What follows belongs to an exercise in optimizing a design on an open flow for a short achievable clock period and few clock cycles; a production flow would make more cautious choices. At most, simulation tests tie the RTL to the original design; equivalence was not proved. Some runs may be left out. An edit can pass the tests and still lose a function that they never use. The RTL of runs 3, 4, 6, 8, 9 and 12 was laid out without a check of its function.

### Supply network, run 1

(1.5 px per µm) Pins as bars on the die edge.
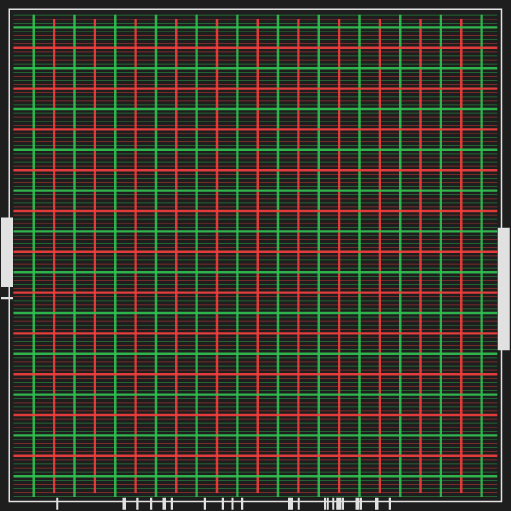
### Sequential cells coloured by netlist name, run 1

(2 px per µm) Other sequential cells in the stronger grey, the rest of the logic in the fainter grey.
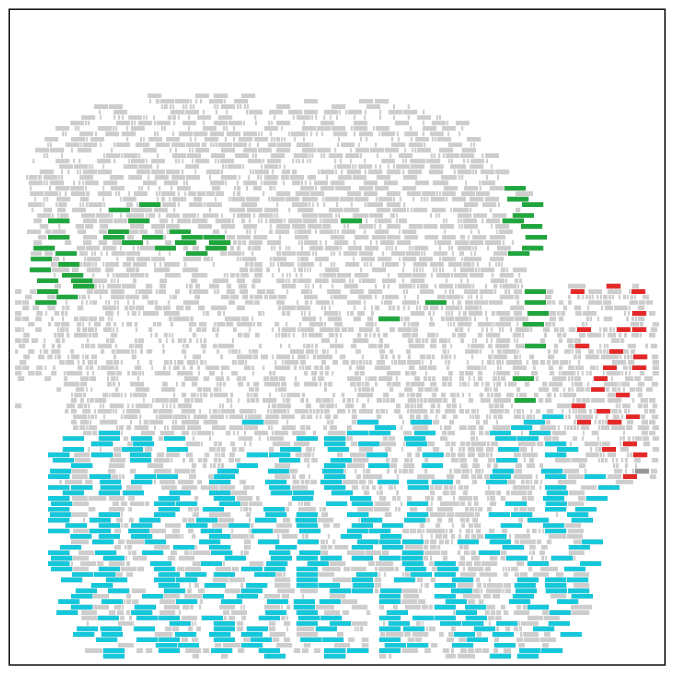
### Nets reached from selected ports, run 1

(1.5 px per µm)
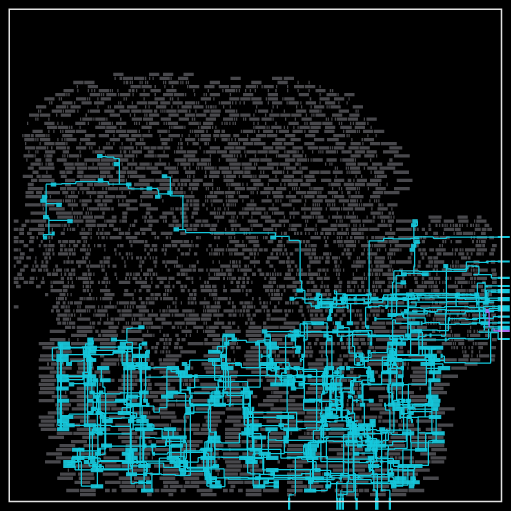
`flow/design.v`:
```
`timescale 1ns / 1ps
module ALU1Biteshe(
 	input A,
    input B,
    input CIN,
    input BInvert,
    input Less,
    input [2:0] Op,
    output Result,
    output CarryOutFinal
    );
   wire JoB, mB, CarryOut, CarryOutSemiFinal, And, Or, Xor, Add;  
   assign JoB = ~B;
   Mux2ne1 muxB(B, JoB, BInvert, mB);
   assign And = A & mB;
   assign Or = A | mB;
   assign Xor = A ^ mB;
  Mux8ne1 coutVlera(1'b0, 1'b0, CarryOut, 1'b0, 1'b0, 1'b0, 1'b0, 1'b0, Op, CarryOutFinal);
  Mbledhesi m1(A, mB, CIN, Add, CarryOut);
  Mux8ne1 MuxiKryesor(And, Or, Add, 1'b0, 1'b0, Xor, 1'b0, 1'b0, Op, Result);
endmodule
`timescale 1ns / 1ps
module ALU24Biteshe(
    input [23:0] A,
    input [23:0] B,
    input [3:0] SHAMT,
    input BNegate,
    input [2:0] Op,
    output Zero,
    output [23:0] ResultFinal,
    output Overflow,
    output CarryOut
    );
  wire [22:0] COUT;
  wire [23:0] Sll, Result, Slt;
  wire [23:0] Mul;
  ALU1Biteshe ALU0(A[0], B[0], BNegate, BNegate, Result[23], Op, Result[0], COUT[0]);
  ALU1Biteshe ALU1(A[1], B[1], COUT[0], BNegate, 1'b0, Op, Result[1], COUT[1]);
  ALU1Biteshe ALU2(A[2], B[2], COUT[1], BNegate, 1'b0, Op, Result[2], COUT[2]);
  ALU1Biteshe ALU3(A[3], B[3], COUT[2], BNegate, 1'b0, Op, Result[3], COUT[3]);
  ALU1Biteshe ALU4(A[4], B[4], COUT[3], BNegate, 1'b0, Op, Result[4], COUT[4]);
  ALU1Biteshe ALU5(A[5], B[5], COUT[4], BNegate, 1'b0, Op, Result[5], COUT[5]);
  ALU1Biteshe ALU6(A[6], B[6], COUT[5], BNegate, 1'b0, Op, Result[6], COUT[6]);
  ALU1Biteshe ALU7(A[7], B[7], COUT[6], BNegate, 1'b0, Op, Result[7], COUT[7]);
  ALU1Biteshe ALU8(A[8], B[8], COUT[7], BNegate, 1'b0, Op, Result[8], COUT[8]);
  ALU1Biteshe ALU9(A[9], B[9], COUT[8], BNegate, 1'b0, Op, Result[9], COUT[9]);
  ALU1Biteshe ALU10(A[10], B[10], COUT[9], BNegate, 1'b0, Op, Result[10], COUT[10]);
  ALU1Biteshe ALU11(A[11], B[11], COUT[10], BNegate, 1'b0, Op, Result[11], COUT[11]);
  ALU1Biteshe ALU12(A[12], B[12], COUT[11], BNegate, 1'b0, Op, Result[12], COUT[12]);
  ALU1Biteshe ALU13(A[13], B[13], COUT[12], BNegate, 1'b0, Op, Result[13], COUT[13]);
  ALU1Biteshe ALU14(A[14], B[14], COUT[13], BNegate, 1'b0, Op, Result[14], COUT[14]);
  ALU1Biteshe ALU15(A[15], B[15], COUT[14], BNegate, 1'b0, Op, Result[15], COUT[15]);
  ALU1Biteshe ALU16(A[16], B[16], COUT[15], BNegate, 1'b0, Op, Result[16], COUT[16]);
  ALU1Biteshe ALU17(A[17], B[17], COUT[16], BNegate, 1'b0, Op, Result[17], COUT[17]);
  ALU1Biteshe ALU18(A[18], B[18], COUT[17], BNegate, 1'b0, Op, Result[18], COUT[18]);
  ALU1Biteshe ALU19(A[19], B[19], COUT[18], BNegate, 1'b0, Op, Result[19], COUT[19]);
  ALU1Biteshe ALU20(A[20], B[20], COUT[19], BNegate, 1'b0, Op, Result[20], COUT[20]);
  ALU1Biteshe ALU21(A[21], B[21], COUT[20], BNegate, 1'b0, Op, Result[21], COUT[21]);
  ALU1Biteshe ALU22(A[22], B[22], COUT[21], BNegate, 1'b0, Op, Result[22], COUT[22]);
  ALU1Biteshe ALU23(A[23], B[23], COUT[22], BNegate, 1'b0, Op, Result[23], CarryOut);
assign Zero = ~(Result[0] | Result[1] | 
                Result[2] | Result[3] | 
                Result[4] | Result[5] | 
                Result[6] | Result[7] | 
                Result[8] | Result[9] | 
                Result[10] | Result[11] | 
                Result[12] | Result[13] | 
                Result[14] | Result[15] | 
                Result[16] | Result[17] | 
                Result[18] | Result[19] | 
                Result[20] | Result[21] | 
                Result[22] | Result[23] ); 
  wire[23:0] Zbritja;
  wire C;
  assign Slt = {23'd0, Zbritja[23]};
  ShiftLeftLogical sll0(A, B, SHAMT, Sll);
  Mbledhesi24Bitesh m(A, ~B, 1'b1, Zbritja, C);
  Mux8ne1_24Bit MuxiKryesor(Result, Result, Result, Slt, 24'd0, Result, Sll, 24'd0, Op, ResultFinal);
    assign Overflow = COUT[22] ^ CarryOut;
endmodule
`timescale 1ns / 1ps
module ALUControl(
input [1:0] ALUOp,
input [3:0] Funct,
input [3:0] opcode,
output reg [3:0] ALUCtrl
);
always @(*)
begin
ALUCtrl = 4'b0010;
case(ALUOp)  
    2'b00: ALUCtrl = 4'b0010;  
    2'b01: ALUCtrl = 4'b1010;  
    2'b10:  
        case(Funct)
            4'b0010: ALUCtrl = 4'b0010;  
            4'b0011: ALUCtrl = 4'b1010;  
            4'b0000: ALUCtrl = 4'b0000;  
            4'b0001 : ALUCtrl = 4'b0001;  
            4'b0100 : ALUCtrl = 4'b0011;  
            4'b0111 : ALUCtrl = 4'b0110;  
            4'b0110 : ALUCtrl = 4'b0101;  
            default : ALUCtrl = 4'b0010;
        endcase
    2'b11:  
        case(opcode)
            4'b0001: ALUCtrl = 4'b0010;  
            4'b0110: ALUCtrl = 4'b0101;  
            default: ALUCtrl = 4'b0010;
        endcase
endcase
end
endmodule
`timescale 1ns / 1ps
module ControlUnit(
    input [3:0] OPCODE,  
    input [3:0] FUNCT,
    output reg RegDst,  
    output reg Branch,
    output reg MemRead,
    output reg MemToReg,
    output reg[1:0] AluOp,
    output reg MemWrite,
    output reg AluSrc,
    output reg RegWrite,
    output reg[1:0] MulToReg,  
    output reg Halt
    );
always @(*)
begin
RegDst = 0;
AluSrc = 0;
MemToReg = 0;
RegWrite = 0;
MemRead = 0;
MemWrite = 0;
Branch = 0;
AluOp = 2'b00;
MulToReg = 2'b00;
Halt = 0;
case(OPCODE)
4'b0110:  
begin
case(FUNCT)
4'b0101:  
 begin
    AluOp = 2'b11;
    end
4'b0000, 4'b0001, 4'b0010, 4'b0011, 4'b0100, 4'b0110, 4'b0111:  
    begin
    RegDst = 1;
    RegWrite = 1;
    AluOp = 2'b10;
   end
4'b1000:  
    begin
    RegDst = 1;
    RegWrite = 1;
    MulToReg = 2'b01;
    end
4'b1001:  
    begin
    RegDst = 1;
    RegWrite = 1;
    MulToReg = 2'b10;
    end
default: ;  
   endcase
end
4'b0010:  
    begin
    AluSrc = 1;
    MemToReg = 1;
    RegWrite = 1;
    MemRead = 1;
    end 
4'b0011:  
    begin
    AluSrc = 1;
    MemWrite = 1;
    end 
4'b0100:  
    begin
    Branch = 1;
    AluOp = 2'b01;
    end 
4'b0001:  
    begin
    AluSrc = 1;
    RegWrite = 1;
    end 
4'b1111:  
    begin
    Halt = 1;
    end
default: ;  
endcase
end
endmodule
`timescale 1ns / 1ps
module Mbledhesi(
  input A,
    input B,
    input CIN,
    output Shuma,
    output COUT
    );
    assign Shuma = A ^ B ^ CIN;
    assign COUT = (CIN & A) | (CIN & B) | (A & B);
endmodule
`timescale 1ns / 1ps
module Mbledhesi24Bitesh(
    input [23:0] A,
    input [23:0] B,
    input CIN,
    output [23:0] Shuma,
    output CarryOut
    );
    wire [22:0] COUT;
    Mbledhesi M0(A[0], B[0], CIN, Shuma[0], COUT[0]);
    Mbledhesi M1(A[1], B[1], COUT[0], Shuma[1], COUT[1]);
    Mbledhesi M2(A[2], B[2], COUT[1], Shuma[2], COUT[2]);
    Mbledhesi M3(A[3], B[3], COUT[2], Shuma[3], COUT[3]);
    Mbledhesi M4(A[4], B[4], COUT[3], Shuma[4], COUT[4]);
    Mbledhesi M5(A[5], B[5], COUT[4], Shuma[5], COUT[5]);
    Mbledhesi M6(A[6], B[6], COUT[5], Shuma[6], COUT[6]);
    Mbledhesi M7(A[7], B[7], COUT[6], Shuma[7], COUT[7]);
    Mbledhesi M8(A[8], B[8], COUT[7], Shuma[8], COUT[8]);
    Mbledhesi M9(A[9], B[9], COUT[8], Shuma[9], COUT[9]);
    Mbledhesi M10(A[10], B[10], COUT[9], Shuma[10], COUT[10]);
    Mbledhesi M11(A[11], B[11], COUT[10], Shuma[11], COUT[11]);
    Mbledhesi M12(A[12], B[12], COUT[11], Shuma[12], COUT[12]);
    Mbledhesi M13(A[13], B[13], COUT[12], Shuma[13], COUT[13]);
    Mbledhesi M14(A[14], B[14], COUT[13], Shuma[14], COUT[14]);
    Mbledhesi M15(A[15], B[15], COUT[14], Shuma[15], COUT[15]);
    Mbledhesi M16(A[16], B[16], COUT[15], Shuma[16], COUT[16]);
    Mbledhesi M17(A[17], B[17], COUT[16], Shuma[17], COUT[17]);
    Mbledhesi M18(A[18], B[18], COUT[17], Shuma[18], COUT[18]);
    Mbledhesi M19(A[19], B[19], COUT[18], Shuma[19], COUT[19]);
    Mbledhesi M20(A[20], B[20], COUT[19], Shuma[20], COUT[20]);
    Mbledhesi M21(A[21], B[21], COUT[20], Shuma[21], COUT[21]);
    Mbledhesi M22(A[22], B[22], COUT[21], Shuma[22], COUT[22]);
    Mbledhesi M23(A[23], B[23], COUT[22], Shuma[23], CarryOut);
endmodule
`timescale 1ns / 1ps
module Mbledhesi48Bitesh(
    input [47:0] A,
    input [47:0] B,
    input CIN,
    output [47:0] Shuma,
    output CarryOut
);
   wire cout; 
   Mbledhesi24Bitesh m0(A[23:0], B[23:0], CIN, Shuma[23:0], cout);
   Mbledhesi24Bitesh m1(A[47:24], B[47:24], cout, Shuma[47:24], CarryOut);
endmodule
`timescale 1ns / 1ps
module MulReg(
input wire[47:0] WriteData,
input wire MulWrite,
input wire Clock,
output wire[47:0] ReadData
    );
reg[47:0] Register;
always @(posedge Clock)
begin
if(MulWrite) 
begin
Register <= WriteData;
    end
end
assign ReadData = Register;
endmodule
`timescale 1ns / 1ps
module Multiply(
input [23:0] A,
input [23:0] B,
output [47:0] Result
    );
    wire [22:0] cout;
    wire[47:0] Result0, Result1, Result2, Result3, Result4, Result5, Result6, Result7, Result8, Result9, 
    Result10, Result11, Result12, Result13, Result14, Result15, Result16, Result17, Result18, Result19, 
    Result20, Result21, Result22, Result23;
    wire[47:0] Mbledhje0, Mbledhje1, Mbledhje2, Mbledhje3, Mbledhje4, Mbledhje5, Mbledhje6, Mbledhje7, Mbledhje8, Mbledhje9, 
    Mbledhje10, Mbledhje11, Mbledhje12, Mbledhje13, Mbledhje14, Mbledhje15, Mbledhje16, Mbledhje17, Mbledhje18, Mbledhje19, 
    Mbledhje20, Mbledhje21, Mbledhje22, Mbledhje23;
    Mux2ne1_48Bit m0(48'd0, {24'd0, A[23:0]}, B[0], Result0);
    Mux2ne1_48Bit m1(48'd0, {23'd0, A[23:0], 1'd0}, B[1], Result1);
    Mux2ne1_48Bit m2(48'd0, {22'd0, A[23:0], 2'd0}, B[2], Result2);
    Mux2ne1_48Bit m3(48'd0, {21'd0, A[23:0], 3'd0}, B[3], Result3);
    Mux2ne1_48Bit m4(48'd0, {20'd0, A[23:0], 4'd0}, B[4], Result4);
    Mux2ne1_48Bit m5(48'd0, {19'd0, A[23:0], 5'd0}, B[5], Result5);
    Mux2ne1_48Bit m6(48'd0, {18'd0, A[23:0], 6'd0}, B[6], Result6);
    Mux2ne1_48Bit m7(48'd0, {17'd0, A[23:0], 7'd0}, B[7], Result7);
    Mux2ne1_48Bit m8(48'd0, {16'd0, A[23:0], 8'd0}, B[8], Result8);
    Mux2ne1_48Bit m9(48'd0, {15'd0, A[23:0], 9'd0}, B[9], Result9);
    Mux2ne1_48Bit m10(48'd0, {14'd0, A[23:0], 10'd0}, B[10], Result10);
    Mux2ne1_48Bit m11(48'd0, {13'd0, A[23:0], 11'd0}, B[11], Result11);
    Mux2ne1_48Bit m12(48'd0, {12'd0, A[23:0], 12'd0}, B[12], Result12);
    Mux2ne1_48Bit m13(48'd0, {11'd0, A[23:0], 13'd0}, B[13], Result13);
    Mux2ne1_48Bit m14(48'd0, {10'd0, A[23:0], 14'd0}, B[14], Result14);
    Mux2ne1_48Bit m15(48'd0, {9'd0, A[23:0], 15'd0}, B[15], Result15);
    Mux2ne1_48Bit m16(48'd0, {8'd0, A[23:0], 16'd0}, B[16], Result16);
    Mux2ne1_48Bit m17(48'd0, {7'd0, A[23:0], 17'd0}, B[17], Result17);
    Mux2ne1_48Bit m18(48'd0, {6'd0, A[23:0], 18'd0}, B[18], Result18);
    Mux2ne1_48Bit m19(48'd0, {5'd0, A[23:0], 19'd0}, B[19], Result19);
    Mux2ne1_48Bit m20(48'd0, {4'd0, A[23:0], 20'd0}, B[20], Result20);
    Mux2ne1_48Bit m21(48'd0, {3'd0, A[23:0], 21'd0}, B[21], Result21);
    Mux2ne1_48Bit m22(48'd0, {2'd0, A[23:0], 22'd0}, B[22], Result22);
    Mux2ne1_48Bit m23(48'd0, {1'd0, A[23:0], 23'd0}, B[23], Result23);
    Mbledhesi48Bitesh a0(Result0, Result1, 1'd0, Mbledhje0, cout[0]);
    Mbledhesi48Bitesh a1(Result2, Result3, 1'd0, Mbledhje1, cout[1]);
    Mbledhesi48Bitesh a2(Result4, Result5, 1'd0, Mbledhje2, cout[2]);
    Mbledhesi48Bitesh a3(Result6, Result7, 1'd0, Mbledhje3, cout[3]);
    Mbledhesi48Bitesh a4(Result8, Result9, 1'd0, Mbledhje4, cout[4]);
    Mbledhesi48Bitesh a5(Result10, Result11, 1'd0, Mbledhje5, cout[5]);
    Mbledhesi48Bitesh a6(Result12, Result13, 1'd0, Mbledhje6, cout[6]);
    Mbledhesi48Bitesh a7(Result14, Result15, 1'd0, Mbledhje7, cout[7]);
    Mbledhesi48Bitesh a8(Result16, Result17, 1'd0, Mbledhje8, cout[8]);
    Mbledhesi48Bitesh a9(Result18, Result19, 1'd0, Mbledhje9, cout[9]);
    Mbledhesi48Bitesh a10(Result20, Result21, 1'd0, Mbledhje10, cout[10]);
    Mbledhesi48Bitesh a11(Result22, Result23, 1'd0, Mbledhje11, cout[11]);
    Mbledhesi48Bitesh a12(Mbledhje0, Mbledhje1, 1'd0, Mbledhje12, cout[12]);
    Mbledhesi48Bitesh a13(Mbledhje2, Mbledhje3, 1'd0, Mbledhje13, cout[13]);
    Mbledhesi48Bitesh a14(Mbledhje4, Mbledhje5, 1'd0, Mbledhje14, cout[14]);
    Mbledhesi48Bitesh a15(Mbledhje6, Mbledhje7, 1'd0, Mbledhje15, cout[15]);
    Mbledhesi48Bitesh a16(Mbledhje8, Mbledhje9, 1'd0, Mbledhje16, cout[16]);
    Mbledhesi48Bitesh a17(Mbledhje10, Mbledhje11, 1'd0, Mbledhje17, cout[17]);
    Mbledhesi48Bitesh a18(Mbledhje12, Mbledhje13, 1'd0, Mbledhje18, cout[18]);
    Mbledhesi48Bitesh a19(Mbledhje14, Mbledhje15, 1'd0, Mbledhje19, cout[19]);
    Mbledhesi48Bitesh a20(Mbledhje16, Mbledhje17, 1'd0, Mbledhje20, cout[20]);
    Mbledhesi48Bitesh a21(Mbledhje18, Mbledhje19, 1'd0, Mbledhje21, cout[21]);
    Mbledhesi48Bitesh a22(Mbledhje20, Mbledhje21, 1'd0, Result, cout[22]);
endmodule
`timescale 1ns / 1ps
module Mux2ne1(
  	input wire Hyrja1,
    input wire Hyrja2,
    input wire S,
    output wire M
    );
wire telijoS, teli1, teli2;
  not(telijoS, S);
  and(teli1, Hyrja1, telijoS);
  and(teli2 , S, Hyrja2);
or(M, teli1, teli2);
endmodule
`timescale 1ns / 1ps
module Mux2ne1_24Bit(
input[23:0] Hyrja0,
    input[23:0] Hyrja1,
    input S,
    output[23:0] Dalja
    );
    wire [23:0] Sp;
    assign Sp = {24{S}};
    assign Dalja = (~Sp & Hyrja0) | (Hyrja1 & Sp);
endmodule
`timescale 1ns / 1ps
module Mux2ne1_48Bit(
input[47:0] Hyrja0,
    input[47:0] Hyrja1,
    input S,
    output[47:0] Dalja
    );
    wire [47:0] Sp;
    assign Sp = {48{S}};
    assign Dalja = (~Sp & Hyrja0) | (Hyrja1 & Sp);
endmodule
`timescale 1ns / 1ps
module Mux2ne1_4Bit(
input[3:0] Hyrja1,
    input[3:0] Hyrja2,
    input S,
    output[3:0] Dalja
    );
Mux2ne1 m0(Hyrja1[0], Hyrja2[0], S, Dalja[0]);
Mux2ne1 m1(Hyrja1[1], Hyrja2[1], S, Dalja[1]);
Mux2ne1 m2(Hyrja1[2], Hyrja2[2], S, Dalja[2]);
Mux2ne1 m3(Hyrja1[3], Hyrja2[3], S, Dalja[3]);
endmodule
`timescale 1ns / 1ps
module Mux4ne1(
 input Hyrja0,
    input Hyrja1,
    input Hyrja2,
    input Hyrja3,
    input [1:0] S,
    output Dalja
    );
    wire Dalja1, Dalja2;
   Mux2ne1 m0(Hyrja0, Hyrja1, S[0], Dalja1);
   Mux2ne1 m1(Hyrja2, Hyrja3, S[0], Dalja2);
   Mux2ne1 m2(Dalja1, Dalja2, S[1], Dalja);
endmodule
`timescale 1ns / 1ps
  module Mux4ne1_24Bit(
    input[23:0] Hyrja0,
    input[23:0] Hyrja1,
    input[23:0] Hyrja2,
    input[23:0] Hyrja3,
    input [1:0] S,
    output[23:0] Dalja
    );
    wire [23:0] Dalja1, Dalja2; 
    Mux2ne1_24Bit m0(Hyrja0, Hyrja1, S[0], Dalja1);
    Mux2ne1_24Bit m1(Hyrja2, Hyrja3, S[0], Dalja2);
    Mux2ne1_24Bit m2(Dalja1, Dalja2, S[1], Dalja);
endmodule
`timescale 1ns / 1ps
module Mux8ne1(
input Hyrja0,
input Hyrja1,
input Hyrja2,
input Hyrja3,
input Hyrja4,
input Hyrja5,
input Hyrja6,
input Hyrja7,
input [2:0] s,
output Dalja);
wire dalja1, dalja2;
Mux4ne1 m0(Hyrja0, Hyrja1, Hyrja2, Hyrja3, s[1:0], dalja1);
Mux4ne1 m1(Hyrja4, Hyrja5, Hyrja6, Hyrja7, s[1:0], dalja2);
Mux2ne1 m(dalja1, dalja2, s[2], Dalja);
endmodule
`timescale 1ns / 1ps
module Mux8ne1_24Bit(
  input[23:0] Hyrja0,
  input[23:0] Hyrja1,
  input[23:0] Hyrja2,
  input[23:0] Hyrja3,
  input[23:0] Hyrja4,
  input[23:0] Hyrja5,
  input[23:0] Hyrja6,
  input[23:0] Hyrja7,
  input[2:0] s,
  output[23:0] Dalja
);
  wire[23:0] dalja1, dalja2;
Mux4ne1_24Bit m0(Hyrja0, Hyrja1, Hyrja2, Hyrja3, s[1:0], dalja1);
Mux4ne1_24Bit m1(Hyrja4, Hyrja5, Hyrja6, Hyrja7, s[1:0], dalja2);
Mux2ne1_24Bit m(dalja1, dalja2, s[2], Dalja);
endmodule
`timescale 1ns / 1ps
module RegisterFile(
input wire[3:0] RS,
input wire[3:0] RT,
input wire[3:0] RD,
input wire[23:0] WriteData,
input wire RegWrite,
input wire Clock,
output wire[23:0] ReadRS,
output wire[23:0] ReadRT
    );
reg[23:0] Registers[15:1];
always @(posedge Clock)
begin
if(RegWrite && RD != 4'd0)
    Registers[RD] <= WriteData;
end
assign ReadRS = (RS == 4'd0) ? 24'd0 : Registers[RS];
assign ReadRT = (RT == 4'd0) ? 24'd0 : Registers[RT];
endmodule
`timescale 1ns / 1ps
module ShiftLeftLogical(
input [23:0] A,
input [23:0] B,
input [3:0] SHAMT,
output[23:0] ResultFinal
    );
  wire cout1, cout2;
    wire[23:0] SHAMTe, Shuma, Zbritja, Result1, Result2;
    assign SHAMTe = {20'd0, SHAMT[3:0]};
  Mbledhesi24Bitesh m0(SHAMTe, B, 1'b0, Shuma, cout1);
  Mbledhesi24Bitesh m00(Shuma, ~(24'd24), 1'b1, Zbritja, cout2);
 assign Result1 = {A[0], 23'd0};
wire [23:0] Dalja1, Dalja2, Dalja3;
Mux8ne1_24Bit m1(A, {A[22:0], 1'd0}, {A[21:0], 2'd0}, {A[20:0], 3'd0}, {A[19:0], 4'd0}, {A[18:0], 5'd0}, {A[17:0], 6'd0}, {A[16:0], 7'd0}, Shuma[2:0], Dalja1);
Mux8ne1_24Bit m2({A[15:0], 8'd0}, {A[14:0], 9'd0}, {A[13:0], 10'd0}, {A[12:0], 11'd0}, {A[11:0], 12'd0}, {A[10:0], 13'd0}, {A[9:0], 14'd0}, {A[8:0], 15'd0}, Shuma[2:0], Dalja2);
Mux8ne1_24Bit m3({A[7:0], 16'd0}, {A[6:0], 17'd0}, {A[5:0], 18'd0}, {A[4:0], 19'd0}, {A[3:0], 20'd0}, {A[2:0], 21'd0}, {A[1:0], 22'd0}, {A[0], 23'd0}, Shuma[2:0], Dalja3);
Mux4ne1_24Bit m4(Dalja1, Dalja2, Dalja3, 24'd0, Shuma[4:3], Result2);
Mux2ne1_24Bit m5(Result1, Result2, Zbritja[23], ResultFinal);
endmodule
`timescale 1ns / 1ps
module Datapath(
input Clock,  
input Reset,  
input RegDst, Branch, MemRead, 
MemWrite, RegWrite, MemToReg, ALUSrc,  
input [1:0] ALUOp,  
input [1:0] MulToReg,  
input Halt,  
output [3:0] opcode,  
output [3:0] funct,
output [23:0] IMemAddress,  
input [23:0] IMemData,  
output [23:0] DMemAddress,  
output [23:0] DMemWriteData,
output DMemWrite,
input [23:0] DMemReadData,
output Halted
);
reg[23:0] pc_initial;  
reg halted_r;
wire [23:0] pc3, pcbeq, pc_next;  
wire [23:0] instruction;  
wire [3:0] mux_regfile;  
wire[23:0] readData1, readData2, writeData,  
mux_ALU, ALU_Out, Zgjerimi, memToMux,  
shifter1beq, shiftTemp, kalo3adresa, branchAdderToMux, beqAddress;  
wire[23:0] aluMemData, mulData;
wire[3:0] ALUCtrl;  
wire MulWrite, zerof, overflow, carryout, cout1, cout2, cout3;  
wire andMuxBranch;  
wire[47:0] MulRes, MulRead;
always@(posedge Clock)
begin
    if(Reset)
        pc_initial <= 24'd10;  
    else
        pc_initial <= pc_next; 
end
always@(posedge Clock)
begin
    if(Reset)
        halted_r <= 1'b0;
    else if(Halt)
        halted_r <= 1'b1;
end
assign Halted = halted_r;
Mbledhesi24Bitesh m1(pc_initial, 24'd3, 1'b0, pc3, cout1); 
assign IMemAddress = pc_initial;
assign instruction = IMemData;
Mux2ne1_4Bit mux0(instruction[15:12], instruction[11:8], RegDst, mux_regfile);
assign Zgjerimi = {{12{instruction[11]}}, instruction[11:0]};
RegisterFile RF(instruction[19:16], instruction[15:12], mux_regfile, writeData, RegWrite, Clock, readData1, readData2 ); 
Mux2ne1_24Bit mux1(readData2, Zgjerimi, ALUSrc, mux_ALU);
ALUControl AC(ALUOp, instruction[3:0], instruction[23:20], ALUCtrl);
ALU24Biteshe ALU(readData1, mux_ALU,instruction[11:0], ALUCtrl[3], ALUCtrl[2:0], zerof, ALU_Out, overflow, carryout);
assign DMemAddress = ALU_Out;
assign DMemWriteData = readData2;
assign DMemWrite = MemWrite;
assign memToMux = DMemReadData;
Mux2ne1_24Bit mux2(ALU_Out, memToMux, MemToReg, aluMemData);
Mux2ne1_24Bit mux5(MulRead[23:0], MulRead[47:24], MulToReg[1], mulData);
Mux2ne1_24Bit mux6(aluMemData, mulData, MulToReg[1] | MulToReg[0], writeData);
assign andMuxBranch = zerof & Branch;
assign pc_next = Halt ? pc_initial : pcbeq;
Mbledhesi24Bitesh m3(pc3, Zgjerimi, 1'b0, beqAddress, cout3); 
Mux2ne1_24Bit mux3(pc3, beqAddress, andMuxBranch, pcbeq);
assign opcode = instruction[23:20];
assign funct = instruction[3:0];
assign MulWrite = ALUOp[1] & ALUOp[0];
Multiply mul0(readData1, mux_ALU, MulRes);
MulReg MR(MulRes, MulWrite, Clock, MulRead);
endmodule
`timescale 1ns / 1ps
module CPU(
input Clock,
input Reset,
output [23:0] imem_addr,
input [23:0] imem_data,
output [23:0] dmem_addr,
output [23:0] dmem_wdata,
output dmem_we,
input [23:0] dmem_rdata,
output halted
);
wire [3:0] opcode, funct;  
wire RegDst, Jump, Branch, MemRead, MemWrite, RegWrite, MemToReg, ALUSrc, Halt;
wire [1:0] ALUOp, MulToReg;
Datapath DP
(
Clock,
Reset,
RegDst, Branch, MemRead, MemWrite, RegWrite, MemToReg, ALUSrc,
ALUOp,
MulToReg,
Halt,
opcode,
funct,
imem_addr,
imem_data,
dmem_addr,
dmem_wdata,
dmem_we,
dmem_rdata,
halted
);
ControlUnit ControlUnit(opcode, 
funct,
RegDst,  
Branch, 
MemRead, 
MemToReg,
ALUOp,
MemWrite, 
ALUSrc,
RegWrite,
MulToReg,
Halt
);
endmodule
```
`flow/run.sh`:
```
#!/bin/bash
# synth_recipe.tcl (not shown) runs the flow's synth.tcl, then flattens the netlist and writes it again
# the make line also repeats each setting of config.mk as NAME=value (left out here)
make -C /OpenROAD-flow-scripts/flow DESIGN_CONFIG=/design/flow/config.mk WORK_HOME=/design/flow/orfs CLKGATE_MAP_FILE= SYNTH_SCRIPT=/design/flow/synth_recipe.tcl finish
```
`flow/config.mk`:
```
export PLATFORM = sky130hd
export DESIGN_NAME = CPU
export DESIGN_NICKNAME = CPU
export VERILOG_FILES = /design/flow/design.v
export SDC_FILE = /design/flow/constraint.sdc
export NUM_CORES = 4
export LEC_CHECK = 0
export CAP_MARGIN = 20
export CORE_MARGIN = 2
export CORE_UTILIZATION = 40
export SLEW_MARGIN = 20
```
`flow/constraint.sdc`:
```
create_clock -name core_clock -period 26.0 [get_ports {Clock}]
set_input_delay 5.2000 -clock core_clock [delete_from_list [all_inputs] [get_ports {Clock}]]
set_output_delay 5.2000 -clock core_clock [all_outputs]
set_load 0.01 [all_outputs]
```
==> impl_metrics.ini, run 1 <==
[outcome]
status = timing/DRC/antenna clean

[finish]
n_antenna_cell = 4
buffer_area_frac = 0.0622
layout_common_cells = 577 x nand2_1, 547 x fa_1, 408 x edfxtp_1
drive_above_1_share = 0.164
n_all_buffers = 338
dominant_cells = multi-input gates
fillers = 9408
regMostFlops = DP.RF.Registers

[synthesis]
ys_seq_elements = 433
synth_compound_area_frac = 0.0676
yosysMostFrequentCell = fa_1
synth_top_area_share = 0.293
synthMuxAreaShare = 0.131
yosysSeqAreaShare = 0.305
synth_cell_types = 87

[detailed_routing]
drc_errors = 0
wl_per_cell_um = 27.0
wl_um = 138000
detail-route-antenna-nets = 0
vias = 29900

[timing]
finalSetupTns_ns = 0
max_slew.worst_pin.slew_ns = 1.10
fin_ws_ns = 0.564

[placement]
pre_cts_ws_ns = -0.658
dpl_cell_area_um2 = 45200

[worst_setup_path]
rr_worst_depth = 63
critical_path_class = in -> out
cp-startpoint = imem_data[20]
critPathMaxFanout = 9

[floorplan]
core_um2 = 103000

[clocking]
cts_hold_buf = 0
Testbench counts for the RTL of run 1, summed over its fixed seeds: cycles 26,199.
Notes on 'Supply network' above:
| colour | net |
|---|---|
| red | VDD |
| green | VSS |
met1 rails: 119
met4 straps: 23

Notes on 'Sequential cells coloured by netlist name' above:
| colour | netlist name | placed flops |
|---|---|---|
| red | `DP.pc_initial` | 24 |
| cyan | `DP.RF.Registers` | 360 |
| green | `DP.MR.Register` | 48 |
not coloured: 1
Sequential Area: 12800 µm²
Seq/total area: 0.271
Final Util: 0.455

Notes on 'Nets reached from selected ports' above:
| colour | port | bits | direction | end cells | buffers | wire |
|---|---|---|---|---|---|---|
| purple | `dmem_we` | 1 | output | 1 | 1 | 15.9 µm |
| cyan | `imem_data` | 24 | input | 475 | 74 | 11600 µm |
I/O pins: 124
I/O Buffers: 123

### Placed standard cells, run 1

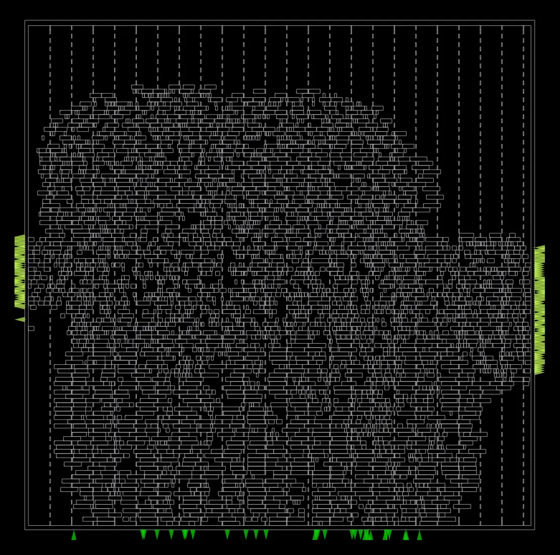

## Run 2: large edit since run 1, in outline
flow/design.v: 604 -> 1301 lines; modules unchanged: 0
  MulCSA24: new, 1122 lines
  CPU: edited, 46 -> 178 lines
  removed: ALU1Biteshe, ALU24Biteshe, ALUControl, ControlUnit, Mbledhesi, Mbledhesi24Bitesh, Mbledhesi48Bitesh, MulReg, Multiply, Mux2ne1, Mux2ne1_24Bit, Mux2ne1_48Bit, Mux2ne1_4Bit, Mux4ne1, Mux4ne1_24Bit, Mux8ne1, Mux8ne1_24Bit, RegisterFile, ShiftLeftLogical, Datapath
==> module CPU as of run 2 <==
module CPU(
input Clock,
input Reset,
output [23:0] imem_addr,
input [23:0] imem_data,
output [23:0] dmem_addr,
output [23:0] dmem_wdata,
output dmem_we,
input [23:0] dmem_rdata,
output halted
);
reg [23:0] pc;
reg        halted_r;
reg [23:0] d_ir;
reg [23:0] d_pc3;
reg        d_valid;
reg        d_pred;
reg        e_wen;         
reg [3:0]  e_dst;
reg        e_ld;
reg        e_mul;
reg [8:0]  e_sel;         
reg [23:0] e_a;
reg [23:0] e_b;
reg [23:0] e_addr;
reg [23:0] e_sd;
reg        e_we;
reg        w_wen;
reg [3:0]  w_dst;
reg [23:0] w_val;
reg [47:0] p_s;
reg [47:0] p_c;
reg [23:0] rf [1:15];
reg [23:0] btb_tag0, btb_tag1, btb_tag2, btb_tag3;
reg [23:0] btb_tgt0, btb_tgt1, btb_tgt2, btb_tgt3;
reg [3:0]  btb_v;
reg [1:0]  btb_ptr;
assign imem_addr = pc;
wire [23:0] pc3 = pc + 24'd3;
wire h0 = btb_v[0] & (btb_tag0 == pc3);
wire h1 = btb_v[1] & (btb_tag1 == pc3);
wire h2 = btb_v[2] & (btb_tag2 == pc3);
wire h3 = btb_v[3] & (btb_tag3 == pc3);
wire btb_hit = h0 | h1 | h2 | h3;
wire [23:0] btb_tgt = ({24{h0}} & btb_tgt0) | ({24{h1}} & btb_tgt1) |
                      ({24{h2}} & btb_tgt2) | ({24{h3}} & btb_tgt3);
wire [3:0] op = d_ir[23:20];
wire [3:0] rs = d_ir[19:16];
wire [3:0] rt = d_ir[15:12];
wire [3:0] rd = d_ir[11:8];
wire [3:0] fn = d_ir[3:0];
wire [23:0] imm = {{12{d_ir[11]}}, d_ir[11:0]};
wire imm_nz = |d_ir[11:0];
wire is_addi = (op == 4'b0001);
wire is_ld   = (op == 4'b0010);
wire is_st   = (op == 4'b0011);
wire is_beq  = (op == 4'b0100);
wire is_r    = (op == 4'b0110);
wire is_halt = (op == 4'b1111);
wire r_and = is_r & (fn == 4'b0000);
wire r_or  = is_r & (fn == 4'b0001);
wire r_add = is_r & (fn == 4'b0010);
wire r_sub = is_r & (fn == 4'b0011);
wire r_slt = is_r & (fn == 4'b0100);
wire r_mul = is_r & (fn == 4'b0101);
wire r_xor = is_r & (fn == 4'b0110);
wire r_sll = is_r & (fn == 4'b0111);
wire r_lo  = is_r & (fn == 4'b1000);
wire r_hi  = is_r & (fn == 4'b1001);
wire r_wr  = r_and | r_or | r_add | r_sub | r_slt | r_xor | r_sll | r_lo | r_hi;
wire [3:0] dst = is_r ? rd : rt;
wire wr = (is_addi | is_ld | r_wr) & (dst != 4'd0);
wire same = (rs == rt);
wire [23:0] rf_rs = (rs == 4'd0) ? 24'd0 : rf[rs];
wire [23:0] rf_rt = (rt == 4'd0) ? 24'd0 : rf[rt];
wire w_rs = w_wen & (w_dst == rs);
wire w_rt = w_wen & (w_dst == rt);
wire e_rs = e_wen & (e_dst == rs);
wire e_rt = e_wen & (e_dst == rt);
wire [23:0] e_res;
wire [23:0] a_nl = e_rs ? e_res : (w_rs ? w_val : rf_rs);
wire [23:0] b_nl = e_rt ? e_res : (w_rt ? w_val : rf_rt);
wire a_ldf = e_rs & e_ld;
wire b_ldf = e_rt & e_ld;
wire stall = d_valid & e_wen & e_ld &
             ((is_beq & ~same & (e_dst == rs | e_dst == rt)) |
              ((is_ld | is_st) & (e_dst == rs)));
wire taken = is_beq & (same | (a_nl == b_nl));
wire [23:0] target = d_pc3 + imm;
wire go = d_valid & ~stall;
wire redirect = go & taken & imm_nz & ~d_pred;
wire halting = go & is_halt;
wire btb_ins = go & is_beq & same & imm_nz & ~d_pred;
wire [23:0] sum  = e_a + e_b;
wire [23:0] diff = e_a - e_b;
wire [4:0]  sh   = e_b[4:0] + 5'd7;
wire [23:0] tsh  = e_b - 24'd17;    
wire [23:0] shl  = (sh < 5'd24) ? (e_a << sh) : 24'd0;
wire [23:0] sll  = tsh[23] ? shl : {e_a[0], 23'd0};
wire [47:0] prod = p_s + p_c;
assign e_res = ({24{e_sel[0]}} & (e_a & e_b)) |
               ({24{e_sel[1]}} & (e_a | e_b)) |
               ({24{e_sel[2]}} & sum) |
               ({24{e_sel[3]}} & diff) |
               ({24{e_sel[4]}} & {23'd0, diff[23]}) |
               ({24{e_sel[5]}} & (e_a ^ e_b)) |
               ({24{e_sel[6]}} & sll) |
               ({24{e_sel[7]}} & prod[23:0]) |
               ({24{e_sel[8]}} & prod[47:24]);
wire [47:0] m_s, m_c;
MulCSA24 mul0(.a(e_a), .b(e_b), .s(m_s), .c(m_c));
assign dmem_addr  = e_addr;
assign dmem_wdata = e_sd;
assign dmem_we    = e_we;
assign halted     = halted_r;
always @(posedge Clock) begin
    if (Reset) begin
        pc       <= 24'd10;
        halted_r <= 1'b0;
        d_valid  <= 1'b0;
        e_wen    <= 1'b0;
        e_ld     <= 1'b0;
        e_mul    <= 1'b0;
        e_we     <= 1'b0;
        w_wen    <= 1'b0;
        btb_v    <= 4'd0;
        btb_ptr  <= 2'd0;
    end else begin
        if (halting | halted_r) begin
            halted_r <= 1'b1;
            d_valid  <= 1'b0;
        end else if (!stall) begin
            if (redirect)     pc <= target;
            else if (btb_hit) pc <= btb_tgt;
            else              pc <= pc3;
            d_valid <= ~redirect;
        end
        e_wen <= go & wr;
        e_ld  <= go & is_ld;
        e_mul <= go & r_mul;
        e_we  <= go & is_st;
        w_wen <= e_wen;
        if (btb_ins) begin
            btb_v[btb_ptr] <= 1'b1;
            btb_ptr <= btb_ptr + 2'd1;
        end
    end
end
always @(posedge Clock) begin
    if (!stall) begin
        d_ir  <= imem_data;
        d_pc3 <= pc3;
        d_pred <= btb_hit;
    end
    e_dst  <= dst;
    e_sel  <= {r_hi, r_lo, r_sll, r_xor, r_slt, r_sub, r_add | is_addi, r_or, r_and};
    e_a    <= a_ldf ? dmem_rdata : a_nl;
    e_b    <= (b_ldf & ~is_addi) ? dmem_rdata : (is_addi ? imm : b_nl);
    e_sd   <= b_ldf ? dmem_rdata : b_nl;
    e_addr <= a_nl + imm;
    w_dst  <= e_dst;
    w_val  <= e_ld ? dmem_rdata : e_res;
    if (e_mul) begin
        p_s <= m_s;
        p_c <= m_c;
    end
    if (w_wen)
        rf[w_dst] <= w_val;
    if (btb_ins) begin
        case (btb_ptr)
            2'd0: begin btb_tag0 <= d_pc3; btb_tgt0 <= target; end
            2'd1: begin btb_tag1 <= d_pc3; btb_tgt1 <= target; end
            2'd2: begin btb_tag2 <= d_pc3; btb_tgt2 <= target; end
            default: begin btb_tag3 <= d_pc3; btb_tgt3 <= target; end
        endcase
    end
end
endmodule
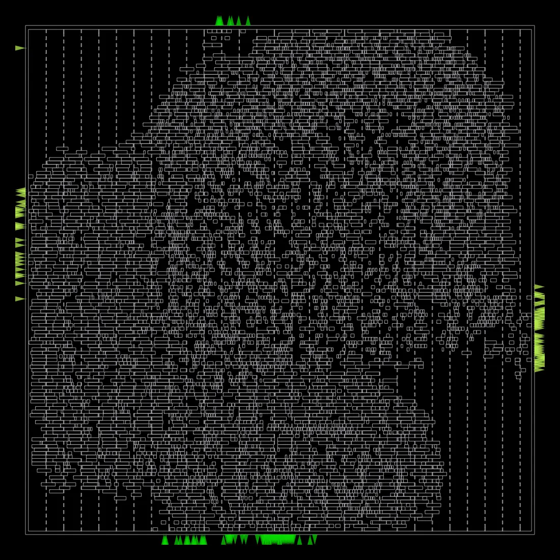
*Placed standard cells, run 2*
FF+latch count: 876
Final Util: 0.447
tap cells: 2058
# rows: 145
# fillers: 14600

==> run 2 against run 1 <==
Net effect:
- critical endpoint is now e_addr[22]
- via count grew 62%
- cell area grew 48%
- final cell count grew 57%
- sequential share of layout area grew 8.0 points
- largest cell class unchanged
- still clean on timing, DRC and antenna
==> impl_metrics.ini, run 2 <==
[synthesis]
ys_seq_elements = 876
synth_top_family_by_area = adder cells
synth_compound_area_frac = 0.109
yosysSeqAreaShare = 0.390
synth_cell_types = 94
synthMuxAreaShare = 0.0887
yosysMostFrequentCell = inv_1
synth_top_area_share = 0.332

[worst_setup_path]
rr_worst_depth = 27
critPathMaxFanout = 20
arrival_ns = 8.95
setup.worst_path.end = e_addr[22]
cp-startpoint = e_b[9]
critical_path_class = reg -> reg

[placement]
pre_cts_ws_ns = 17.95
port_buffers = 123
dpl_cell_area_um2 = 66400

[detailed_routing]
vias = 48400
detail-route-antenna-nets = 0
wl_per_cell_um = 29.2
drc_errors = 0
wl_um = 235000
vias_per_cell = 6.02

[outcome]
status = timing/DRC/antenna clean

[finish]
dominant_cells = multi-input gates
sh_seq_area = 0.351
regMostFlops = rf
drive_above_1_share = 0.0989
buffer_area_frac = 0.0309
regArea_um2 = 24500
multi_input_area_share = 0.494
layout_common_cells = 697 x inv_1, 694 x edfxtp_1, 681 x nor2_1

[timing]
clock.fmax_mhz = 120
fin_ws_ns = 17.68
finalSetupTns_ns = 0

[floorplan]
pin_count = 124
core_um2 = 156000

[clocking]
htree_levels = 3
cts_hold_buf = 0
Testbench counts for the RTL of run 2, summed over its fixed seeds: cycles 27,318.
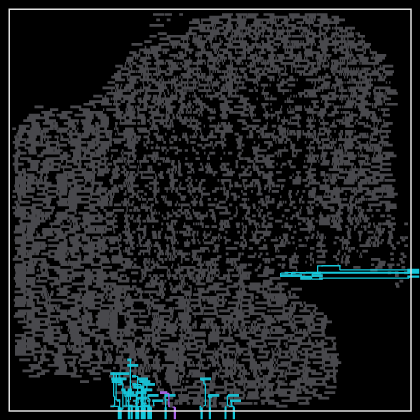
*Nets reached from selected ports, run 2*
(1 px per µm)
| colour | port | bits | direction | end cells | buffers | wire |
|---|---|---|---|---|---|---|
| cyan | `imem_data` | 24 | input | 32 | 24 | 1120 µm |
| purple | `dmem_we` | 1 | output | 1 | 1 | 20.4 µm |

### Wire density map, run 2

(1 px per µm) 20 x 20 tiles, from black (low) to pale yellow (high), scaled to the fullest tile. Values are wire area over tile area, all layers added.
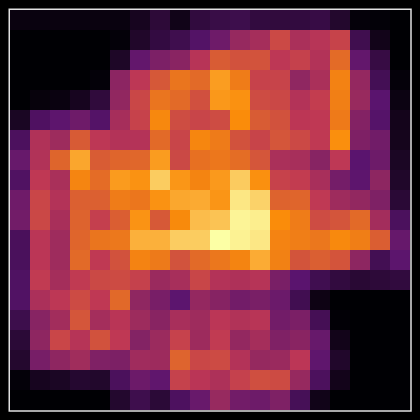

==> inputs of run 3 (changes only) <==
--- a/flow/design.v
+++ b/flow/design.v
@@ -1141,10 +1141,13 @@
 reg        e_wen;         
 reg [3:0]  e_dst;
 reg        e_ld;
+reg        e_add;         
 reg        e_mul;
 reg [8:0]  e_sel;         
 reg [23:0] e_a;
 reg [23:0] e_b;
+reg [23:0] m_a;           
+reg [23:0] m_b;
 reg [23:0] e_addr;
 reg [23:0] e_sd;
 reg        e_we;
@@ -1158,6 +1161,13 @@
 reg [23:0] btb_tgt0, btb_tgt1, btb_tgt2, btb_tgt3;
 reg [3:0]  btb_v;
 reg [1:0]  btb_ptr;
+function eqsum(input [23:0] a, input [23:0] b, input [23:0] k);
+    reg [23:0] c;
+    begin
+        c = (a & b) | ((a | b) & ~k);
+        eqsum = ((a ^ b ^ k) == {c[22:0], 1'b0});
+    end
+endfunction
 assign imem_addr = pc;
 wire [23:0] pc3 = pc + 24'd3;
 wire h0 = btb_v[0] & (btb_tag0 == pc3);
@@ -1198,17 +1208,20 @@
 wire [23:0] rf_rt = (rt == 4'd0) ? 24'd0 : rf[rt];
 wire w_rs = w_wen & (w_dst == rs);
 wire w_rt = w_wen & (w_dst == rt);
+wire [23:0] a_ne = w_rs ? w_val : rf_rs;
+wire [23:0] b_ne = w_rt ? w_val : rf_rt;
 wire e_rs = e_wen & (e_dst == rs);
 wire e_rt = e_wen & (e_dst == rt);
 wire [23:0] e_res;
-wire [23:0] a_nl = e_rs ? e_res : (w_rs ? w_val : rf_rs);
-wire [23:0] b_nl = e_rt ? e_res : (w_rt ? w_val : rf_rt);
-wire a_ldf = e_rs & e_ld;
-wire b_ldf = e_rt & e_ld;
-wire stall = d_valid & e_wen & e_ld &
-             ((is_beq & ~same & (e_dst == rs | e_dst == rt)) |
-              ((is_ld | is_st) & (e_dst == rs)));
-wire taken = is_beq & (same | (a_nl == b_nl));
+wire [23:0] e_fwd = e_ld ? dmem_rdata : e_res;
+wire [23:0] a_full = e_rs ? e_fwd : a_ne;
+wire [23:0] b_full = e_rt ? e_fwd : b_ne;
+wire stall = d_valid & (((is_beq & ~same) & (e_rs | e_rt) & ~e_add) |
+                        ((is_ld | is_st) & e_rs));
+wire eq = e_rs ? eqsum(e_a, e_b, b_ne) :
+          e_rt ? eqsum(e_a, e_b, a_ne) :
+                 (a_ne == b_ne);
+wire taken = is_beq & (same | eq);
 wire [23:0] target = d_pc3 + imm;
 wire go = d_valid & ~stall;
 wire redirect = go & taken & imm_nz & ~d_pred;
@@ -1231,7 +1244,7 @@
                ({24{e_sel[7]}} & prod[23:0]) |
                ({24{e_sel[8]}} & prod[47:24]);
 wire [47:0] m_s, m_c;
-MulCSA24 mul0(.a(e_a), .b(e_b), .s(m_s), .c(m_c));
+MulCSA24 mul0(.a(m_a), .b(m_b), .s(m_s), .c(m_c));
 assign dmem_addr  = e_addr;
 assign dmem_wdata = e_sd;
 assign dmem_we    = e_we;
@@ -1253,9 +1266,9 @@
             halted_r <= 1'b1;
             d_valid  <= 1'b0;
         end else if (!stall) begin
-            if (redirect)     pc <= target;
+            if (redirect)   pc <= target;
             else if (btb_hit) pc <= btb_tgt;
-            else              pc <= pc3;
+            else            pc <= pc3;
             d_valid <= ~redirect;
         end
         e_wen <= go & wr;
@@ -1271,18 +1284,23 @@
 end
 always @(posedge Clock) begin
     if (!stall) begin
-        d_ir  <= imem_data;
-        d_pc3 <= pc3;
+        d_ir   <= imem_data;
+        d_pc3  <= pc3;
         d_pred <= btb_hit;
     end
     e_dst  <= dst;
+    e_add  <= r_add | is_addi;
     e_sel  <= {r_hi, r_lo, r_sll, r_xor, r_slt, r_sub, r_add | is_addi, r_or, r_and};
-    e_a    <= a_ldf ? dmem_rdata : a_nl;
-    e_b    <= (b_ldf & ~is_addi) ? dmem_rdata : (is_addi ? imm : b_nl);
-    e_sd   <= b_ldf ? dmem_rdata : b_nl;
-    e_addr <= a_nl + imm;
+    e_a    <= a_full;
+    e_b    <= is_addi ? imm : b_full;
+    e_sd   <= b_full;
+    e_addr <= a_ne + imm;
+    if (go & r_mul) begin
+        m_a <= a_full;
+        m_b <= b_full;
+    end
     w_dst  <= e_dst;
-    w_val  <= e_ld ? dmem_rdata : e_res;
+    w_val  <= e_fwd;
     if (e_mul) begin
         p_s <= m_s;
         p_c <= m_c;
==> flow/flow/run.sh (new file) <==
#!/bin/bash
# The standard layout (standard.sh), with ORFS's repair_timing asked to
# keep 20 ns of setup slack at the design's 26 ns clock.
set -o pipefail
bash standard.sh SETUP_SLACK_MARGIN=20 finish > standard.log 2>&1
==> flow/standard.sh (new file) <==
#!/bin/bash
# synth_recipe.tcl (not shown) runs the flow's synth.tcl, then flattens the netlist and writes it again
# the make line also repeats each setting of config.mk as NAME=value (left out here)
make -C /OpenROAD-flow-scripts/flow DESIGN_CONFIG=/design/flow/config.mk WORK_HOME=/design/flow/orfs CLKGATE_MAP_FILE= SYNTH_SCRIPT=/design/flow/synth_recipe.tcl "${@:-finish}"
removed: flow/run.sh
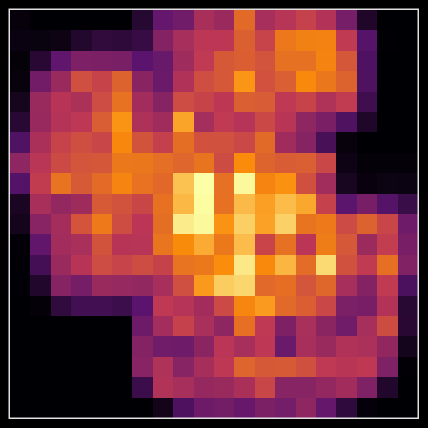
*Wire density map, run 3*
(1 px per µm) 20 x 20 tiles, from black (low) to pale yellow (high), scaled to the fullest tile. Values are wire area over tile area, all layers added.
tiles over half the peak: 40%
densest ninth of the die: centre
nearly empty tiles: 17%
emptiest ninth of the die: lower left
fullest tile: 0.60
vias: 48500
drt wl/cell: 29.3 µm

==> run 3 against run 2 <==
Net effect:
- still clean
- non-clock buffer count increased by 49
- synthesized cell count decreased by 2.0%
- critical endpoint is now imem_addr[6]
- via count increased by 0.31%
- final cell count increased by 0.91%
- clock skew decreased by 0.029 ns
- sequential cell count increased by 48
- utilization increased by 0.65 points
==> impl_metrics.ini, run 3 <==
[timing]
hold_viol_final = 0
finalSetupTns_ns = 0
relSlewSlack = 0.187
timing.final.max_slew_violations = 0
fin_ws_ns = 19.48

[global_route]
use_met2 = 0.420
grt_pass1_wl_um = 344000
grt.overflow.total = 0

[floorplan]
row_count = 148
core_um2 = 162000
pin_count = 124
num_tap_cells = 2175

[worst_setup_path]
rr_worst_depth = 13
setup.worst_path.end = imem_addr[6]
critPathMaxFanout = 2
critical_path_class = reg -> out
cp-startpoint = pc[6]
rr_startpoint = pc[4]
arrival_ns = 1.32

[finish]
buffer_area_frac = 0.0371
largest_reg_flops = 360
drive_above_1_share = 0.131
fillers = 14900
multi_input_area_share = 0.486
fin_area_um2 = 73600
layout_common_cells = 742 x edfxtp_1, 673 x inv_1, 534 x fa_1
regMostFlops = rf
dominant_cells = multi-input gates

[synthesis]
yosysSeqAreaShare = 0.398
synthMuxAreaShare = 0.0826
synth_top_family_by_area = adder cells
synth_cell_types = 93
synth_top_area_share = 0.342
yosysMostFrequentCell = edfxtp_1
synth_compound_area_frac = 0.0958
netlist_instances = 5761
ys_seq_elements = 924
async_flop_share = 0

[detailed_routing]
vias_per_cell = 5.99
wl_met3_um = 24300
drc_errors = 0
detail-route-antenna-nets = 0
wl_um = 238000

[clocking]
cts_hold_buf = 0
htree_levels = 3
post_cts_resized = 499

[placement]
port_buffers = 123
pre_cts_ws_ns = 18.40
dpl_cell_area_um2 = 69100

[worst_hold_path]
hold_end = w_dst[1]
hp-start = e_dst[1]

[outcome]
status = timing/DRC/antenna clean
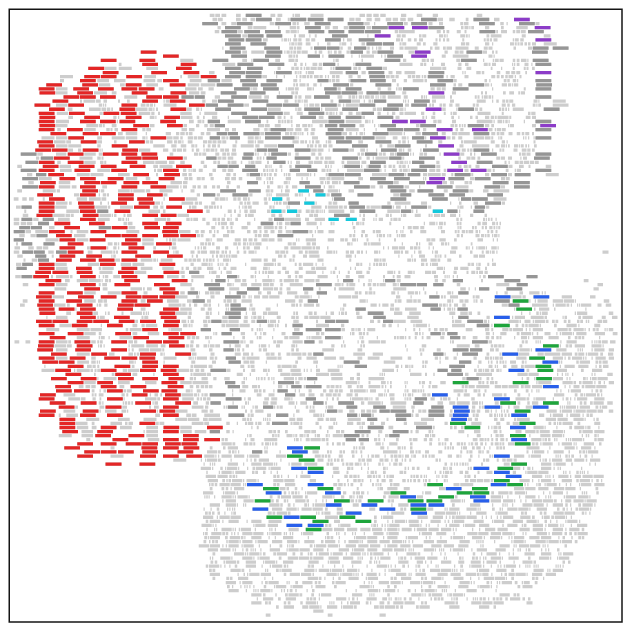
*Sequential cells coloured by netlist name, run 3*
(1.5 px per µm) Other sequential cells in the stronger grey, the rest of the logic in the fainter grey.
| colour | netlist name | placed flops |
|---|---|---|
| purple | `btb_tag0` | 24 |
| red | `rf` | 360 |
| blue | `p_s` | 47 |
| green | `p_c` | 46 |
| cyan | `e_sel` | 9 |
not coloured: 438
Sequential Area: 26200 µm²
Seq/total area: 0.355
Final Util: 0.454

### Nets reached from selected ports, run 3

(1 px per µm)
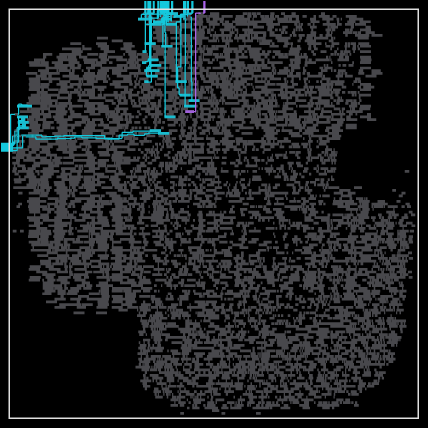

==> inputs of run 4 (changes only) <==
==> flow/flow/run.sh (replaced) <==
#!/bin/bash
# The standard layout (standard.sh), with ORFS's repair_timing asked to
# keep 21 ns of setup slack at the design's 26 ns clock.
set -o pipefail
bash standard.sh SETUP_SLACK_MARGIN=21 finish > standard.log 2>&1
--- a/flow/config.mk
+++ b/flow/config.mk
@@ -7,5 +7,8 @@
 export LEC_CHECK = 0
 export CAP_MARGIN = 20
 export CORE_MARGIN = 2
-export CORE_UTILIZATION = 40
+export CORE_UTILIZATION = 60
+export CTS_CLUSTER_DIAMETER = 80
+export CTS_CLUSTER_SIZE = 24
+export GPL_TIMING_DRIVEN = 1
 export SLEW_MARGIN = 20
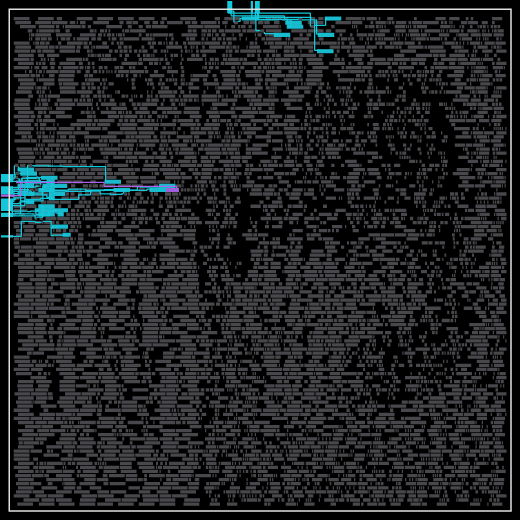
*Nets reached from selected ports, run 4*
(1.5 px per µm)
| colour | port | bits | direction | end cells | buffers | wire |
|---|---|---|---|---|---|---|
| purple | `dmem_we` | 1 | output | 1 | 1 | 127 µm |
| cyan | `imem_data` | 24 | input | 32 | 24 | 1080 µm |

==> run 4 against run 3 <==
Net effect:
- synthesized cell count stayed put
- cell area shrank 0.56%
- sequential share of layout area is 0.24 points higher
- clock-buffer cell count fell by 49
- utilization is 23 points higher
- wire length decreased by 2.0%
- register-to-register slack gained 0.27 ns
- synthesized area stayed put
- critical endpoint is now dmem_addr[23]
- largest cell class unchanged
- highest routed layer unchanged
==> impl_metrics.ini, run 4 <==
[outcome]
status = timing/DRC/antenna clean

[global_route]
use_met2 = 0.624
grt_pass1_wl_um = 335000
grt.overflow.total = 0

[finish]
layout_common_cells = 742 x edfxtp_1, 658 x inv_1, 533 x fa_1
drive_above_1_share = 0.162
final_cells = 7323
fillers = 7950
utilization = 0.682
dominant_cells = multi-input gates
multi_input_area_share = 0.504
largest_reg_flops = 360
sh_seq_area = 0.358
fin_area_um2 = 73200
regArea_um2 = 26200
buffer_area_frac = 0.0549

[synthesis]
synth_top_family_by_area = adder cells
ys_seq_elements = 924
netlist_instances = 5761
yosysSeqAreaShare = 0.398
async_flop_share = 0
synthMuxAreaShare = 0.0826
synth_compound_area_frac = 0.0958
synth_cell_types = 93

[clocking]
post_cts_resized = 822
cts_hold_buf = 0
cts_tree = yes
cts_root_buf = clkbuf_16

[floorplan]
pin_count = 124
num_tap_cells = 1403
row_count = 120
core_um2 = 107000

[worst_setup_path]
setup.worst_path.end = dmem_addr[23]
critPathMaxFanout = 1
rr_worst_depth = 13
critical_path_class = reg -> out
rr_startpoint = e_a[2]
arrival_ns = 1.28

[placement]
pre_cts_ws_ns = 19.00
dpl_cell_area_um2 = 68400
port_buffers = 123

[timing]
hold_viol_final = 0
finalSetupTns_ns = 0
relSlewSlack = 0.181
fin_ws_ns = 19.52
timing.final.max_slew_violations = 0
whs_ns = 0.397

[worst_hold_path]
hp-start = e_dst[3]
hold_end = w_dst[3]

[detailed_routing]
vias_per_cell = 6.73
drc_errors = 0
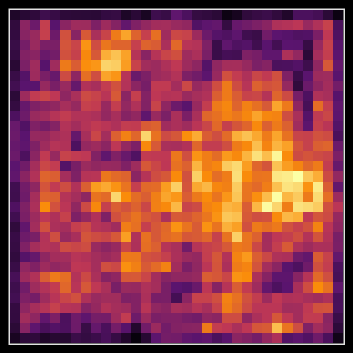
*Wire density map, run 4*
(1 px per µm) 33 x 33 tiles, from black (low) to pale yellow (high), scaled to the fullest tile. Values are wire area over tile area, all layers added.
fullest tile: 0.78
tiles over half the peak: 43%
mean over tiles: 0.37
densest ninth of the die: middle right
Tot GR Track Use: 0.419
vias: 49300
drt wl/cell: 31.8 µm
WL final: 233000 µm

### Supply network, run 4

(1.5 px per µm) Pins as bars on the die edge.
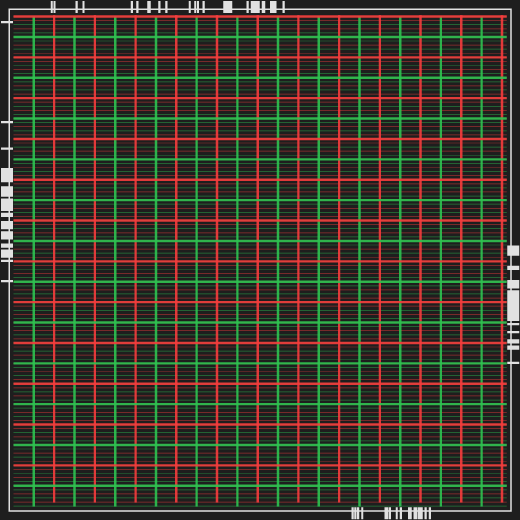

==> inputs of run 5 (changes only) <==
--- a/flow/design.v
+++ b/flow/design.v
@@ -1157,10 +1157,6 @@
 reg [47:0] p_s;
 reg [47:0] p_c;
 reg [23:0] rf [1:15];
-reg [23:0] btb_tag0, btb_tag1, btb_tag2, btb_tag3;
-reg [23:0] btb_tgt0, btb_tgt1, btb_tgt2, btb_tgt3;
-reg [3:0]  btb_v;
-reg [1:0]  btb_ptr;
 function eqsum(input [23:0] a, input [23:0] b, input [23:0] k);
     reg [23:0] c;
     begin
@@ -1170,13 +1166,13 @@
 endfunction
 assign imem_addr = pc;
 wire [23:0] pc3 = pc + 24'd3;
-wire h0 = btb_v[0] & (btb_tag0 == pc3);
-wire h1 = btb_v[1] & (btb_tag1 == pc3);
-wire h2 = btb_v[2] & (btb_tag2 == pc3);
-wire h3 = btb_v[3] & (btb_tag3 == pc3);
-wire btb_hit = h0 | h1 | h2 | h3;
-wire [23:0] btb_tgt = ({24{h0}} & btb_tgt0) | ({24{h1}} & btb_tgt1) |
-                      ({24{h2}} & btb_tgt2) | ({24{h3}} & btb_tgt3);
+wire [11:0] pc3_hi_p = pc3[23:12] + 12'd1;
+wire [11:0] pc3_hi_m = pc3[23:12] - 12'd1;
+wire f_beq = (imem_data[23:20] == 4'b0100) & (imem_data[19:16] == imem_data[15:12]);
+wire [12:0] f_lo = {1'b0, pc3[11:0]} + {1'b0, imem_data[11:0]};
+wire [11:0] f_hi = imem_data[11] ? (f_lo[12] ? pc3[23:12] : pc3_hi_m)
+                                 : (f_lo[12] ? pc3_hi_p : pc3[23:12]);
+wire [23:0] f_tgt = {f_hi, f_lo[11:0]};
 wire [3:0] op = d_ir[23:20];
 wire [3:0] rs = d_ir[19:16];
 wire [3:0] rt = d_ir[15:12];
@@ -1226,7 +1222,6 @@
 wire go = d_valid & ~stall;
 wire redirect = go & taken & imm_nz & ~d_pred;
 wire halting = go & is_halt;
-wire btb_ins = go & is_beq & same & imm_nz & ~d_pred;
 wire [23:0] sum  = e_a + e_b;
 wire [23:0] diff = e_a - e_b;
 wire [4:0]  sh   = e_b[4:0] + 5'd7;
@@ -1259,15 +1254,13 @@
         e_mul    <= 1'b0;
         e_we     <= 1'b0;
         w_wen    <= 1'b0;
-        btb_v    <= 4'd0;
-        btb_ptr  <= 2'd0;
     end else begin
         if (halting | halted_r) begin
             halted_r <= 1'b1;
             d_valid  <= 1'b0;
         end else if (!stall) begin
             if (redirect)   pc <= target;
-            else if (btb_hit) pc <= btb_tgt;
+            else if (f_beq) pc <= f_tgt;
             else            pc <= pc3;
             d_valid <= ~redirect;
         end
@@ -1276,17 +1269,13 @@
         e_mul <= go & r_mul;
         e_we  <= go & is_st;
         w_wen <= e_wen;
-        if (btb_ins) begin
-            btb_v[btb_ptr] <= 1'b1;
-            btb_ptr <= btb_ptr + 2'd1;
-        end
     end
 end
 always @(posedge Clock) begin
     if (!stall) begin
         d_ir   <= imem_data;
         d_pc3  <= pc3;
-        d_pred <= btb_hit;
+        d_pred <= f_beq;
     end
     e_dst  <= dst;
     e_add  <= r_add | is_addi;
@@ -1307,13 +1296,5 @@
     end
     if (w_wen)
         rf[w_dst] <= w_val;
-    if (btb_ins) begin
-        case (btb_ptr)
-            2'd0: begin btb_tag0 <= d_pc3; btb_tgt0 <= target; end
-            2'd1: begin btb_tag1 <= d_pc3; btb_tgt1 <= target; end
-            2'd2: begin btb_tag2 <= d_pc3; btb_tgt2 <= target; end
-            default: begin btb_tag3 <= d_pc3; btb_tgt3 <= target; end
-        endcase
-    end
 end
 endmodule
==> flow/flow/run.sh (replaced) <==
#!/bin/bash
# The standard layout (standard.sh), with ORFS's repair_timing asked to
# keep 20 ns of setup slack at the design's 26 ns clock.
set -o pipefail
bash standard.sh SETUP_SLACK_MARGIN=20 finish > standard.log 2>&1
--- a/flow/config.mk
+++ b/flow/config.mk
@@ -7,8 +7,5 @@
 export LEC_CHECK = 0
 export CAP_MARGIN = 20
 export CORE_MARGIN = 2
-export CORE_UTILIZATION = 60
-export CTS_CLUSTER_DIAMETER = 80
-export CTS_CLUSTER_SIZE = 24
-export GPL_TIMING_DRIVEN = 1
+export CORE_UTILIZATION = 40
 export SLEW_MARGIN = 20
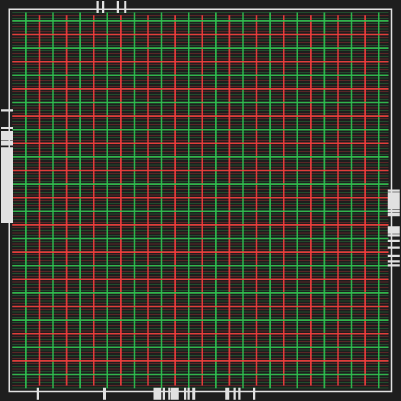
*Supply network, run 5*
(1 px per µm) Pins as bars on the die edge.
| colour | net |
|---|---|
| green | VSS |
| red | VDD |
met5 straps: 27
met4 straps: 27
signal pins: 124
rows: 138

==> run 5 against run 4 <==
Net effect:
- register-to-register slack worse by 0.54 ns
- non-clock buffer count decreased by 91
- via count decreased by 15%
- first-iteration DRC count shrank 26%
- largest cell class unchanged
- critical path depth grew 13
- utilization shrank 22 points
- critical path type is now in -> reg
- maximum frequency is 12% lower
- die area up 30%
==> impl_metrics.ini, run 5 <==
[worst_setup_path]
rr_worst_depth = 15
critical_path_class = in -> reg
critPathMaxFanout = 5
setup.worst_path.end = pc[19]

[timing]
timing.final.max_slew_violations = 0
relSlewSlack = 0.163
hold_viol_final = 0
whs_ns = 0.389
finalSetupTns_ns = 0
fin_ws_ns = 18.65

[global_route]
grt_pass1_wl_um = 284000
grt.overflow.total = 0
grt_usage = 0.265
use_met2 = 0.408

[floorplan]
core_um2 = 141000
num_tap_cells = 1890
pin_count = 124
row_count = 138

[placement]
dpl_cell_area_um2 = 60300
port_buffers = 123
pre_cts_ws_ns = 17.22

[synthesis]
ys_seq_elements = 726
synth_top_family_by_area = adder cells
async_flop_share = 0
synth_compound_area_frac = 0.0982
synth_cell_types = 84
yosysSeqAreaShare = 0.353

[finish]
buffer_area_frac = 0.0421
multi_input_area_share = 0.524
drive_above_1_share = 0.154
largest_reg_flops = 360
fillers = 13100
dominant_cells = multi-input gates
fin_area_um2 = 64600

[clocking]
cts_tree = yes
post_cts_resized = 625
cts_hold_buf = 0
cts_root_buf = clkbuf_16

[detailed_routing]
wl_um = 194000
vias = 41800
wl_per_cell_um = 27.0
drc_errors = 0
vias_per_cell = 5.82

[worst_hold_path]
hp-start = e_dst[2]

[outcome]
status = timing/DRC/antenna clean
Testbench counts for the RTL of run 5, summed over its fixed seeds: cycles 26,793.
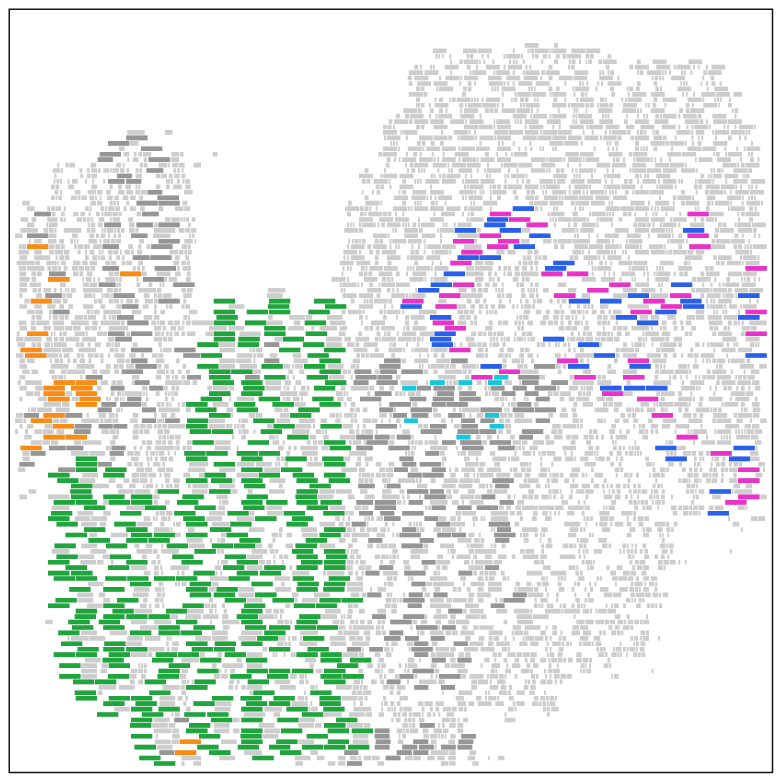
*Sequential cells coloured by netlist name, run 5*
(2 px per µm) Other sequential cells in the stronger grey, the rest of the logic in the fainter grey.
| colour | netlist name | placed flops |
|---|---|---|
| cyan | `e_sel` | 9 |
| blue | `p_s` | 47 |
| green | `rf` | 360 |
| magenta | `p_c` | 46 |
| orange | `d_ir` | 24 |
not coloured: 240
Sequential Area: 20300 µm²
Seq/total area: 0.314

### Nets reached from selected ports, run 5

(1 px per µm)
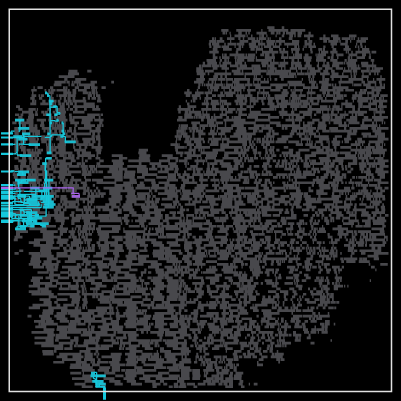

==> inputs of run 6 (changes only) <==
--- a/flow/design.v
+++ b/flow/design.v
@@ -1166,13 +1166,15 @@
 endfunction
 assign imem_addr = pc;
 wire [23:0] pc3 = pc + 24'd3;
-wire [11:0] pc3_hi_p = pc3[23:12] + 12'd1;
-wire [11:0] pc3_hi_m = pc3[23:12] - 12'd1;
-wire f_beq = (imem_data[23:20] == 4'b0100) & (imem_data[19:16] == imem_data[15:12]);
-wire [12:0] f_lo = {1'b0, pc3[11:0]} + {1'b0, imem_data[11:0]};
-wire [11:0] f_hi = imem_data[11] ? (f_lo[12] ? pc3[23:12] : pc3_hi_m)
-                                 : (f_lo[12] ? pc3_hi_p : pc3[23:12]);
-wire [23:0] f_tgt = {f_hi, f_lo[11:0]};
+wire [16:0] pc3_hi_p = pc3[23:7] + 17'd1;
+wire [16:0] pc3_hi_m = pc3[23:7] - 17'd1;
+wire f_beq;
+wire [23:0] pc_next;
+wire [23:0] pc_alt;
+wire f_ok;
+FetchNext fn0(.pc3(pc3), .pc3_hi_p(pc3_hi_p), .pc3_hi_m(pc3_hi_m),
+              .word(imem_data), .ok(f_ok), .alt(pc_alt),
+              .beq(f_beq), .next(pc_next));
 wire [3:0] op = d_ir[23:20];
 wire [3:0] rs = d_ir[19:16];
 wire [3:0] rt = d_ir[15:12];
@@ -1222,6 +1224,9 @@
 wire go = d_valid & ~stall;
 wire redirect = go & taken & imm_nz & ~d_pred;
 wire halting = go & is_halt;
+wire hold = stall | halting | halted_r;
+assign f_ok = ~hold & ~redirect;
+assign pc_alt = hold ? pc : (redirect ? target : pc3);
 wire [23:0] sum  = e_a + e_b;
 wire [23:0] diff = e_a - e_b;
 wire [4:0]  sh   = e_b[4:0] + 5'd7;
@@ -1255,13 +1260,11 @@
         e_we     <= 1'b0;
         w_wen    <= 1'b0;
     end else begin
+        pc <= pc_next;
         if (halting | halted_r) begin
             halted_r <= 1'b1;
             d_valid  <= 1'b0;
         end else if (!stall) begin
-            if (redirect)   pc <= target;
-            else if (f_beq) pc <= f_tgt;
-            else            pc <= pc3;
             d_valid <= ~redirect;
         end
         e_wen <= go & wr;
@@ -1298,3 +1301,20 @@
         rf[w_dst] <= w_val;
 end
 endmodule
+module FetchNext(
+input  [23:0] pc3,
+input  [16:0] pc3_hi_p,
+input  [16:0] pc3_hi_m,
+input  [23:0] word,
+input         ok,
+input  [23:0] alt,
+output        beq,
+output [23:0] next
+);
+wire short = (word[11:6] == 6'b000000) | (word[11:6] == 6'b111111);
+assign beq = (word[23:20] == 4'b0100) & (word[19:16] == word[15:12]) & short;
+wire [7:0]  lo = {1'b0, pc3[6:0]} + {1'b0, word[6:0]};
+wire [16:0] hi = word[6] ? (lo[7] ? pc3[23:7] : pc3_hi_m)
+                         : (lo[7] ? pc3_hi_p : pc3[23:7]);
+assign next = (beq & ok) ? {hi, lo[6:0]} : alt;
+endmodule
--- a/flow/config.mk
+++ b/flow/config.mk
@@ -9,3 +9,4 @@
 export CORE_MARGIN = 2
 export CORE_UTILIZATION = 40
 export SLEW_MARGIN = 20
+export SYNTH_HIERARCHICAL = 1
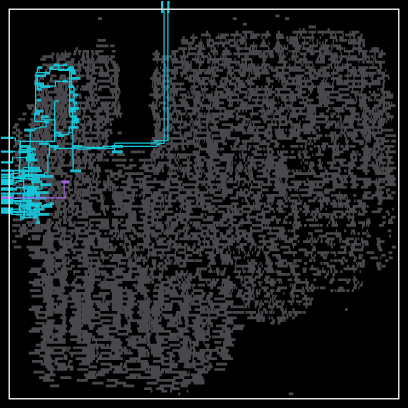
*Nets reached from selected ports, run 6*
(1 px per µm)
| colour | port | bits | direction | end cells | buffers | wire |
|---|---|---|---|---|---|---|
| purple | `dmem_we` | 1 | output | 1 | 1 | 74.4 µm |
| cyan | `imem_data` | 24 | input | 84 | 29 | 2010 µm |

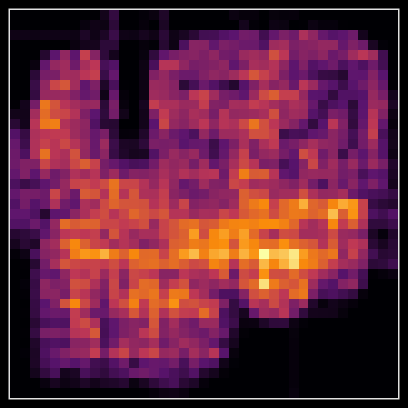
*Wire density map, run 6*
(1 px per µm) 39 x 39 tiles, from black (low) to pale yellow (high), scaled to the fullest tile. Values are wire area over tile area, all layers added.
fullest tile: 0.80
nearly empty tiles: 20%
mean over tiles: 0.24

==> run 6 against run 5 <==
Net effect:
- critical path type unchanged
- synthesized cell count grew 4.5%
- clock skew up 0.012 ns
- non-clock buffer count is 49 higher
- critical endpoint is now pc[9]
- first-iteration DRC count increased by 16%
- setup slack gained 0.92 ns
- synthesized area is 3.9% higher
- wire length increased by 9.0%
==> impl_metrics.ini, run 6 <==
[outcome]
status = timing/DRC/antenna clean

[floorplan]
pin_count = 124
row_count = 140
core_um2 = 146000

[timing]
fin_crit_sh = 0.248
relSlewSlack = 0.205
whs_ns = 0.397
finalSetupTns_ns = 0
fin_ws_ns = 19.56
hold_viol_final = 0
timing.final.max_slew_violations = 0

[clocking]
cts_tree = yes
cts_root_buf = clkbuf_16
post_cts_resized = 680
cts_hold_buf = 0

[global_route]
use_met2 = 0.413
grt.overflow.total = 0
grt_usage = 0.278
grtUsageMet3 = 0.0775
grt_pass1_wl_um = 306000

[synthesis]
synth_top_family_by_area = adder cells
async_flop_share = 0
synth_cell_types = 106
ys_seq_elements = 729
synth_compound_area_frac = 0.107

[finish]
fin_area_um2 = 66600
fillers = 13400
dominant_cells = multi-input gates
final_cells = 7408
multi_input_area_share = 0.527
regArea_um2 = 20300
sh_seq_area = 0.305

[placement]
pre_cts_ws_ns = 17.99
port_buffers = 123
dpl_cell_area_um2 = 61700

[detailed_routing]
vias = 44200
wl_per_cell_um = 28.6
dr.pass1.iters = 6
wl_um = 212000
vias_per_cell = 5.97

[worst_setup_path]
setup.worst_path.end = pc[9]
rr_worst_depth = 20
critPathMaxFanout = 5

[worst_hold_path]
hold_end = w_dst[1]
hp-start = e_dst[1]

[flow_run]
maxCapViolations = 0
### Supply network, run 6

(1 px per µm) Pins as bars on the die edge.
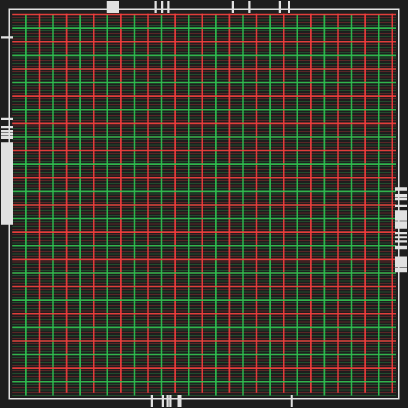

==> inputs of run 7 (changes only) <==
--- a/flow/design.v
+++ b/flow/design.v
@@ -1172,8 +1172,11 @@
 wire [23:0] pc_next;
 wire [23:0] pc_alt;
 wire f_ok;
+wire       z_next;        
+wire [3:0] z_reg;
 FetchNext fn0(.pc3(pc3), .pc3_hi_p(pc3_hi_p), .pc3_hi_m(pc3_hi_m),
               .word(imem_data), .ok(f_ok), .alt(pc_alt),
+              .zd(z_next), .zreg(z_reg),
               .beq(f_beq), .next(pc_next));
 wire [3:0] op = d_ir[23:20];
 wire [3:0] rs = d_ir[19:16];
@@ -1222,11 +1225,14 @@
 wire taken = is_beq & (same | eq);
 wire [23:0] target = d_pc3 + imm;
 wire go = d_valid & ~stall;
-wire redirect = go & taken & imm_nz & ~d_pred;
+wire redirect = go & is_beq & (d_pred ? ~taken : (taken & imm_nz));
+wire [23:0] fix = d_pred ? d_pc3 : target;
+assign z_next = go & is_addi & wr & ~e_rs & eqsum(a_ne, imm, 24'd0);
+assign z_reg = dst;
 wire halting = go & is_halt;
 wire hold = stall | halting | halted_r;
 assign f_ok = ~hold & ~redirect;
-assign pc_alt = hold ? pc : (redirect ? target : pc3);
+assign pc_alt = hold ? pc : (redirect ? fix : pc3);
 wire [23:0] sum  = e_a + e_b;
 wire [23:0] diff = e_a - e_b;
 wire [4:0]  sh   = e_b[4:0] + 5'd7;
@@ -1308,11 +1314,15 @@
 input  [23:0] word,
 input         ok,
 input  [23:0] alt,
+input         zd,
+input  [3:0]  zreg,
 output        beq,
 output [23:0] next
 );
 wire short = (word[11:6] == 6'b000000) | (word[11:6] == 6'b111111);
-assign beq = (word[23:20] == 4'b0100) & (word[19:16] == word[15:12]) & short;
+wire z = zd & (((word[19:16] == zreg) & (word[15:12] == 4'd0)) |
+               ((word[15:12] == zreg) & (word[19:16] == 4'd0)));
+assign beq = (word[23:20] == 4'b0100) & ((word[19:16] == word[15:12]) | z) & short;
 wire [7:0]  lo = {1'b0, pc3[6:0]} + {1'b0, word[6:0]};
 wire [16:0] hi = word[6] ? (lo[7] ? pc3[23:7] : pc3_hi_m)
                          : (lo[7] ? pc3_hi_p : pc3[23:7]);
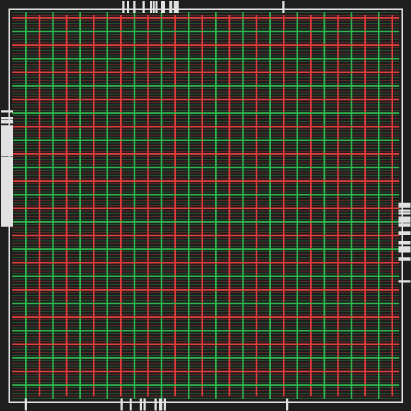
*Supply network, run 7*
(1 px per µm) Pins as bars on the die edge.
| colour | net |
|---|---|
| red | VDD |
| green | VSS |
signal pins: 124
met5 straps: 28
Die Span X: 391 µm

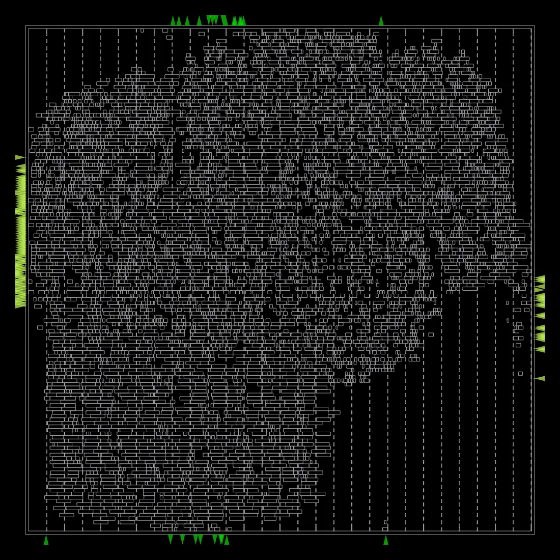
*Placed standard cells, run 7*
Seq/total area: 0.302
tap cells: 2016
# fillers: 13800
# rows: 142

==> run 7 against run 6 <==
Net effect:
- synthesized area grew 1.8%
- global-route usage fell by 0.29 points
- utilization fell by 0.45 points
- sequential cell count is the same
- via count grew 1.7%
- critical path type is now reg -> out
==> impl_metrics.ini, run 7 <==
[outcome]
status = timing/DRC/antenna clean

[clocking]
cts_hold_buf = 0
cts_root_buf = clkbuf_16
cts_tree = yes

[timing]
timing.final.max_slew_violations = 0
whs_ns = 0.394
relSlewSlack = 0.257
fin_ws_ns = 19.57
fin_crit_sh = 0.247

[global_route]
use_met2 = 0.417
grt_pass1_wl_um = 308000
grtUsageMet3 = 0.0630
grt_usage = 0.275
grt.overflow.total = 0

[finish]
fin_area_um2 = 67400
dominant_cells = multi-input gates
regArea_um2 = 20300
multi_input_area_share = 0.529
final_cells = 7670

[detailed_routing]
dr.pass1.iters = 6
vias_per_cell = 5.87
wl_um = 211000
vias = 45000
wl_per_cell_um = 27.5

[synthesis]
synth_compound_area_frac = 0.104
synth_top_family_by_area = adder cells
synth_cell_types = 103
ys_seq_elements = 729
async_flop_share = 0

[worst_setup_path]
critPathMaxFanout = 1
rr_worst_depth = 23

[floorplan]
pin_count = 124
core_um2 = 149000

[placement]
port_buffers = 123

[worst_hold_path]
hp-start = e_dst[1]
Testbench counts for the RTL of run 7, summed over its fixed seeds: cycles 26,342.
### Nets reached from selected ports, run 7

(1 px per µm)
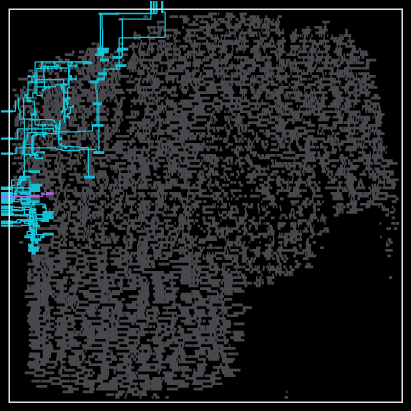

==> inputs of run 8 (changes only) <==
--- a/flow/design.v
+++ b/flow/design.v
@@ -1231,8 +1231,8 @@
 assign z_reg = dst;
 wire halting = go & is_halt;
 wire hold = stall | halting | halted_r;
-assign f_ok = ~hold & ~redirect;
-assign pc_alt = hold ? pc : (redirect ? fix : pc3);
+assign f_ok = ~Reset & ~hold & ~redirect;
+assign pc_alt = Reset ? 24'd10 : hold ? pc : (redirect ? fix : pc3);
 wire [23:0] sum  = e_a + e_b;
 wire [23:0] diff = e_a - e_b;
 wire [4:0]  sh   = e_b[4:0] + 5'd7;
@@ -1256,8 +1256,8 @@
 assign dmem_we    = e_we;
 assign halted     = halted_r;
 always @(posedge Clock) begin
+    pc <= pc_next;        
     if (Reset) begin
-        pc       <= 24'd10;
         halted_r <= 1'b0;
         d_valid  <= 1'b0;
         e_wen    <= 1'b0;
@@ -1266,7 +1266,6 @@
         e_we     <= 1'b0;
         w_wen    <= 1'b0;
     end else begin
-        pc <= pc_next;
         if (halting | halted_r) begin
             halted_r <= 1'b1;
             d_valid  <= 1'b0;
==> flow/flow/run.sh (replaced) <==
#!/bin/bash
# The standard layout (standard.sh), with ORFS's repair_timing asked to
# keep 21 ns of setup slack at the design's 26 ns clock.
set -o pipefail
bash standard.sh SETUP_SLACK_MARGIN=21 finish > standard.log 2>&1
--- a/flow/config.mk
+++ b/flow/config.mk
@@ -7,6 +7,6 @@
 export LEC_CHECK = 0
 export CAP_MARGIN = 20
 export CORE_MARGIN = 2
-export CORE_UTILIZATION = 40
+export CORE_UTILIZATION = 60
 export SLEW_MARGIN = 20
 export SYNTH_HIERARCHICAL = 1
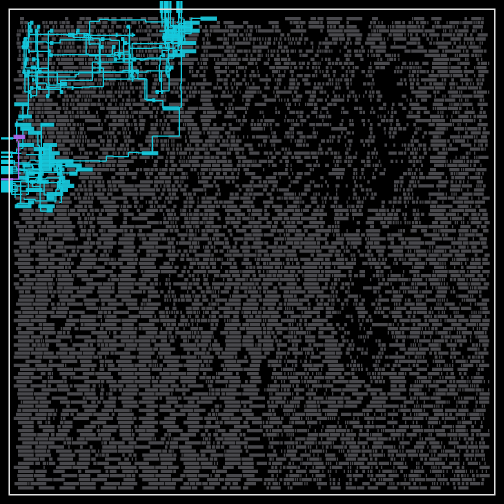
*Nets reached from selected ports, run 8*
(1.5 px per µm)
| colour | port | bits | direction | end cells | buffers | wire |
|---|---|---|---|---|---|---|
| purple | `dmem_we` | 1 | output | 1 | 1 | 37.4 µm |
| cyan | `imem_data` | 24 | input | 127 | 37 | 2860 µm |

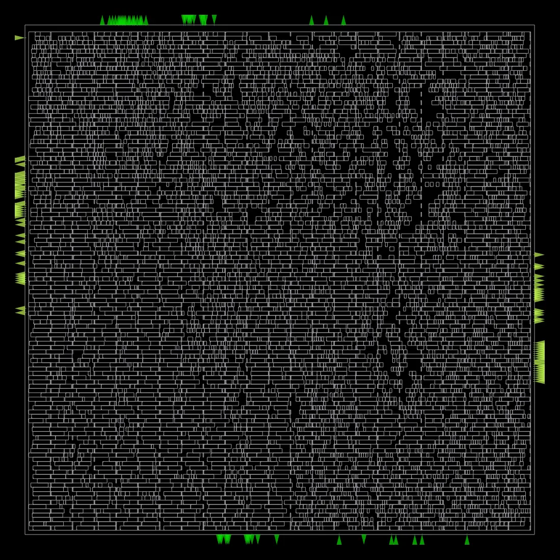
*Placed standard cells, run 8*
tap cells: 1357
# fillers: 7428
Core Area: 100000 µm²
Seq/total area: 0.290
Post-Layout Cell Count: 7211

==> run 8 against run 7 <==
Net effect:
- non-clock buffer count rose by 97
- clock skew fell by 0.0052 ns
- cell area rose by 3.9%
- utilization rose by 25 points
- die area fell by 32%
- synthesized area rose by 1.4%
- largest cell class unchanged
==> impl_metrics.ini, run 8 <==
[placement]
port_buffers = 123

[global_route]
grt_pass1_wl_um = 322000
grtUsageMet3 = 0.119
grt.overflow.total = 0
use_met2 = 0.656
grt_usage = 0.430

[floorplan]
row_count = 116
die_x_um = 323

[timing]
fin_ws_ns = 19.56
relSlewSlack = 0.184
whs_ns = 0.392
fin_crit_sh = 0.248

[outcome]
status = timing/DRC/antenna clean

[synthesis]
synth_cell_types = 113
synth_top_family_by_area = adder cells
synth_compound_area_frac = 0.109

[clocking]
cts_tree = yes

[finish]
dominant_cells = multi-input gates
multi_input_area_share = 0.535

[detailed_routing]
dr.pass1.iters = 6
wl_per_cell_um = 30.7
vias = 47300

[worst_setup_path]
rr_worst_depth = 20
critPathMaxFanout = 1
### Wire density map, run 8

(1 px per µm) 32 x 32 tiles, from black (low) to pale yellow (high), scaled to the fullest tile. Values are wire area over tile area, all layers added.
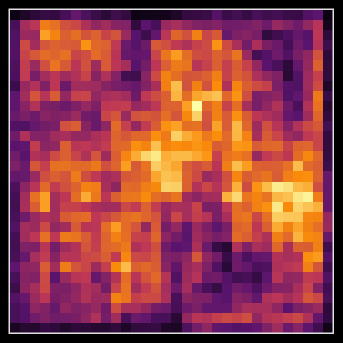

==> inputs of run 9 (changes only) <==
==> flow/flow/run.sh (replaced) <==
#!/bin/bash
# The standard layout (standard.sh), with ORFS's repair_timing asked to
# keep 21 ns of setup slack at the design's 26 ns clock, and the flops that
# drive output ports placed beside their port buffers (flow/pin_flops.tcl,
# run before detailed placement).
set -o pipefail
bash standard.sh SETUP_SLACK_MARGIN=21 PRE_DETAIL_PLACE_TCL=$PWD/flow/pin_flops.tcl finish > standard.log 2>&1
==> flow/flow/pin_flops.tcl (new file) <==
# Before detailed placement: put each flip-flop that drives an output port's
# buffer right beside that buffer, so the flop-to-pin wire is short. The
# detailed placer then legalizes them.
set block [ord::get_db_block]
set moved 0
foreach bterm [$block getBTerms] {
  if { [$bterm getIoType] != "OUTPUT" } { continue }
  set net [$bterm getNet]
  if { $net == "NULL" } { continue }
  set buf ""
  foreach it [$net getITerms] {
    if { [$it getIoType] == "OUTPUT" } { set buf [$it getInst] }
  }
  if { $buf == "" } { continue }
  set innet ""
  foreach it [$buf getITerms] {
    if { [$it getIoType] == "INPUT" && [[$it getMTerm] getSigType] == "SIGNAL" } { set innet [$it getNet] }
  }
  if { $innet == "" || $innet == "NULL" } { continue }
  set drv ""
  foreach it [$innet getITerms] {
    if { [$it getIoType] == "OUTPUT" } { set drv [$it getInst] }
  }
  if { $drv == "" } { continue }
  if { ![[$drv getMaster] isSequential] } { continue }
  set loc [$buf getLocation]
  $drv setLocation [lindex $loc 0] [lindex $loc 1]
  $drv setPlacementStatus PLACED
  incr moved
}
puts "pin_flops: moved $moved flip-flops next to their output buffers"
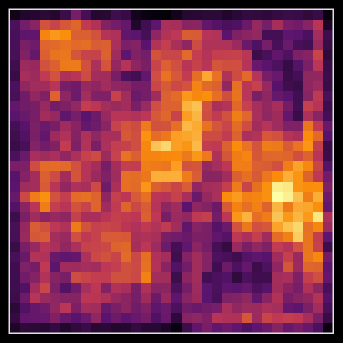
*Wire density map, run 9*
(1 px per µm) 32 x 32 tiles, from black (low) to pale yellow (high), scaled to the fullest tile. Values are wire area over tile area, all layers added.
fullest tile: 0.87
mean over tiles: 0.38
tiles over half the peak: 36%
nearly empty tiles: 0.30%

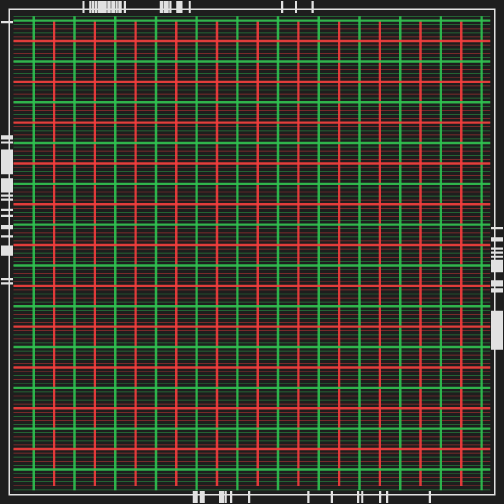
*Supply network, run 9*
(1.5 px per µm) Pins as bars on the die edge.
| colour | net |
|---|---|
| green | VSS |
| red | VDD |
rows: 116
met5 straps: 23
met4 straps: 23
Die Span X: 323 µm

==> run 9 against run 8 <==
Net effect:
- maximum frequency rose by 0.16%
- clock skew fell by 0.023 ns
- still clean
- sequential cell count did not move
- clock-buffer cell count rose by 4
- hold slack got worse by 0.019 ns
- first-iteration DRC count rose by 3.6%
- sequential share of layout area fell by 0.31 points
- cell area rose by 0.89%
==> impl_metrics.ini, run 9 <==
[global_route]
use_met2 = 0.658
grt_pass1_wl_um = 323000
grtUsageMet3 = 0.124
grt.overflow.total = 0
grt_antenna_before_repair = 14
grtUsageMet1 = 0.539

[finish]
multi_input_area_share = 0.531
fillers = 7264
dominant_cells = multi-input gates
final_cells = 7255
sh_seq_area = 0.287
regArea_um2 = 20300

[synthesis]
synth_top_family_by_area = adder cells
synth_top_area_share = 0.273
synth_compound_area_frac = 0.109
synth_cell_types = 113

[detailed_routing]
vias = 47900
dr.pass1.iters = 8
wl_per_cell_um = 30.9
wl_um = 224000

[floorplan]
core_um2 = 100000
row_count = 116
num_tap_cells = 1357

[timing]
fin_ws_ns = 19.57
whs_ns = 0.374
relSlewSlack = 0.178
fin_crit_sh = 0.247

[placement]
place_inst = 6874
port_buffers = 123

[outcome]
status = timing/DRC/antenna clean

[flow_run]
maxCapViolations = 0
### Nets reached from selected ports, run 9

(1.5 px per µm)
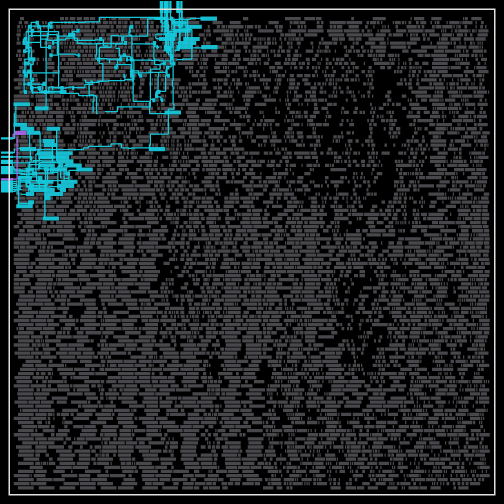

==> inputs of run 10 (changes only) <==
--- a/flow/design.v
+++ b/flow/design.v
@@ -1231,8 +1231,8 @@
 assign z_reg = dst;
 wire halting = go & is_halt;
 wire hold = stall | halting | halted_r;
-assign f_ok = ~Reset & ~hold & ~redirect;
-assign pc_alt = Reset ? 24'd10 : hold ? pc : (redirect ? fix : pc3);
+assign f_ok = ~hold & ~redirect;
+assign pc_alt = hold ? pc : (redirect ? fix : pc3);
 wire [23:0] sum  = e_a + e_b;
 wire [23:0] diff = e_a - e_b;
 wire [4:0]  sh   = e_b[4:0] + 5'd7;
@@ -1256,8 +1256,8 @@
 assign dmem_we    = e_we;
 assign halted     = halted_r;
 always @(posedge Clock) begin
-    pc <= pc_next;        
     if (Reset) begin
+        pc       <= 24'd10;
         halted_r <= 1'b0;
         d_valid  <= 1'b0;
         e_wen    <= 1'b0;
@@ -1266,6 +1266,7 @@
         e_we     <= 1'b0;
         w_wen    <= 1'b0;
     end else begin
+        pc <= pc_next;
         if (halting | halted_r) begin
             halted_r <= 1'b1;
             d_valid  <= 1'b0;
==> flow/flow/run.sh (replaced) <==
#!/bin/bash
# The standard layout (standard.sh), with ORFS's repair_timing asked to
# keep 20 ns of setup slack at the design's 26 ns clock, and the flops that
# drive output ports placed beside their port buffers (flow/pin_flops.tcl,
# run before detailed placement).
set -o pipefail
bash standard.sh SETUP_SLACK_MARGIN=20 PRE_DETAIL_PLACE_TCL=$PWD/flow/pin_flops.tcl finish > standard.log 2>&1
--- a/flow/config.mk
+++ b/flow/config.mk
@@ -7,6 +7,6 @@
 export LEC_CHECK = 0
 export CAP_MARGIN = 20
 export CORE_MARGIN = 2
-export CORE_UTILIZATION = 60
+export CORE_UTILIZATION = 40
 export SLEW_MARGIN = 20
 export SYNTH_HIERARCHICAL = 1
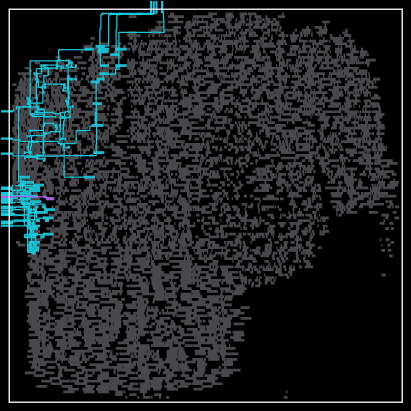
*Nets reached from selected ports, run 10*
(1 px per µm)
| colour | port | bits | direction | end cells | buffers | wire |
|---|---|---|---|---|---|---|
| purple | `dmem_we` | 1 | output | 1 | 1 | 49.0 µm |
| cyan | `imem_data` | 24 | input | 127 | 31 | 2560 µm |

==> run 10 against run 9 <==
Net effect:
- critical path depth rose by 2
- critical path type unchanged
- via count fell by 6.4%
- global-route usage fell by 16 points
- clock-buffer cell count fell by 3
- utilization fell by 25 points
- highest routed layer unchanged
==> impl_metrics.ini, run 10 <==
[worst_setup_path]
critPathSlowestCell = mux2_4
r2r_end = pc[19]
critPathMaxFanout = 6

[flow_run]
maxCapViolations = 0

[synthesis]
synth_top_area_share = 0.277
synth_cell_types = 103
synth_compound_area_frac = 0.104
synth_top_family_by_area = adder cells
synth_fa_ha_area_frac = 0.225
yosys.area_share.simple = 0.123
syn-cell-area_um2 = 60000

[floorplan]
die_h_um = 391
die_x_um = 391
row_count = 142
dieArea_um2 = 153000

[timing]
whs_ns = 0.398
relSlewSlack = 0.249
fin_crit_sh = 0.248
clock.fmax_mhz = 155
fin_ws_ns = 19.54

[global_route]
grt_pass1_wl_um = 308000
grt_antenna_before_repair = 13
grtUsageMet1 = 0.383
use_met2 = 0.418
grtUsageMet3 = 0.0646
grt.overflow.total = 0

[finish]
dominant_cells = multi-input gates
clock_buffers = 116
regArea_um2 = 20300
multi_input_area_share = 0.529
fillers = 13800
syn2layout_area_growth_pct = 12.5

[detailed_routing]
wl_per_cell_um = 27.6
vias = 44900
wl_um = 212000
detail-route-antenna-nets = 0
dr.pass1.iters = 7
wl_met3_um = 21100

[placement]
port_buffers = 123
place_inst = 7432

[clocking]
cts_hold_buf = 0
htree_levels = 3

[outcome]
status = timing/DRC/antenna clean
Testbench counts for the RTL of run 10, summed over its fixed seeds: cycles 26,342.
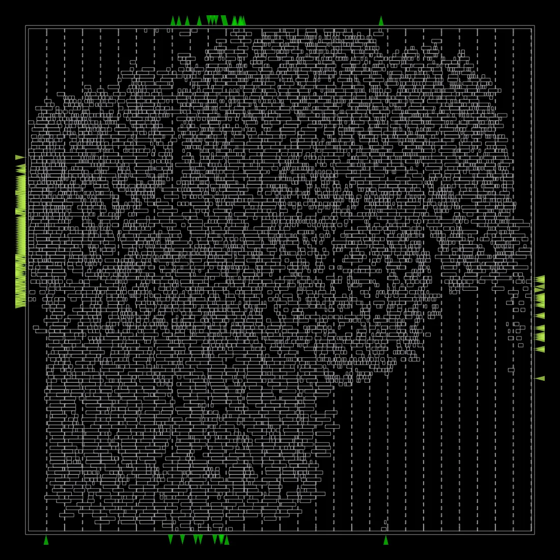
*Placed standard cells, run 10*
Final Util: 0.452
tap cells: 2016
Post-Layout Cell Count: 7676
Core Area: 149000 µm²
Seq/total area: 0.300

### Sequential cells coloured by netlist name, run 10

(1.5 px per µm) Other sequential cells in the stronger grey, the rest of the logic in the fainter grey.
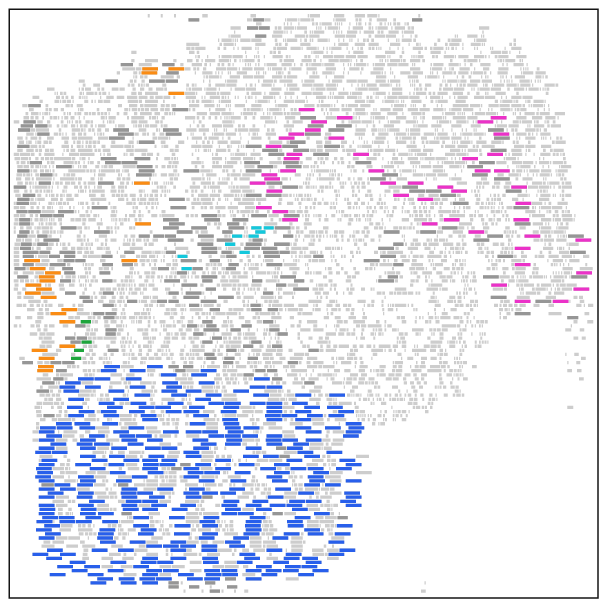

==> inputs of run 11 (changes only) <==
--- a/flow/design.v
+++ b/flow/design.v
@@ -1225,8 +1225,9 @@
 wire taken = is_beq & (same | eq);
 wire [23:0] target = d_pc3 + imm;
 wire go = d_valid & ~stall;
-wire redirect = go & is_beq & (d_pred ? ~taken : (taken & imm_nz));
-wire [23:0] fix = d_pred ? d_pc3 : target;
+wire short = (d_ir[11:6] == 6'b000000) | (d_ir[11:6] == 6'b111111);
+wire redirect = go & is_beq & (d_pred ? (~taken | ~short) : (taken & imm_nz));
+wire [23:0] fix = taken ? target : d_pc3;
 assign z_next = go & is_addi & wr & ~e_rs & eqsum(a_ne, imm, 24'd0);
 assign z_reg = dst;
 wire halting = go & is_halt;
@@ -1319,10 +1320,9 @@
 output        beq,
 output [23:0] next
 );
-wire short = (word[11:6] == 6'b000000) | (word[11:6] == 6'b111111);
 wire z = zd & (((word[19:16] == zreg) & (word[15:12] == 4'd0)) |
                ((word[15:12] == zreg) & (word[19:16] == 4'd0)));
-assign beq = (word[23:20] == 4'b0100) & ((word[19:16] == word[15:12]) | z) & short;
+assign beq = (word[23:20] == 4'b0100) & ((word[19:16] == word[15:12]) | z);
 wire [7:0]  lo = {1'b0, pc3[6:0]} + {1'b0, word[6:0]};
 wire [16:0] hi = word[6] ? (lo[7] ? pc3[23:7] : pc3_hi_m)
                          : (lo[7] ? pc3_hi_p : pc3[23:7]);
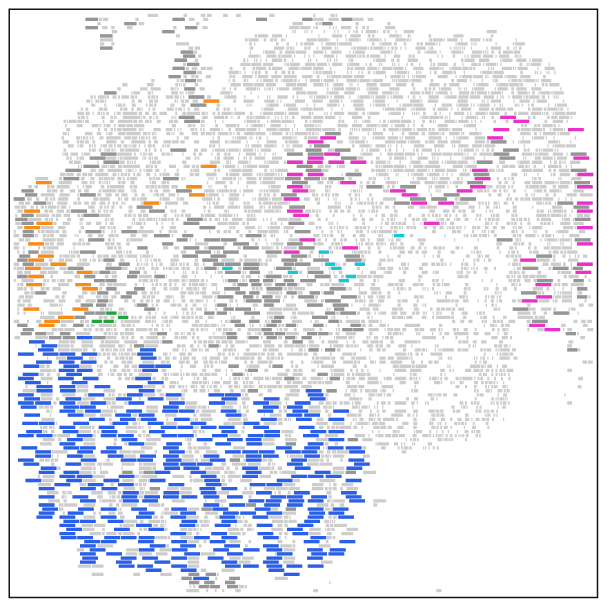
*Sequential cells coloured by netlist name, run 11*
(1.5 px per µm) Other sequential cells in the stronger grey, the rest of the logic in the fainter grey.
| colour | netlist name | placed flops |
|---|---|---|
| blue | `rf` | 360 |
| cyan | `e_sel` | 9 |
| magenta | `p_c` | 48 |
| orange | `d_ir` | 24 |
| green | `w_dst` | 4 |
not coloured: 284
Final Util: 0.454
Sequential Area: 20300 µm²
Seq/total area: 0.299

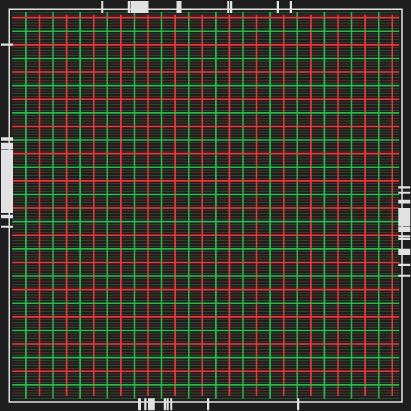
*Supply network, run 11*
(1 px per µm) Pins as bars on the die edge.
| colour | net |
|---|---|
| red | VDD |
| green | VSS |
met1 rails: 143
met5 straps: 28
Die Y: 391 µm
Die Span X: 391 µm

==> run 11 against run 10 <==
Net effect:
- register-to-register slack worse by 0.16 ns
- still clean on timing, DRC and antenna
- global-route usage rose by 0.45 points
- sequential share of layout area is 0.16 points lower
- non-clock buffer count down 2
- synthesized cell count decreased by 0.54%
- sequential cell count is the same
- cell area is 0.48% higher
- clock-buffer cell count is 2 higher
- critical path type unchanged
- clock skew is 0.0062 ns lower
- die area decreased by 0.13%
==> impl_metrics.ini, run 11 <==
[worst_setup_path]
r2r_end = pc[3]
critPathSlowestCell = a221oi_4
critPathMaxFanout = 6

[synthesis]
synth_compound_area_frac = 0.102
synth_top_family_by_area = adder cells
synth_cell_types = 97
synth_top_area_share = 0.277
yosys.area_share.simple = 0.125

[placement]
place_inst = 7387
port_buffers = 123

[global_route]
use_met2 = 0.423
grt.overflow.total = 0
grt_pass1_wl_um = 312000

[detailed_routing]
dr.pass1.iters = 6
detail-route-antenna-nets = 0
vias = 44900
wl_um = 216000
wl_met3_um = 23400
wl_per_cell_um = 28.3

[floorplan]
num_tap_cells = 2016
core_um2 = 149000
row_count = 142

[flow_run]
maxCapViolations = 0

[finish]
fillers = 13800
dominant_cells = multi-input gates
final_cells = 7635
syn2layout_area_growth_pct = 13.2
multi_input_area_share = 0.530

[timing]
whs_ns = 0.391
fin_crit_sh = 0.249
fin_ws_ns = 19.53
clock.fmax_mhz = 155

[clocking]
cts_hold_buf = 0

[outcome]
status = timing/DRC/antenna clean

[worst_hold_path]
hold_end = w_dst[0]
Testbench counts for the RTL of run 11, summed over its fixed seeds: cycles 26,342.
### Wire density map, run 11

(1 px per µm) 39 x 39 tiles, from black (low) to pale yellow (high), scaled to the fullest tile. Values are wire area over tile area, all layers added.
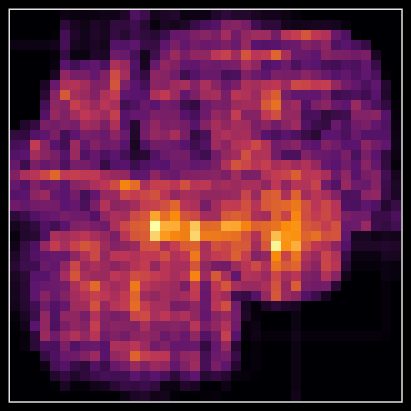

==> inputs of run 12 (changes only) <==
--- a/flow/design.v
+++ b/flow/design.v
@@ -1232,8 +1232,8 @@
 assign z_reg = dst;
 wire halting = go & is_halt;
 wire hold = stall | halting | halted_r;
-assign f_ok = ~hold & ~redirect;
-assign pc_alt = hold ? pc : (redirect ? fix : pc3);
+assign f_ok = ~Reset & ~hold & ~redirect;
+assign pc_alt = Reset ? 24'd10 : hold ? pc : (redirect ? fix : pc3);
 wire [23:0] sum  = e_a + e_b;
 wire [23:0] diff = e_a - e_b;
 wire [4:0]  sh   = e_b[4:0] + 5'd7;
@@ -1257,8 +1257,8 @@
 assign dmem_we    = e_we;
 assign halted     = halted_r;
 always @(posedge Clock) begin
+    pc <= pc_next;        
     if (Reset) begin
-        pc       <= 24'd10;
         halted_r <= 1'b0;
         d_valid  <= 1'b0;
         e_wen    <= 1'b0;
@@ -1267,7 +1267,6 @@
         e_we     <= 1'b0;
         w_wen    <= 1'b0;
     end else begin
-        pc <= pc_next;
         if (halting | halted_r) begin
             halted_r <= 1'b1;
             d_valid  <= 1'b0;
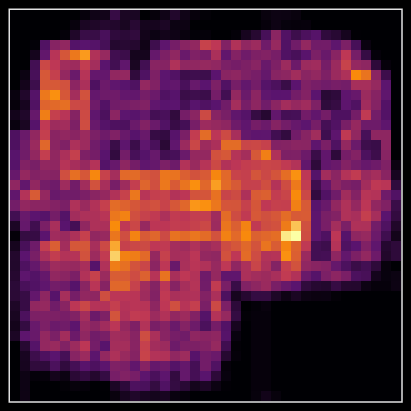
*Wire density map, run 12*
(1 px per µm) 39 x 39 tiles, from black (low) to pale yellow (high), scaled to the fullest tile. Values are wire area over tile area, all layers added.
mean over tiles: 0.23
nearly empty tiles: 20%
fullest tile: 0.80
emptiest ninth of the die: lower right
densest ninth of the die: centre
tiles over half the peak: 17%

==> run 12 against run 11 <==
Net effect:
- non-clock buffer count rose by 30
- synthesized area barely moved
- die area barely moved
- maximum frequency rose by 1.1%
- largest cell class unchanged
==> impl_metrics.ini, run 12 <==
[outcome]
status = timing/DRC/antenna clean

[clocking]
cts_tree = yes
cts_hold_buf = 0
max-clock-path-buffers = 3

[worst_setup_path]
worstSetupEndpointType = output port
crit_required_ns = 20.80
r2r_end = pc[6]
critPathSlowestCell = dfxtp_4
critPathMaxFanout = 2

[worst_hold_path]
hold_end = w_dst[1]

[synthesis]
synth_cell_types = 102
synth-xor-area-share = 0.0387
yosys_warnings = 7
synth_top_area_share = 0.277
synth_compound_area_frac = 0.102
yosys.area_share.simple = 0.129
syn-cell-area_um2 = 60000

[global_route]
grt_pass1_wl_um = 310000
grt_antenna_before_repair = 9
use_met2 = 0.420
grt.overflow.total = 0

[timing]
whs_ns = 0.393
hold_viol_final = 0
finClkSkew_ns = 0.0745
clock.fmax_mhz = 156
fin_ws_ns = 19.60
fin_crit_sh = 0.246

[finish]
regMostFlops = rf
regArea_um2 = 20300
utilization = 0.457
dominant_cells = multi-input gates
fillers = 13800
final_cells = 7746
syn2layout_area_growth_pct = 13.7
multi_input_area_share = 0.530
sh_seq_area = 0.297

[detailed_routing]
vias = 45400
detail-route-antenna-nets = 0
dr.pass1.iters = 7
wl_per_cell_um = 27.3
wl_met2_um = 94400
wl_met3_um = 20700
wl_um = 212000

[floorplan]
die_x_um = 391
row_count = 142
core_um2 = 149000
num_tap_cells = 2016

[placement]
place_inst = 7459
port_buffers = 123

[flow_run]
maxCapViolations = 0
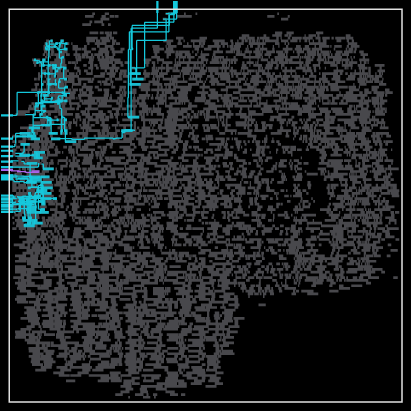
*Nets reached from selected ports, run 12*
(1 px per µm)
| colour | port | bits | direction | end cells | buffers | wire |
|---|---|---|---|---|---|---|
| cyan | `imem_data` | 24 | input | 128 | 28 | 2500 µm |
| purple | `dmem_we` | 1 | output | 1 | 1 | 32.3 µm |

### Sequential cells coloured by netlist name, run 12

(1.5 px per µm) Other sequential cells in the stronger grey, the rest of the logic in the fainter grey.
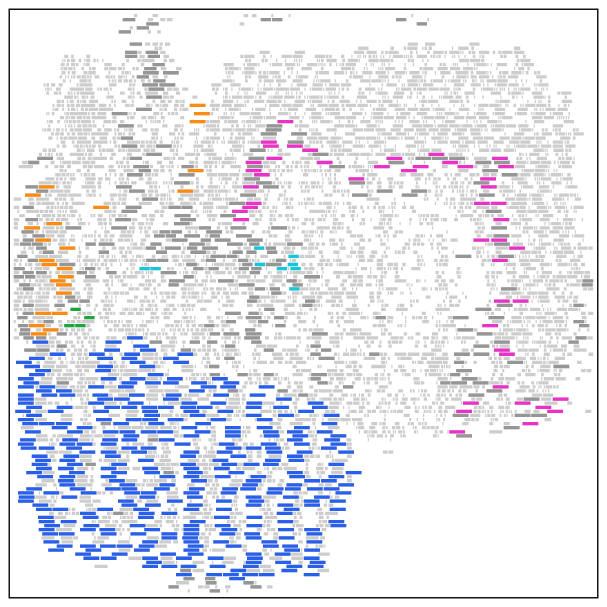

==> inputs of run 13 (changes only) <==
--- a/flow/design.v
+++ b/flow/design.v
@@ -1175,7 +1175,7 @@
 wire       z_next;        
 wire [3:0] z_reg;
 FetchNext fn0(.pc3(pc3), .pc3_hi_p(pc3_hi_p), .pc3_hi_m(pc3_hi_m),
-              .word(imem_data), .ok(f_ok), .alt(pc_alt),
+              .word(imem_data), .ok(f_ok), .rst(Reset), .alt(pc_alt),
               .zd(z_next), .zreg(z_reg),
               .beq(f_beq), .next(pc_next));
 wire [3:0] op = d_ir[23:20];
@@ -1225,15 +1225,15 @@
 wire taken = is_beq & (same | eq);
 wire [23:0] target = d_pc3 + imm;
 wire go = d_valid & ~stall;
-wire short = (d_ir[11:6] == 6'b000000) | (d_ir[11:6] == 6'b111111);
-wire redirect = go & is_beq & (d_pred ? (~taken | ~short) : (taken & imm_nz));
-wire [23:0] fix = taken ? target : d_pc3;
+wire redirect = go & is_beq & (d_pred ? ~taken : (taken & imm_nz));
+wire [23:0] fix = d_pred ? d_pc3 : target;
 assign z_next = go & is_addi & wr & ~e_rs & eqsum(a_ne, imm, 24'd0);
 assign z_reg = dst;
 wire halting = go & is_halt;
 wire hold = stall | halting | halted_r;
-assign f_ok = ~Reset & ~hold & ~redirect;
-assign pc_alt = Reset ? 24'd10 : hold ? pc : (redirect ? fix : pc3);
+assign f_ok = ~hold & ~redirect;
+wire [23:0] pc_alt_nr = hold ? pc : (redirect ? fix : pc3);
+Mux24 mr(.s(Reset), .a(pc_alt_nr), .b(24'd10), .y(pc_alt));
 wire [23:0] sum  = e_a + e_b;
 wire [23:0] diff = e_a - e_b;
 wire [4:0]  sh   = e_b[4:0] + 5'd7;
@@ -1313,17 +1313,59 @@
 input  [16:0] pc3_hi_m,
 input  [23:0] word,
 input         ok,
+input         rst,
 input  [23:0] alt,
 input         zd,
 input  [3:0]  zreg,
 output        beq,
 output [23:0] next
 );
+wire sel, c7;
+wire [6:0] lo;
+FetchSel fs(.word(word), .ok(ok), .rst(rst), .zd(zd), .zreg(zreg), .beq(beq), .sel(sel));
+FetchAdd fa(.a(pc3[6:0]), .b(word[6:0]), .s(lo), .c(c7));
+wire [16:0] hi_c1 = word[6] ? pc3[23:7] : pc3_hi_p;    
+wire [16:0] hi_c0 = word[6] ? pc3_hi_m : pc3[23:7];    
+wire [16:0] hi;
+Mux17 mh(.s(c7), .a(hi_c0), .b(hi_c1), .y(hi));
+Mux24 mn(.s(sel), .a(alt), .b({hi, lo}), .y(next));
+endmodule
+module FetchSel(
+input  [23:0] word,
+input         ok,
+input         rst,
+input         zd,
+input  [3:0]  zreg,
+output        beq,
+output        sel
+);
+wire short = (word[11:6] == 6'b000000) | (word[11:6] == 6'b111111);
 wire z = zd & (((word[19:16] == zreg) & (word[15:12] == 4'd0)) |
                ((word[15:12] == zreg) & (word[19:16] == 4'd0)));
-assign beq = (word[23:20] == 4'b0100) & ((word[19:16] == word[15:12]) | z);
-wire [7:0]  lo = {1'b0, pc3[6:0]} + {1'b0, word[6:0]};
-wire [16:0] hi = word[6] ? (lo[7] ? pc3[23:7] : pc3_hi_m)
-                         : (lo[7] ? pc3_hi_p : pc3[23:7]);
-assign next = (beq & ok) ? {hi, lo[6:0]} : alt;
+assign beq = (word[23:20] == 4'b0100) & ((word[19:16] == word[15:12]) | z) & short;
+assign sel = beq & ok & ~rst;
+endmodule
+module FetchAdd(
+input  [6:0] a,
+input  [6:0] b,
+output [6:0] s,
+output       c
+);
+assign {c, s} = {1'b0, a} + {1'b0, b};
+endmodule
+module Mux17(
+input         s,
+input  [16:0] a,
+input  [16:0] b,
+output [16:0] y
+);
+assign y = s ? b : a;
+endmodule
+module Mux24(
+input         s,
+input  [23:0] a,
+input  [23:0] b,
+output [23:0] y
+);
+assign y = s ? b : a;
 endmodule
==> flow/flow/run.sh (replaced) <==
#!/bin/bash
# The standard layout (standard.sh), with ORFS's repair_timing asked to
# keep 21 ns of setup slack at the design's 26 ns clock, and the flops that
# drive output ports placed beside their port buffers (flow/pin_flops.tcl,
# run before detailed placement).
set -o pipefail
bash standard.sh SETUP_SLACK_MARGIN=21 PRE_DETAIL_PLACE_TCL=$PWD/flow/pin_flops.tcl finish > standard.log 2>&1
--- a/flow/config.mk
+++ b/flow/config.mk
@@ -7,6 +7,6 @@
 export LEC_CHECK = 0
 export CAP_MARGIN = 20
 export CORE_MARGIN = 2
-export CORE_UTILIZATION = 40
+export CORE_UTILIZATION = 60
 export SLEW_MARGIN = 20
 export SYNTH_HIERARCHICAL = 1
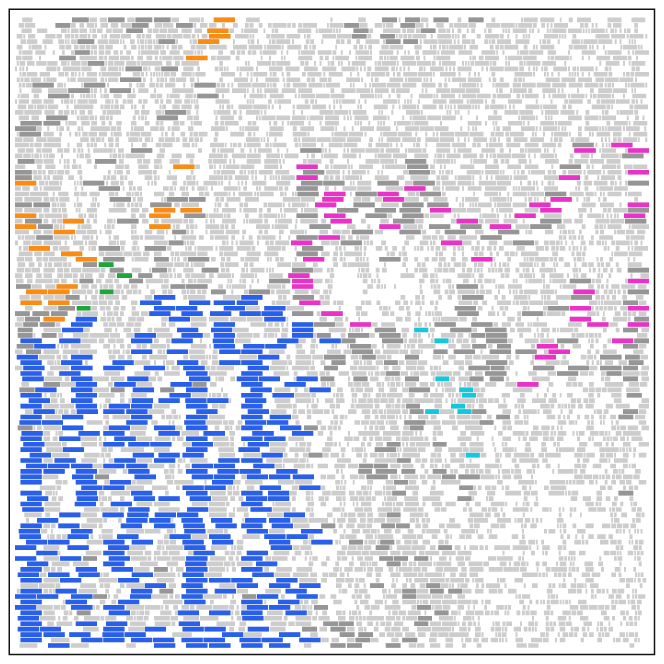
*Sequential cells coloured by netlist name, run 13*
(2 px per µm) Other sequential cells in the stronger grey, the rest of the logic in the fainter grey.
| colour | netlist name | placed flops |
|---|---|---|
| cyan | `e_sel` | 9 |
| green | `w_dst` | 4 |
| magenta | `p_c` | 48 |
| orange | `d_ir` | 24 |
| blue | `rf` | 360 |
not coloured: 284
Sequential Area: 20300 µm²
Final Util: 0.691

==> run 13 against run 12 <==
Net effect:
- clock-buffer cell count stayed put
- clock skew is 0.0012 ns lower
- setup slack worse by 0.25 ns
- first-iteration DRC count up 21%
- via count is 0.37% higher
==> impl_metrics.ini, run 13 <==
[outcome]
status = timing/DRC/antenna clean

[synthesis]
synthMuxAreaShare = 0.104
synth_compound_area_frac = 0.100
synth_top_area_share = 0.274
syn-cell-area_um2 = 60600
synth_cell_types = 102
yosys_warnings = 7

[detailed_routing]
wl_per_cell_um = 29.4
detail-route-antenna-nets = 0
wl_met3_um = 22100
vias = 45600

[timing]
whs_ns = 0.384
hold_viol_final = 0
finClkSkew_ns = 0.0733
clock.fmax_mhz = 150
finalSetupTns_ns = 0
fin_crit_sh = 0.256
fin_ws_ns = 19.35

[clocking]
post_cts_resized = 854
cts_hold_buf = 0
post_cts_buffers = 118
max-clock-path-buffers = 3
cts_tree = yes

[worst_setup_path]
r2r_end = pc[2]
crit_required_ns = 26.56
worstSetupEndpointType = flop
critPathSlowestCell = or4_4
critPathMaxFanout = 6

[finish]
syn2layout_area_growth_pct = 14.3
regMostFlops = rf
dominant_cells = multi-input gates
multi_input_area_share = 0.534
fin_nets = 6489

[floorplan]
die_x_um = 322
core_um2 = 100000
num_tap_cells = 1298

[global_route]
use_met2 = 0.621
grt.overflow.total = 0
grtUsageMet1 = 0.527
grt_antenna_before_repair = 19

[worst_hold_path]
hold_end = w_dst[1]

[flow_run]
maxCapViolations = 0

[placement]
place_inst = 6721
port_buffers = 123
dpl_cell_area_um2 = 62900
Testbench counts for the RTL of run 13, summed over its fixed seeds: cycles 26,342.
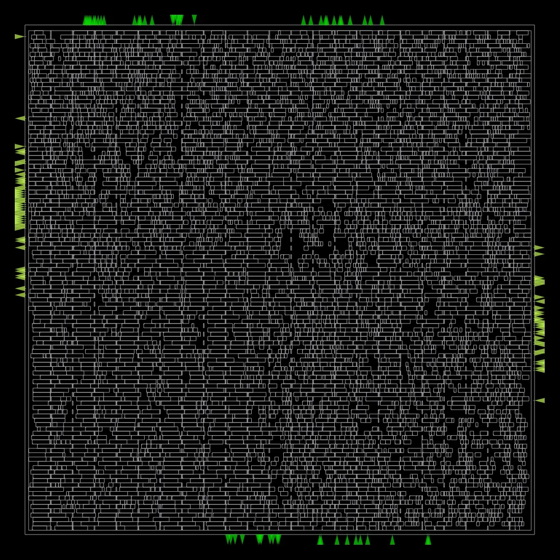
*Placed standard cells, run 13*
# rows: 116
# fillers: 7375
Seq/total area: 0.293
Post-Layout Cell Count: 7051
FF+latch count: 729

### Wire density map, run 13

(1 px per µm) 32 x 32 tiles, from black (low) to pale yellow (high), scaled to the fullest tile. Values are wire area over tile area, all layers added.
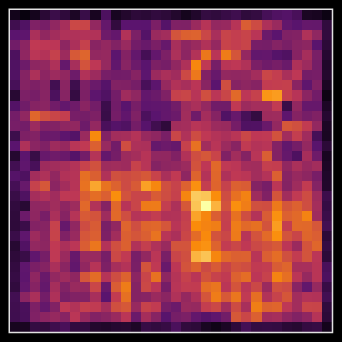

==> inputs of run 14 (changes only) <==
--- a/flow/design.v
+++ b/flow/design.v
@@ -1320,15 +1320,23 @@
 output        beq,
 output [23:0] next
 );
-wire sel, c7;
+wire sel0, sel1, sel2, c7a, c7b;
 wire [6:0] lo;
-FetchSel fs(.word(word), .ok(ok), .rst(rst), .zd(zd), .zreg(zreg), .beq(beq), .sel(sel));
-FetchAdd fa(.a(pc3[6:0]), .b(word[6:0]), .s(lo), .c(c7));
+wire [6:0] lo_unused;
+FetchSel fs0(.word(word), .ok(ok), .rst(rst), .zd(zd), .zreg(zreg), .beq(beq), .sel(sel0));
+FetchSel fs1(.word(word), .ok(ok), .rst(rst), .zd(zd), .zreg(zreg), .beq(), .sel(sel1));
+FetchSel fs2(.word(word), .ok(ok), .rst(rst), .zd(zd), .zreg(zreg), .beq(), .sel(sel2));
+FetchAdd fa0(.a(pc3[6:0]), .b(word[6:0]), .s(lo), .c(c7a));
+FetchAdd fa1(.a(pc3[6:0]), .b(word[6:0]), .s(lo_unused), .c(c7b));
 wire [16:0] hi_c1 = word[6] ? pc3[23:7] : pc3_hi_p;    
 wire [16:0] hi_c0 = word[6] ? pc3_hi_m : pc3[23:7];    
 wire [16:0] hi;
-Mux17 mh(.s(c7), .a(hi_c0), .b(hi_c1), .y(hi));
-Mux24 mn(.s(sel), .a(alt), .b({hi, lo}), .y(next));
+Mux8 mh0(.s(c7a), .a(hi_c0[7:0]),  .b(hi_c1[7:0]),  .y(hi[7:0]));
+Mux9 mh1(.s(c7b), .a(hi_c0[16:8]), .b(hi_c1[16:8]), .y(hi[16:8]));
+wire [23:0] tgt = {hi, lo};
+Mux8 mn0(.s(sel0), .a(alt[7:0]),   .b(tgt[7:0]),   .y(next[7:0]));
+Mux8 mn1(.s(sel1), .a(alt[15:8]),  .b(tgt[15:8]),  .y(next[15:8]));
+Mux8 mn2(.s(sel2), .a(alt[23:16]), .b(tgt[23:16]), .y(next[23:16]));
 endmodule
 module FetchSel(
 input  [23:0] word,
@@ -1353,6 +1361,22 @@
 );
 assign {c, s} = {1'b0, a} + {1'b0, b};
 endmodule
+module Mux8(
+input        s,
+input  [7:0] a,
+input  [7:0] b,
+output [7:0] y
+);
+assign y = s ? b : a;
+endmodule
+module Mux9(
+input        s,
+input  [8:0] a,
+input  [8:0] b,
+output [8:0] y
+);
+assign y = s ? b : a;
+endmodule
 module Mux17(
 input         s,
 input  [16:0] a,
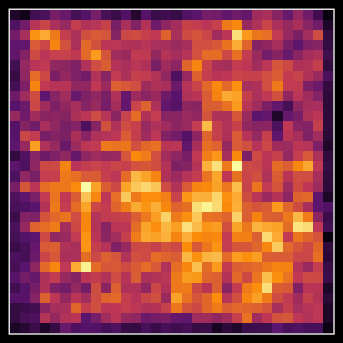
*Wire density map, run 14*
(1 px per µm) 32 x 32 tiles, from black (low) to pale yellow (high), scaled to the fullest tile. Values are wire area over tile area, all layers added.
mean over tiles: 0.35
densest ninth of the die: centre
tiles over half the peak: 48%
fullest tile: 0.72

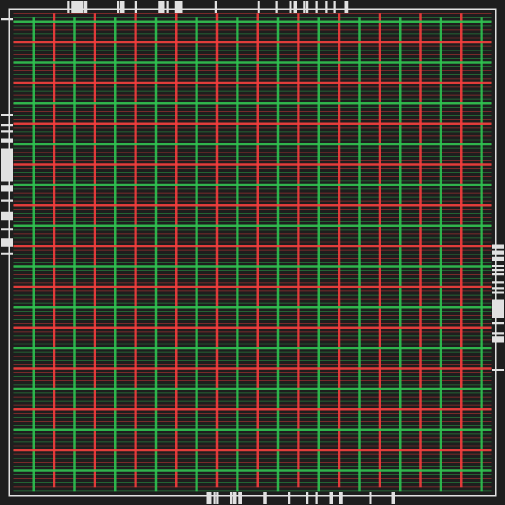
*Supply network, run 14*
(1.5 px per µm) Pins as bars on the die edge.
| colour | net |
|---|---|
| red | VDD |
| green | VSS |
met5 straps: 23
rows: 117
met1 rails: 118
signal pins: 124
met4 straps: 23

==> run 14 against run 13 <==
Net effect:
- largest cell class unchanged
- maximum frequency fell by 0.58%
- via count rose by 1.7%
==> impl_metrics.ini, run 14 <==
[timing]
period_needed_ns = 6.69
whs_ns = 0.383
hold_viol_final = 0
clock.fmax_mhz = 149
fin_ws_ns = 19.31
finClkSkew_ns = 0.0811

[clocking]
max-clock-path-buffers = 3
cts_tree = yes
post_cts_resized = 868
cts_hold_buf = 0

[worst_hold_path]
hold_end = w_dst[2]

[global_route]
grt_antenna_before_repair = 22
grt.overflow.total = 0
grtUsageMet1 = 0.543
use_met2 = 0.614

[placement]
dpl_cell_area_um2 = 63600
place_inst = 6854

[synthesis]
syn-cell-area_um2 = 61200
yosys_warnings = 7

[finish]
final_cells = 7187
multi_input_area_share = 0.537
fin_nets = 6560
dominant_cells = multi-input gates
utilization = 0.693
fillers = 7418
regArea_um2 = 20300
seq_cells = 729
regMostFlops = rf
sh_seq_area = 0.289

[detailed_routing]
vias = 46400
wl_met3_um = 22300
wl_per_cell_um = 29.5

[worst_setup_path]
critPathSlowestCell = or4_4
crit_required_ns = 26.59
critPathMaxFanout = 8
r2r_end = pc[22]
worstSetupEndpointType = flop

[floorplan]
row_count = 117
die_x_um = 323
num_tap_cells = 1368

[flow_run]
maxCapViolations = 0

[outcome]
status = timing/DRC/antenna clean
Testbench counts for the RTL of run 14, summed over its fixed seeds: cycles 26,342.

[static timing again, ports no longer ideal]
How much do the figures lean on ideal ports? The routed layouts below were timed once more, with nothing changed but the port constraints. Step 1, drivers: a clkbuf_16 drives Clock and a buf_2 each remaining input, both assumed. Step 2 moves the port delays by t, midway between the first and last clock arrival at a register: inputs arrive t later, outputs are due t later. That takes back most of the time a late clock gives input paths. Three values: ideal, step 1, step 2; two values: the first two.
run | shift t [ns] | setup WS [ns] | worst hold slack (ns) | worst register clock-pin slew, ns
run 1 | 0.661 | 0.564 / 0.533 / 0.018 | 0.476 / 0.476 / 0.476 | 0.07 / 0.07
run 2 | 0.813 | 17.681 / 17.681 / 17.681 | 0.403 / 0.403 / 0.403 | 0.07 / 0.07
run 3 | 0.814 | 19.476 / 19.398 / 19.225 | 0.398 / 0.398 / 0.398 | 0.07 / 0.07
run 4 | 0.770 | 19.521 / 19.442 / 19.543 | 0.397 / 0.397 / 0.397 | 0.10 / 0.10
run 5 | 0.740 | 18.647 / 18.677 / 17.938 | 0.389 / 0.389 / 0.389 | 0.07 / 0.07
run 6 | 0.757 | 19.563 / 19.485 / 18.774 | 0.397 / 0.397 / 0.397 | 0.07 / 0.07
run 7 | 0.773 | 19.571 / 19.491 / 18.888 | 0.394 / 0.394 / 0.394 | 0.07 / 0.07
run 8 | 0.760 | 19.555 / 19.479 / 18.965 | 0.392 / 0.392 / 0.392 | 0.07 / 0.07
run 9 | 0.750 | 19.566 / 19.568 / 18.849 | 0.374 / 0.374 / 0.374 | 0.07 / 0.07
run 10 | 0.794 | 19.541 / 19.499 / 18.799 | 0.398 / 0.398 / 0.398 | 0.07 / 0.07
run 11 | 0.764 | 19.530 / 19.520 / 18.802 | 0.391 / 0.391 / 0.391 | 0.08 / 0.08
run 12 | 0.786 | 19.603 / 19.516 / 18.824 | 0.393 / 0.393 / 0.393 | 0.07 / 0.07
run 13 | 0.738 | 19.349 / 19.384 / 18.645 | 0.384 / 0.384 / 0.384 | 0.07 / 0.07
run 14 | 0.740 | 19.310 / 19.351 / 18.611 | 0.383 / 0.383 / 0.383 | 0.07 / 0.07
After both steps every run listed still meets setup and hold. For run 6, which loses most, drivers alone change the setup slack by -0.078 ns; drivers and shift together by -0.789 ns.
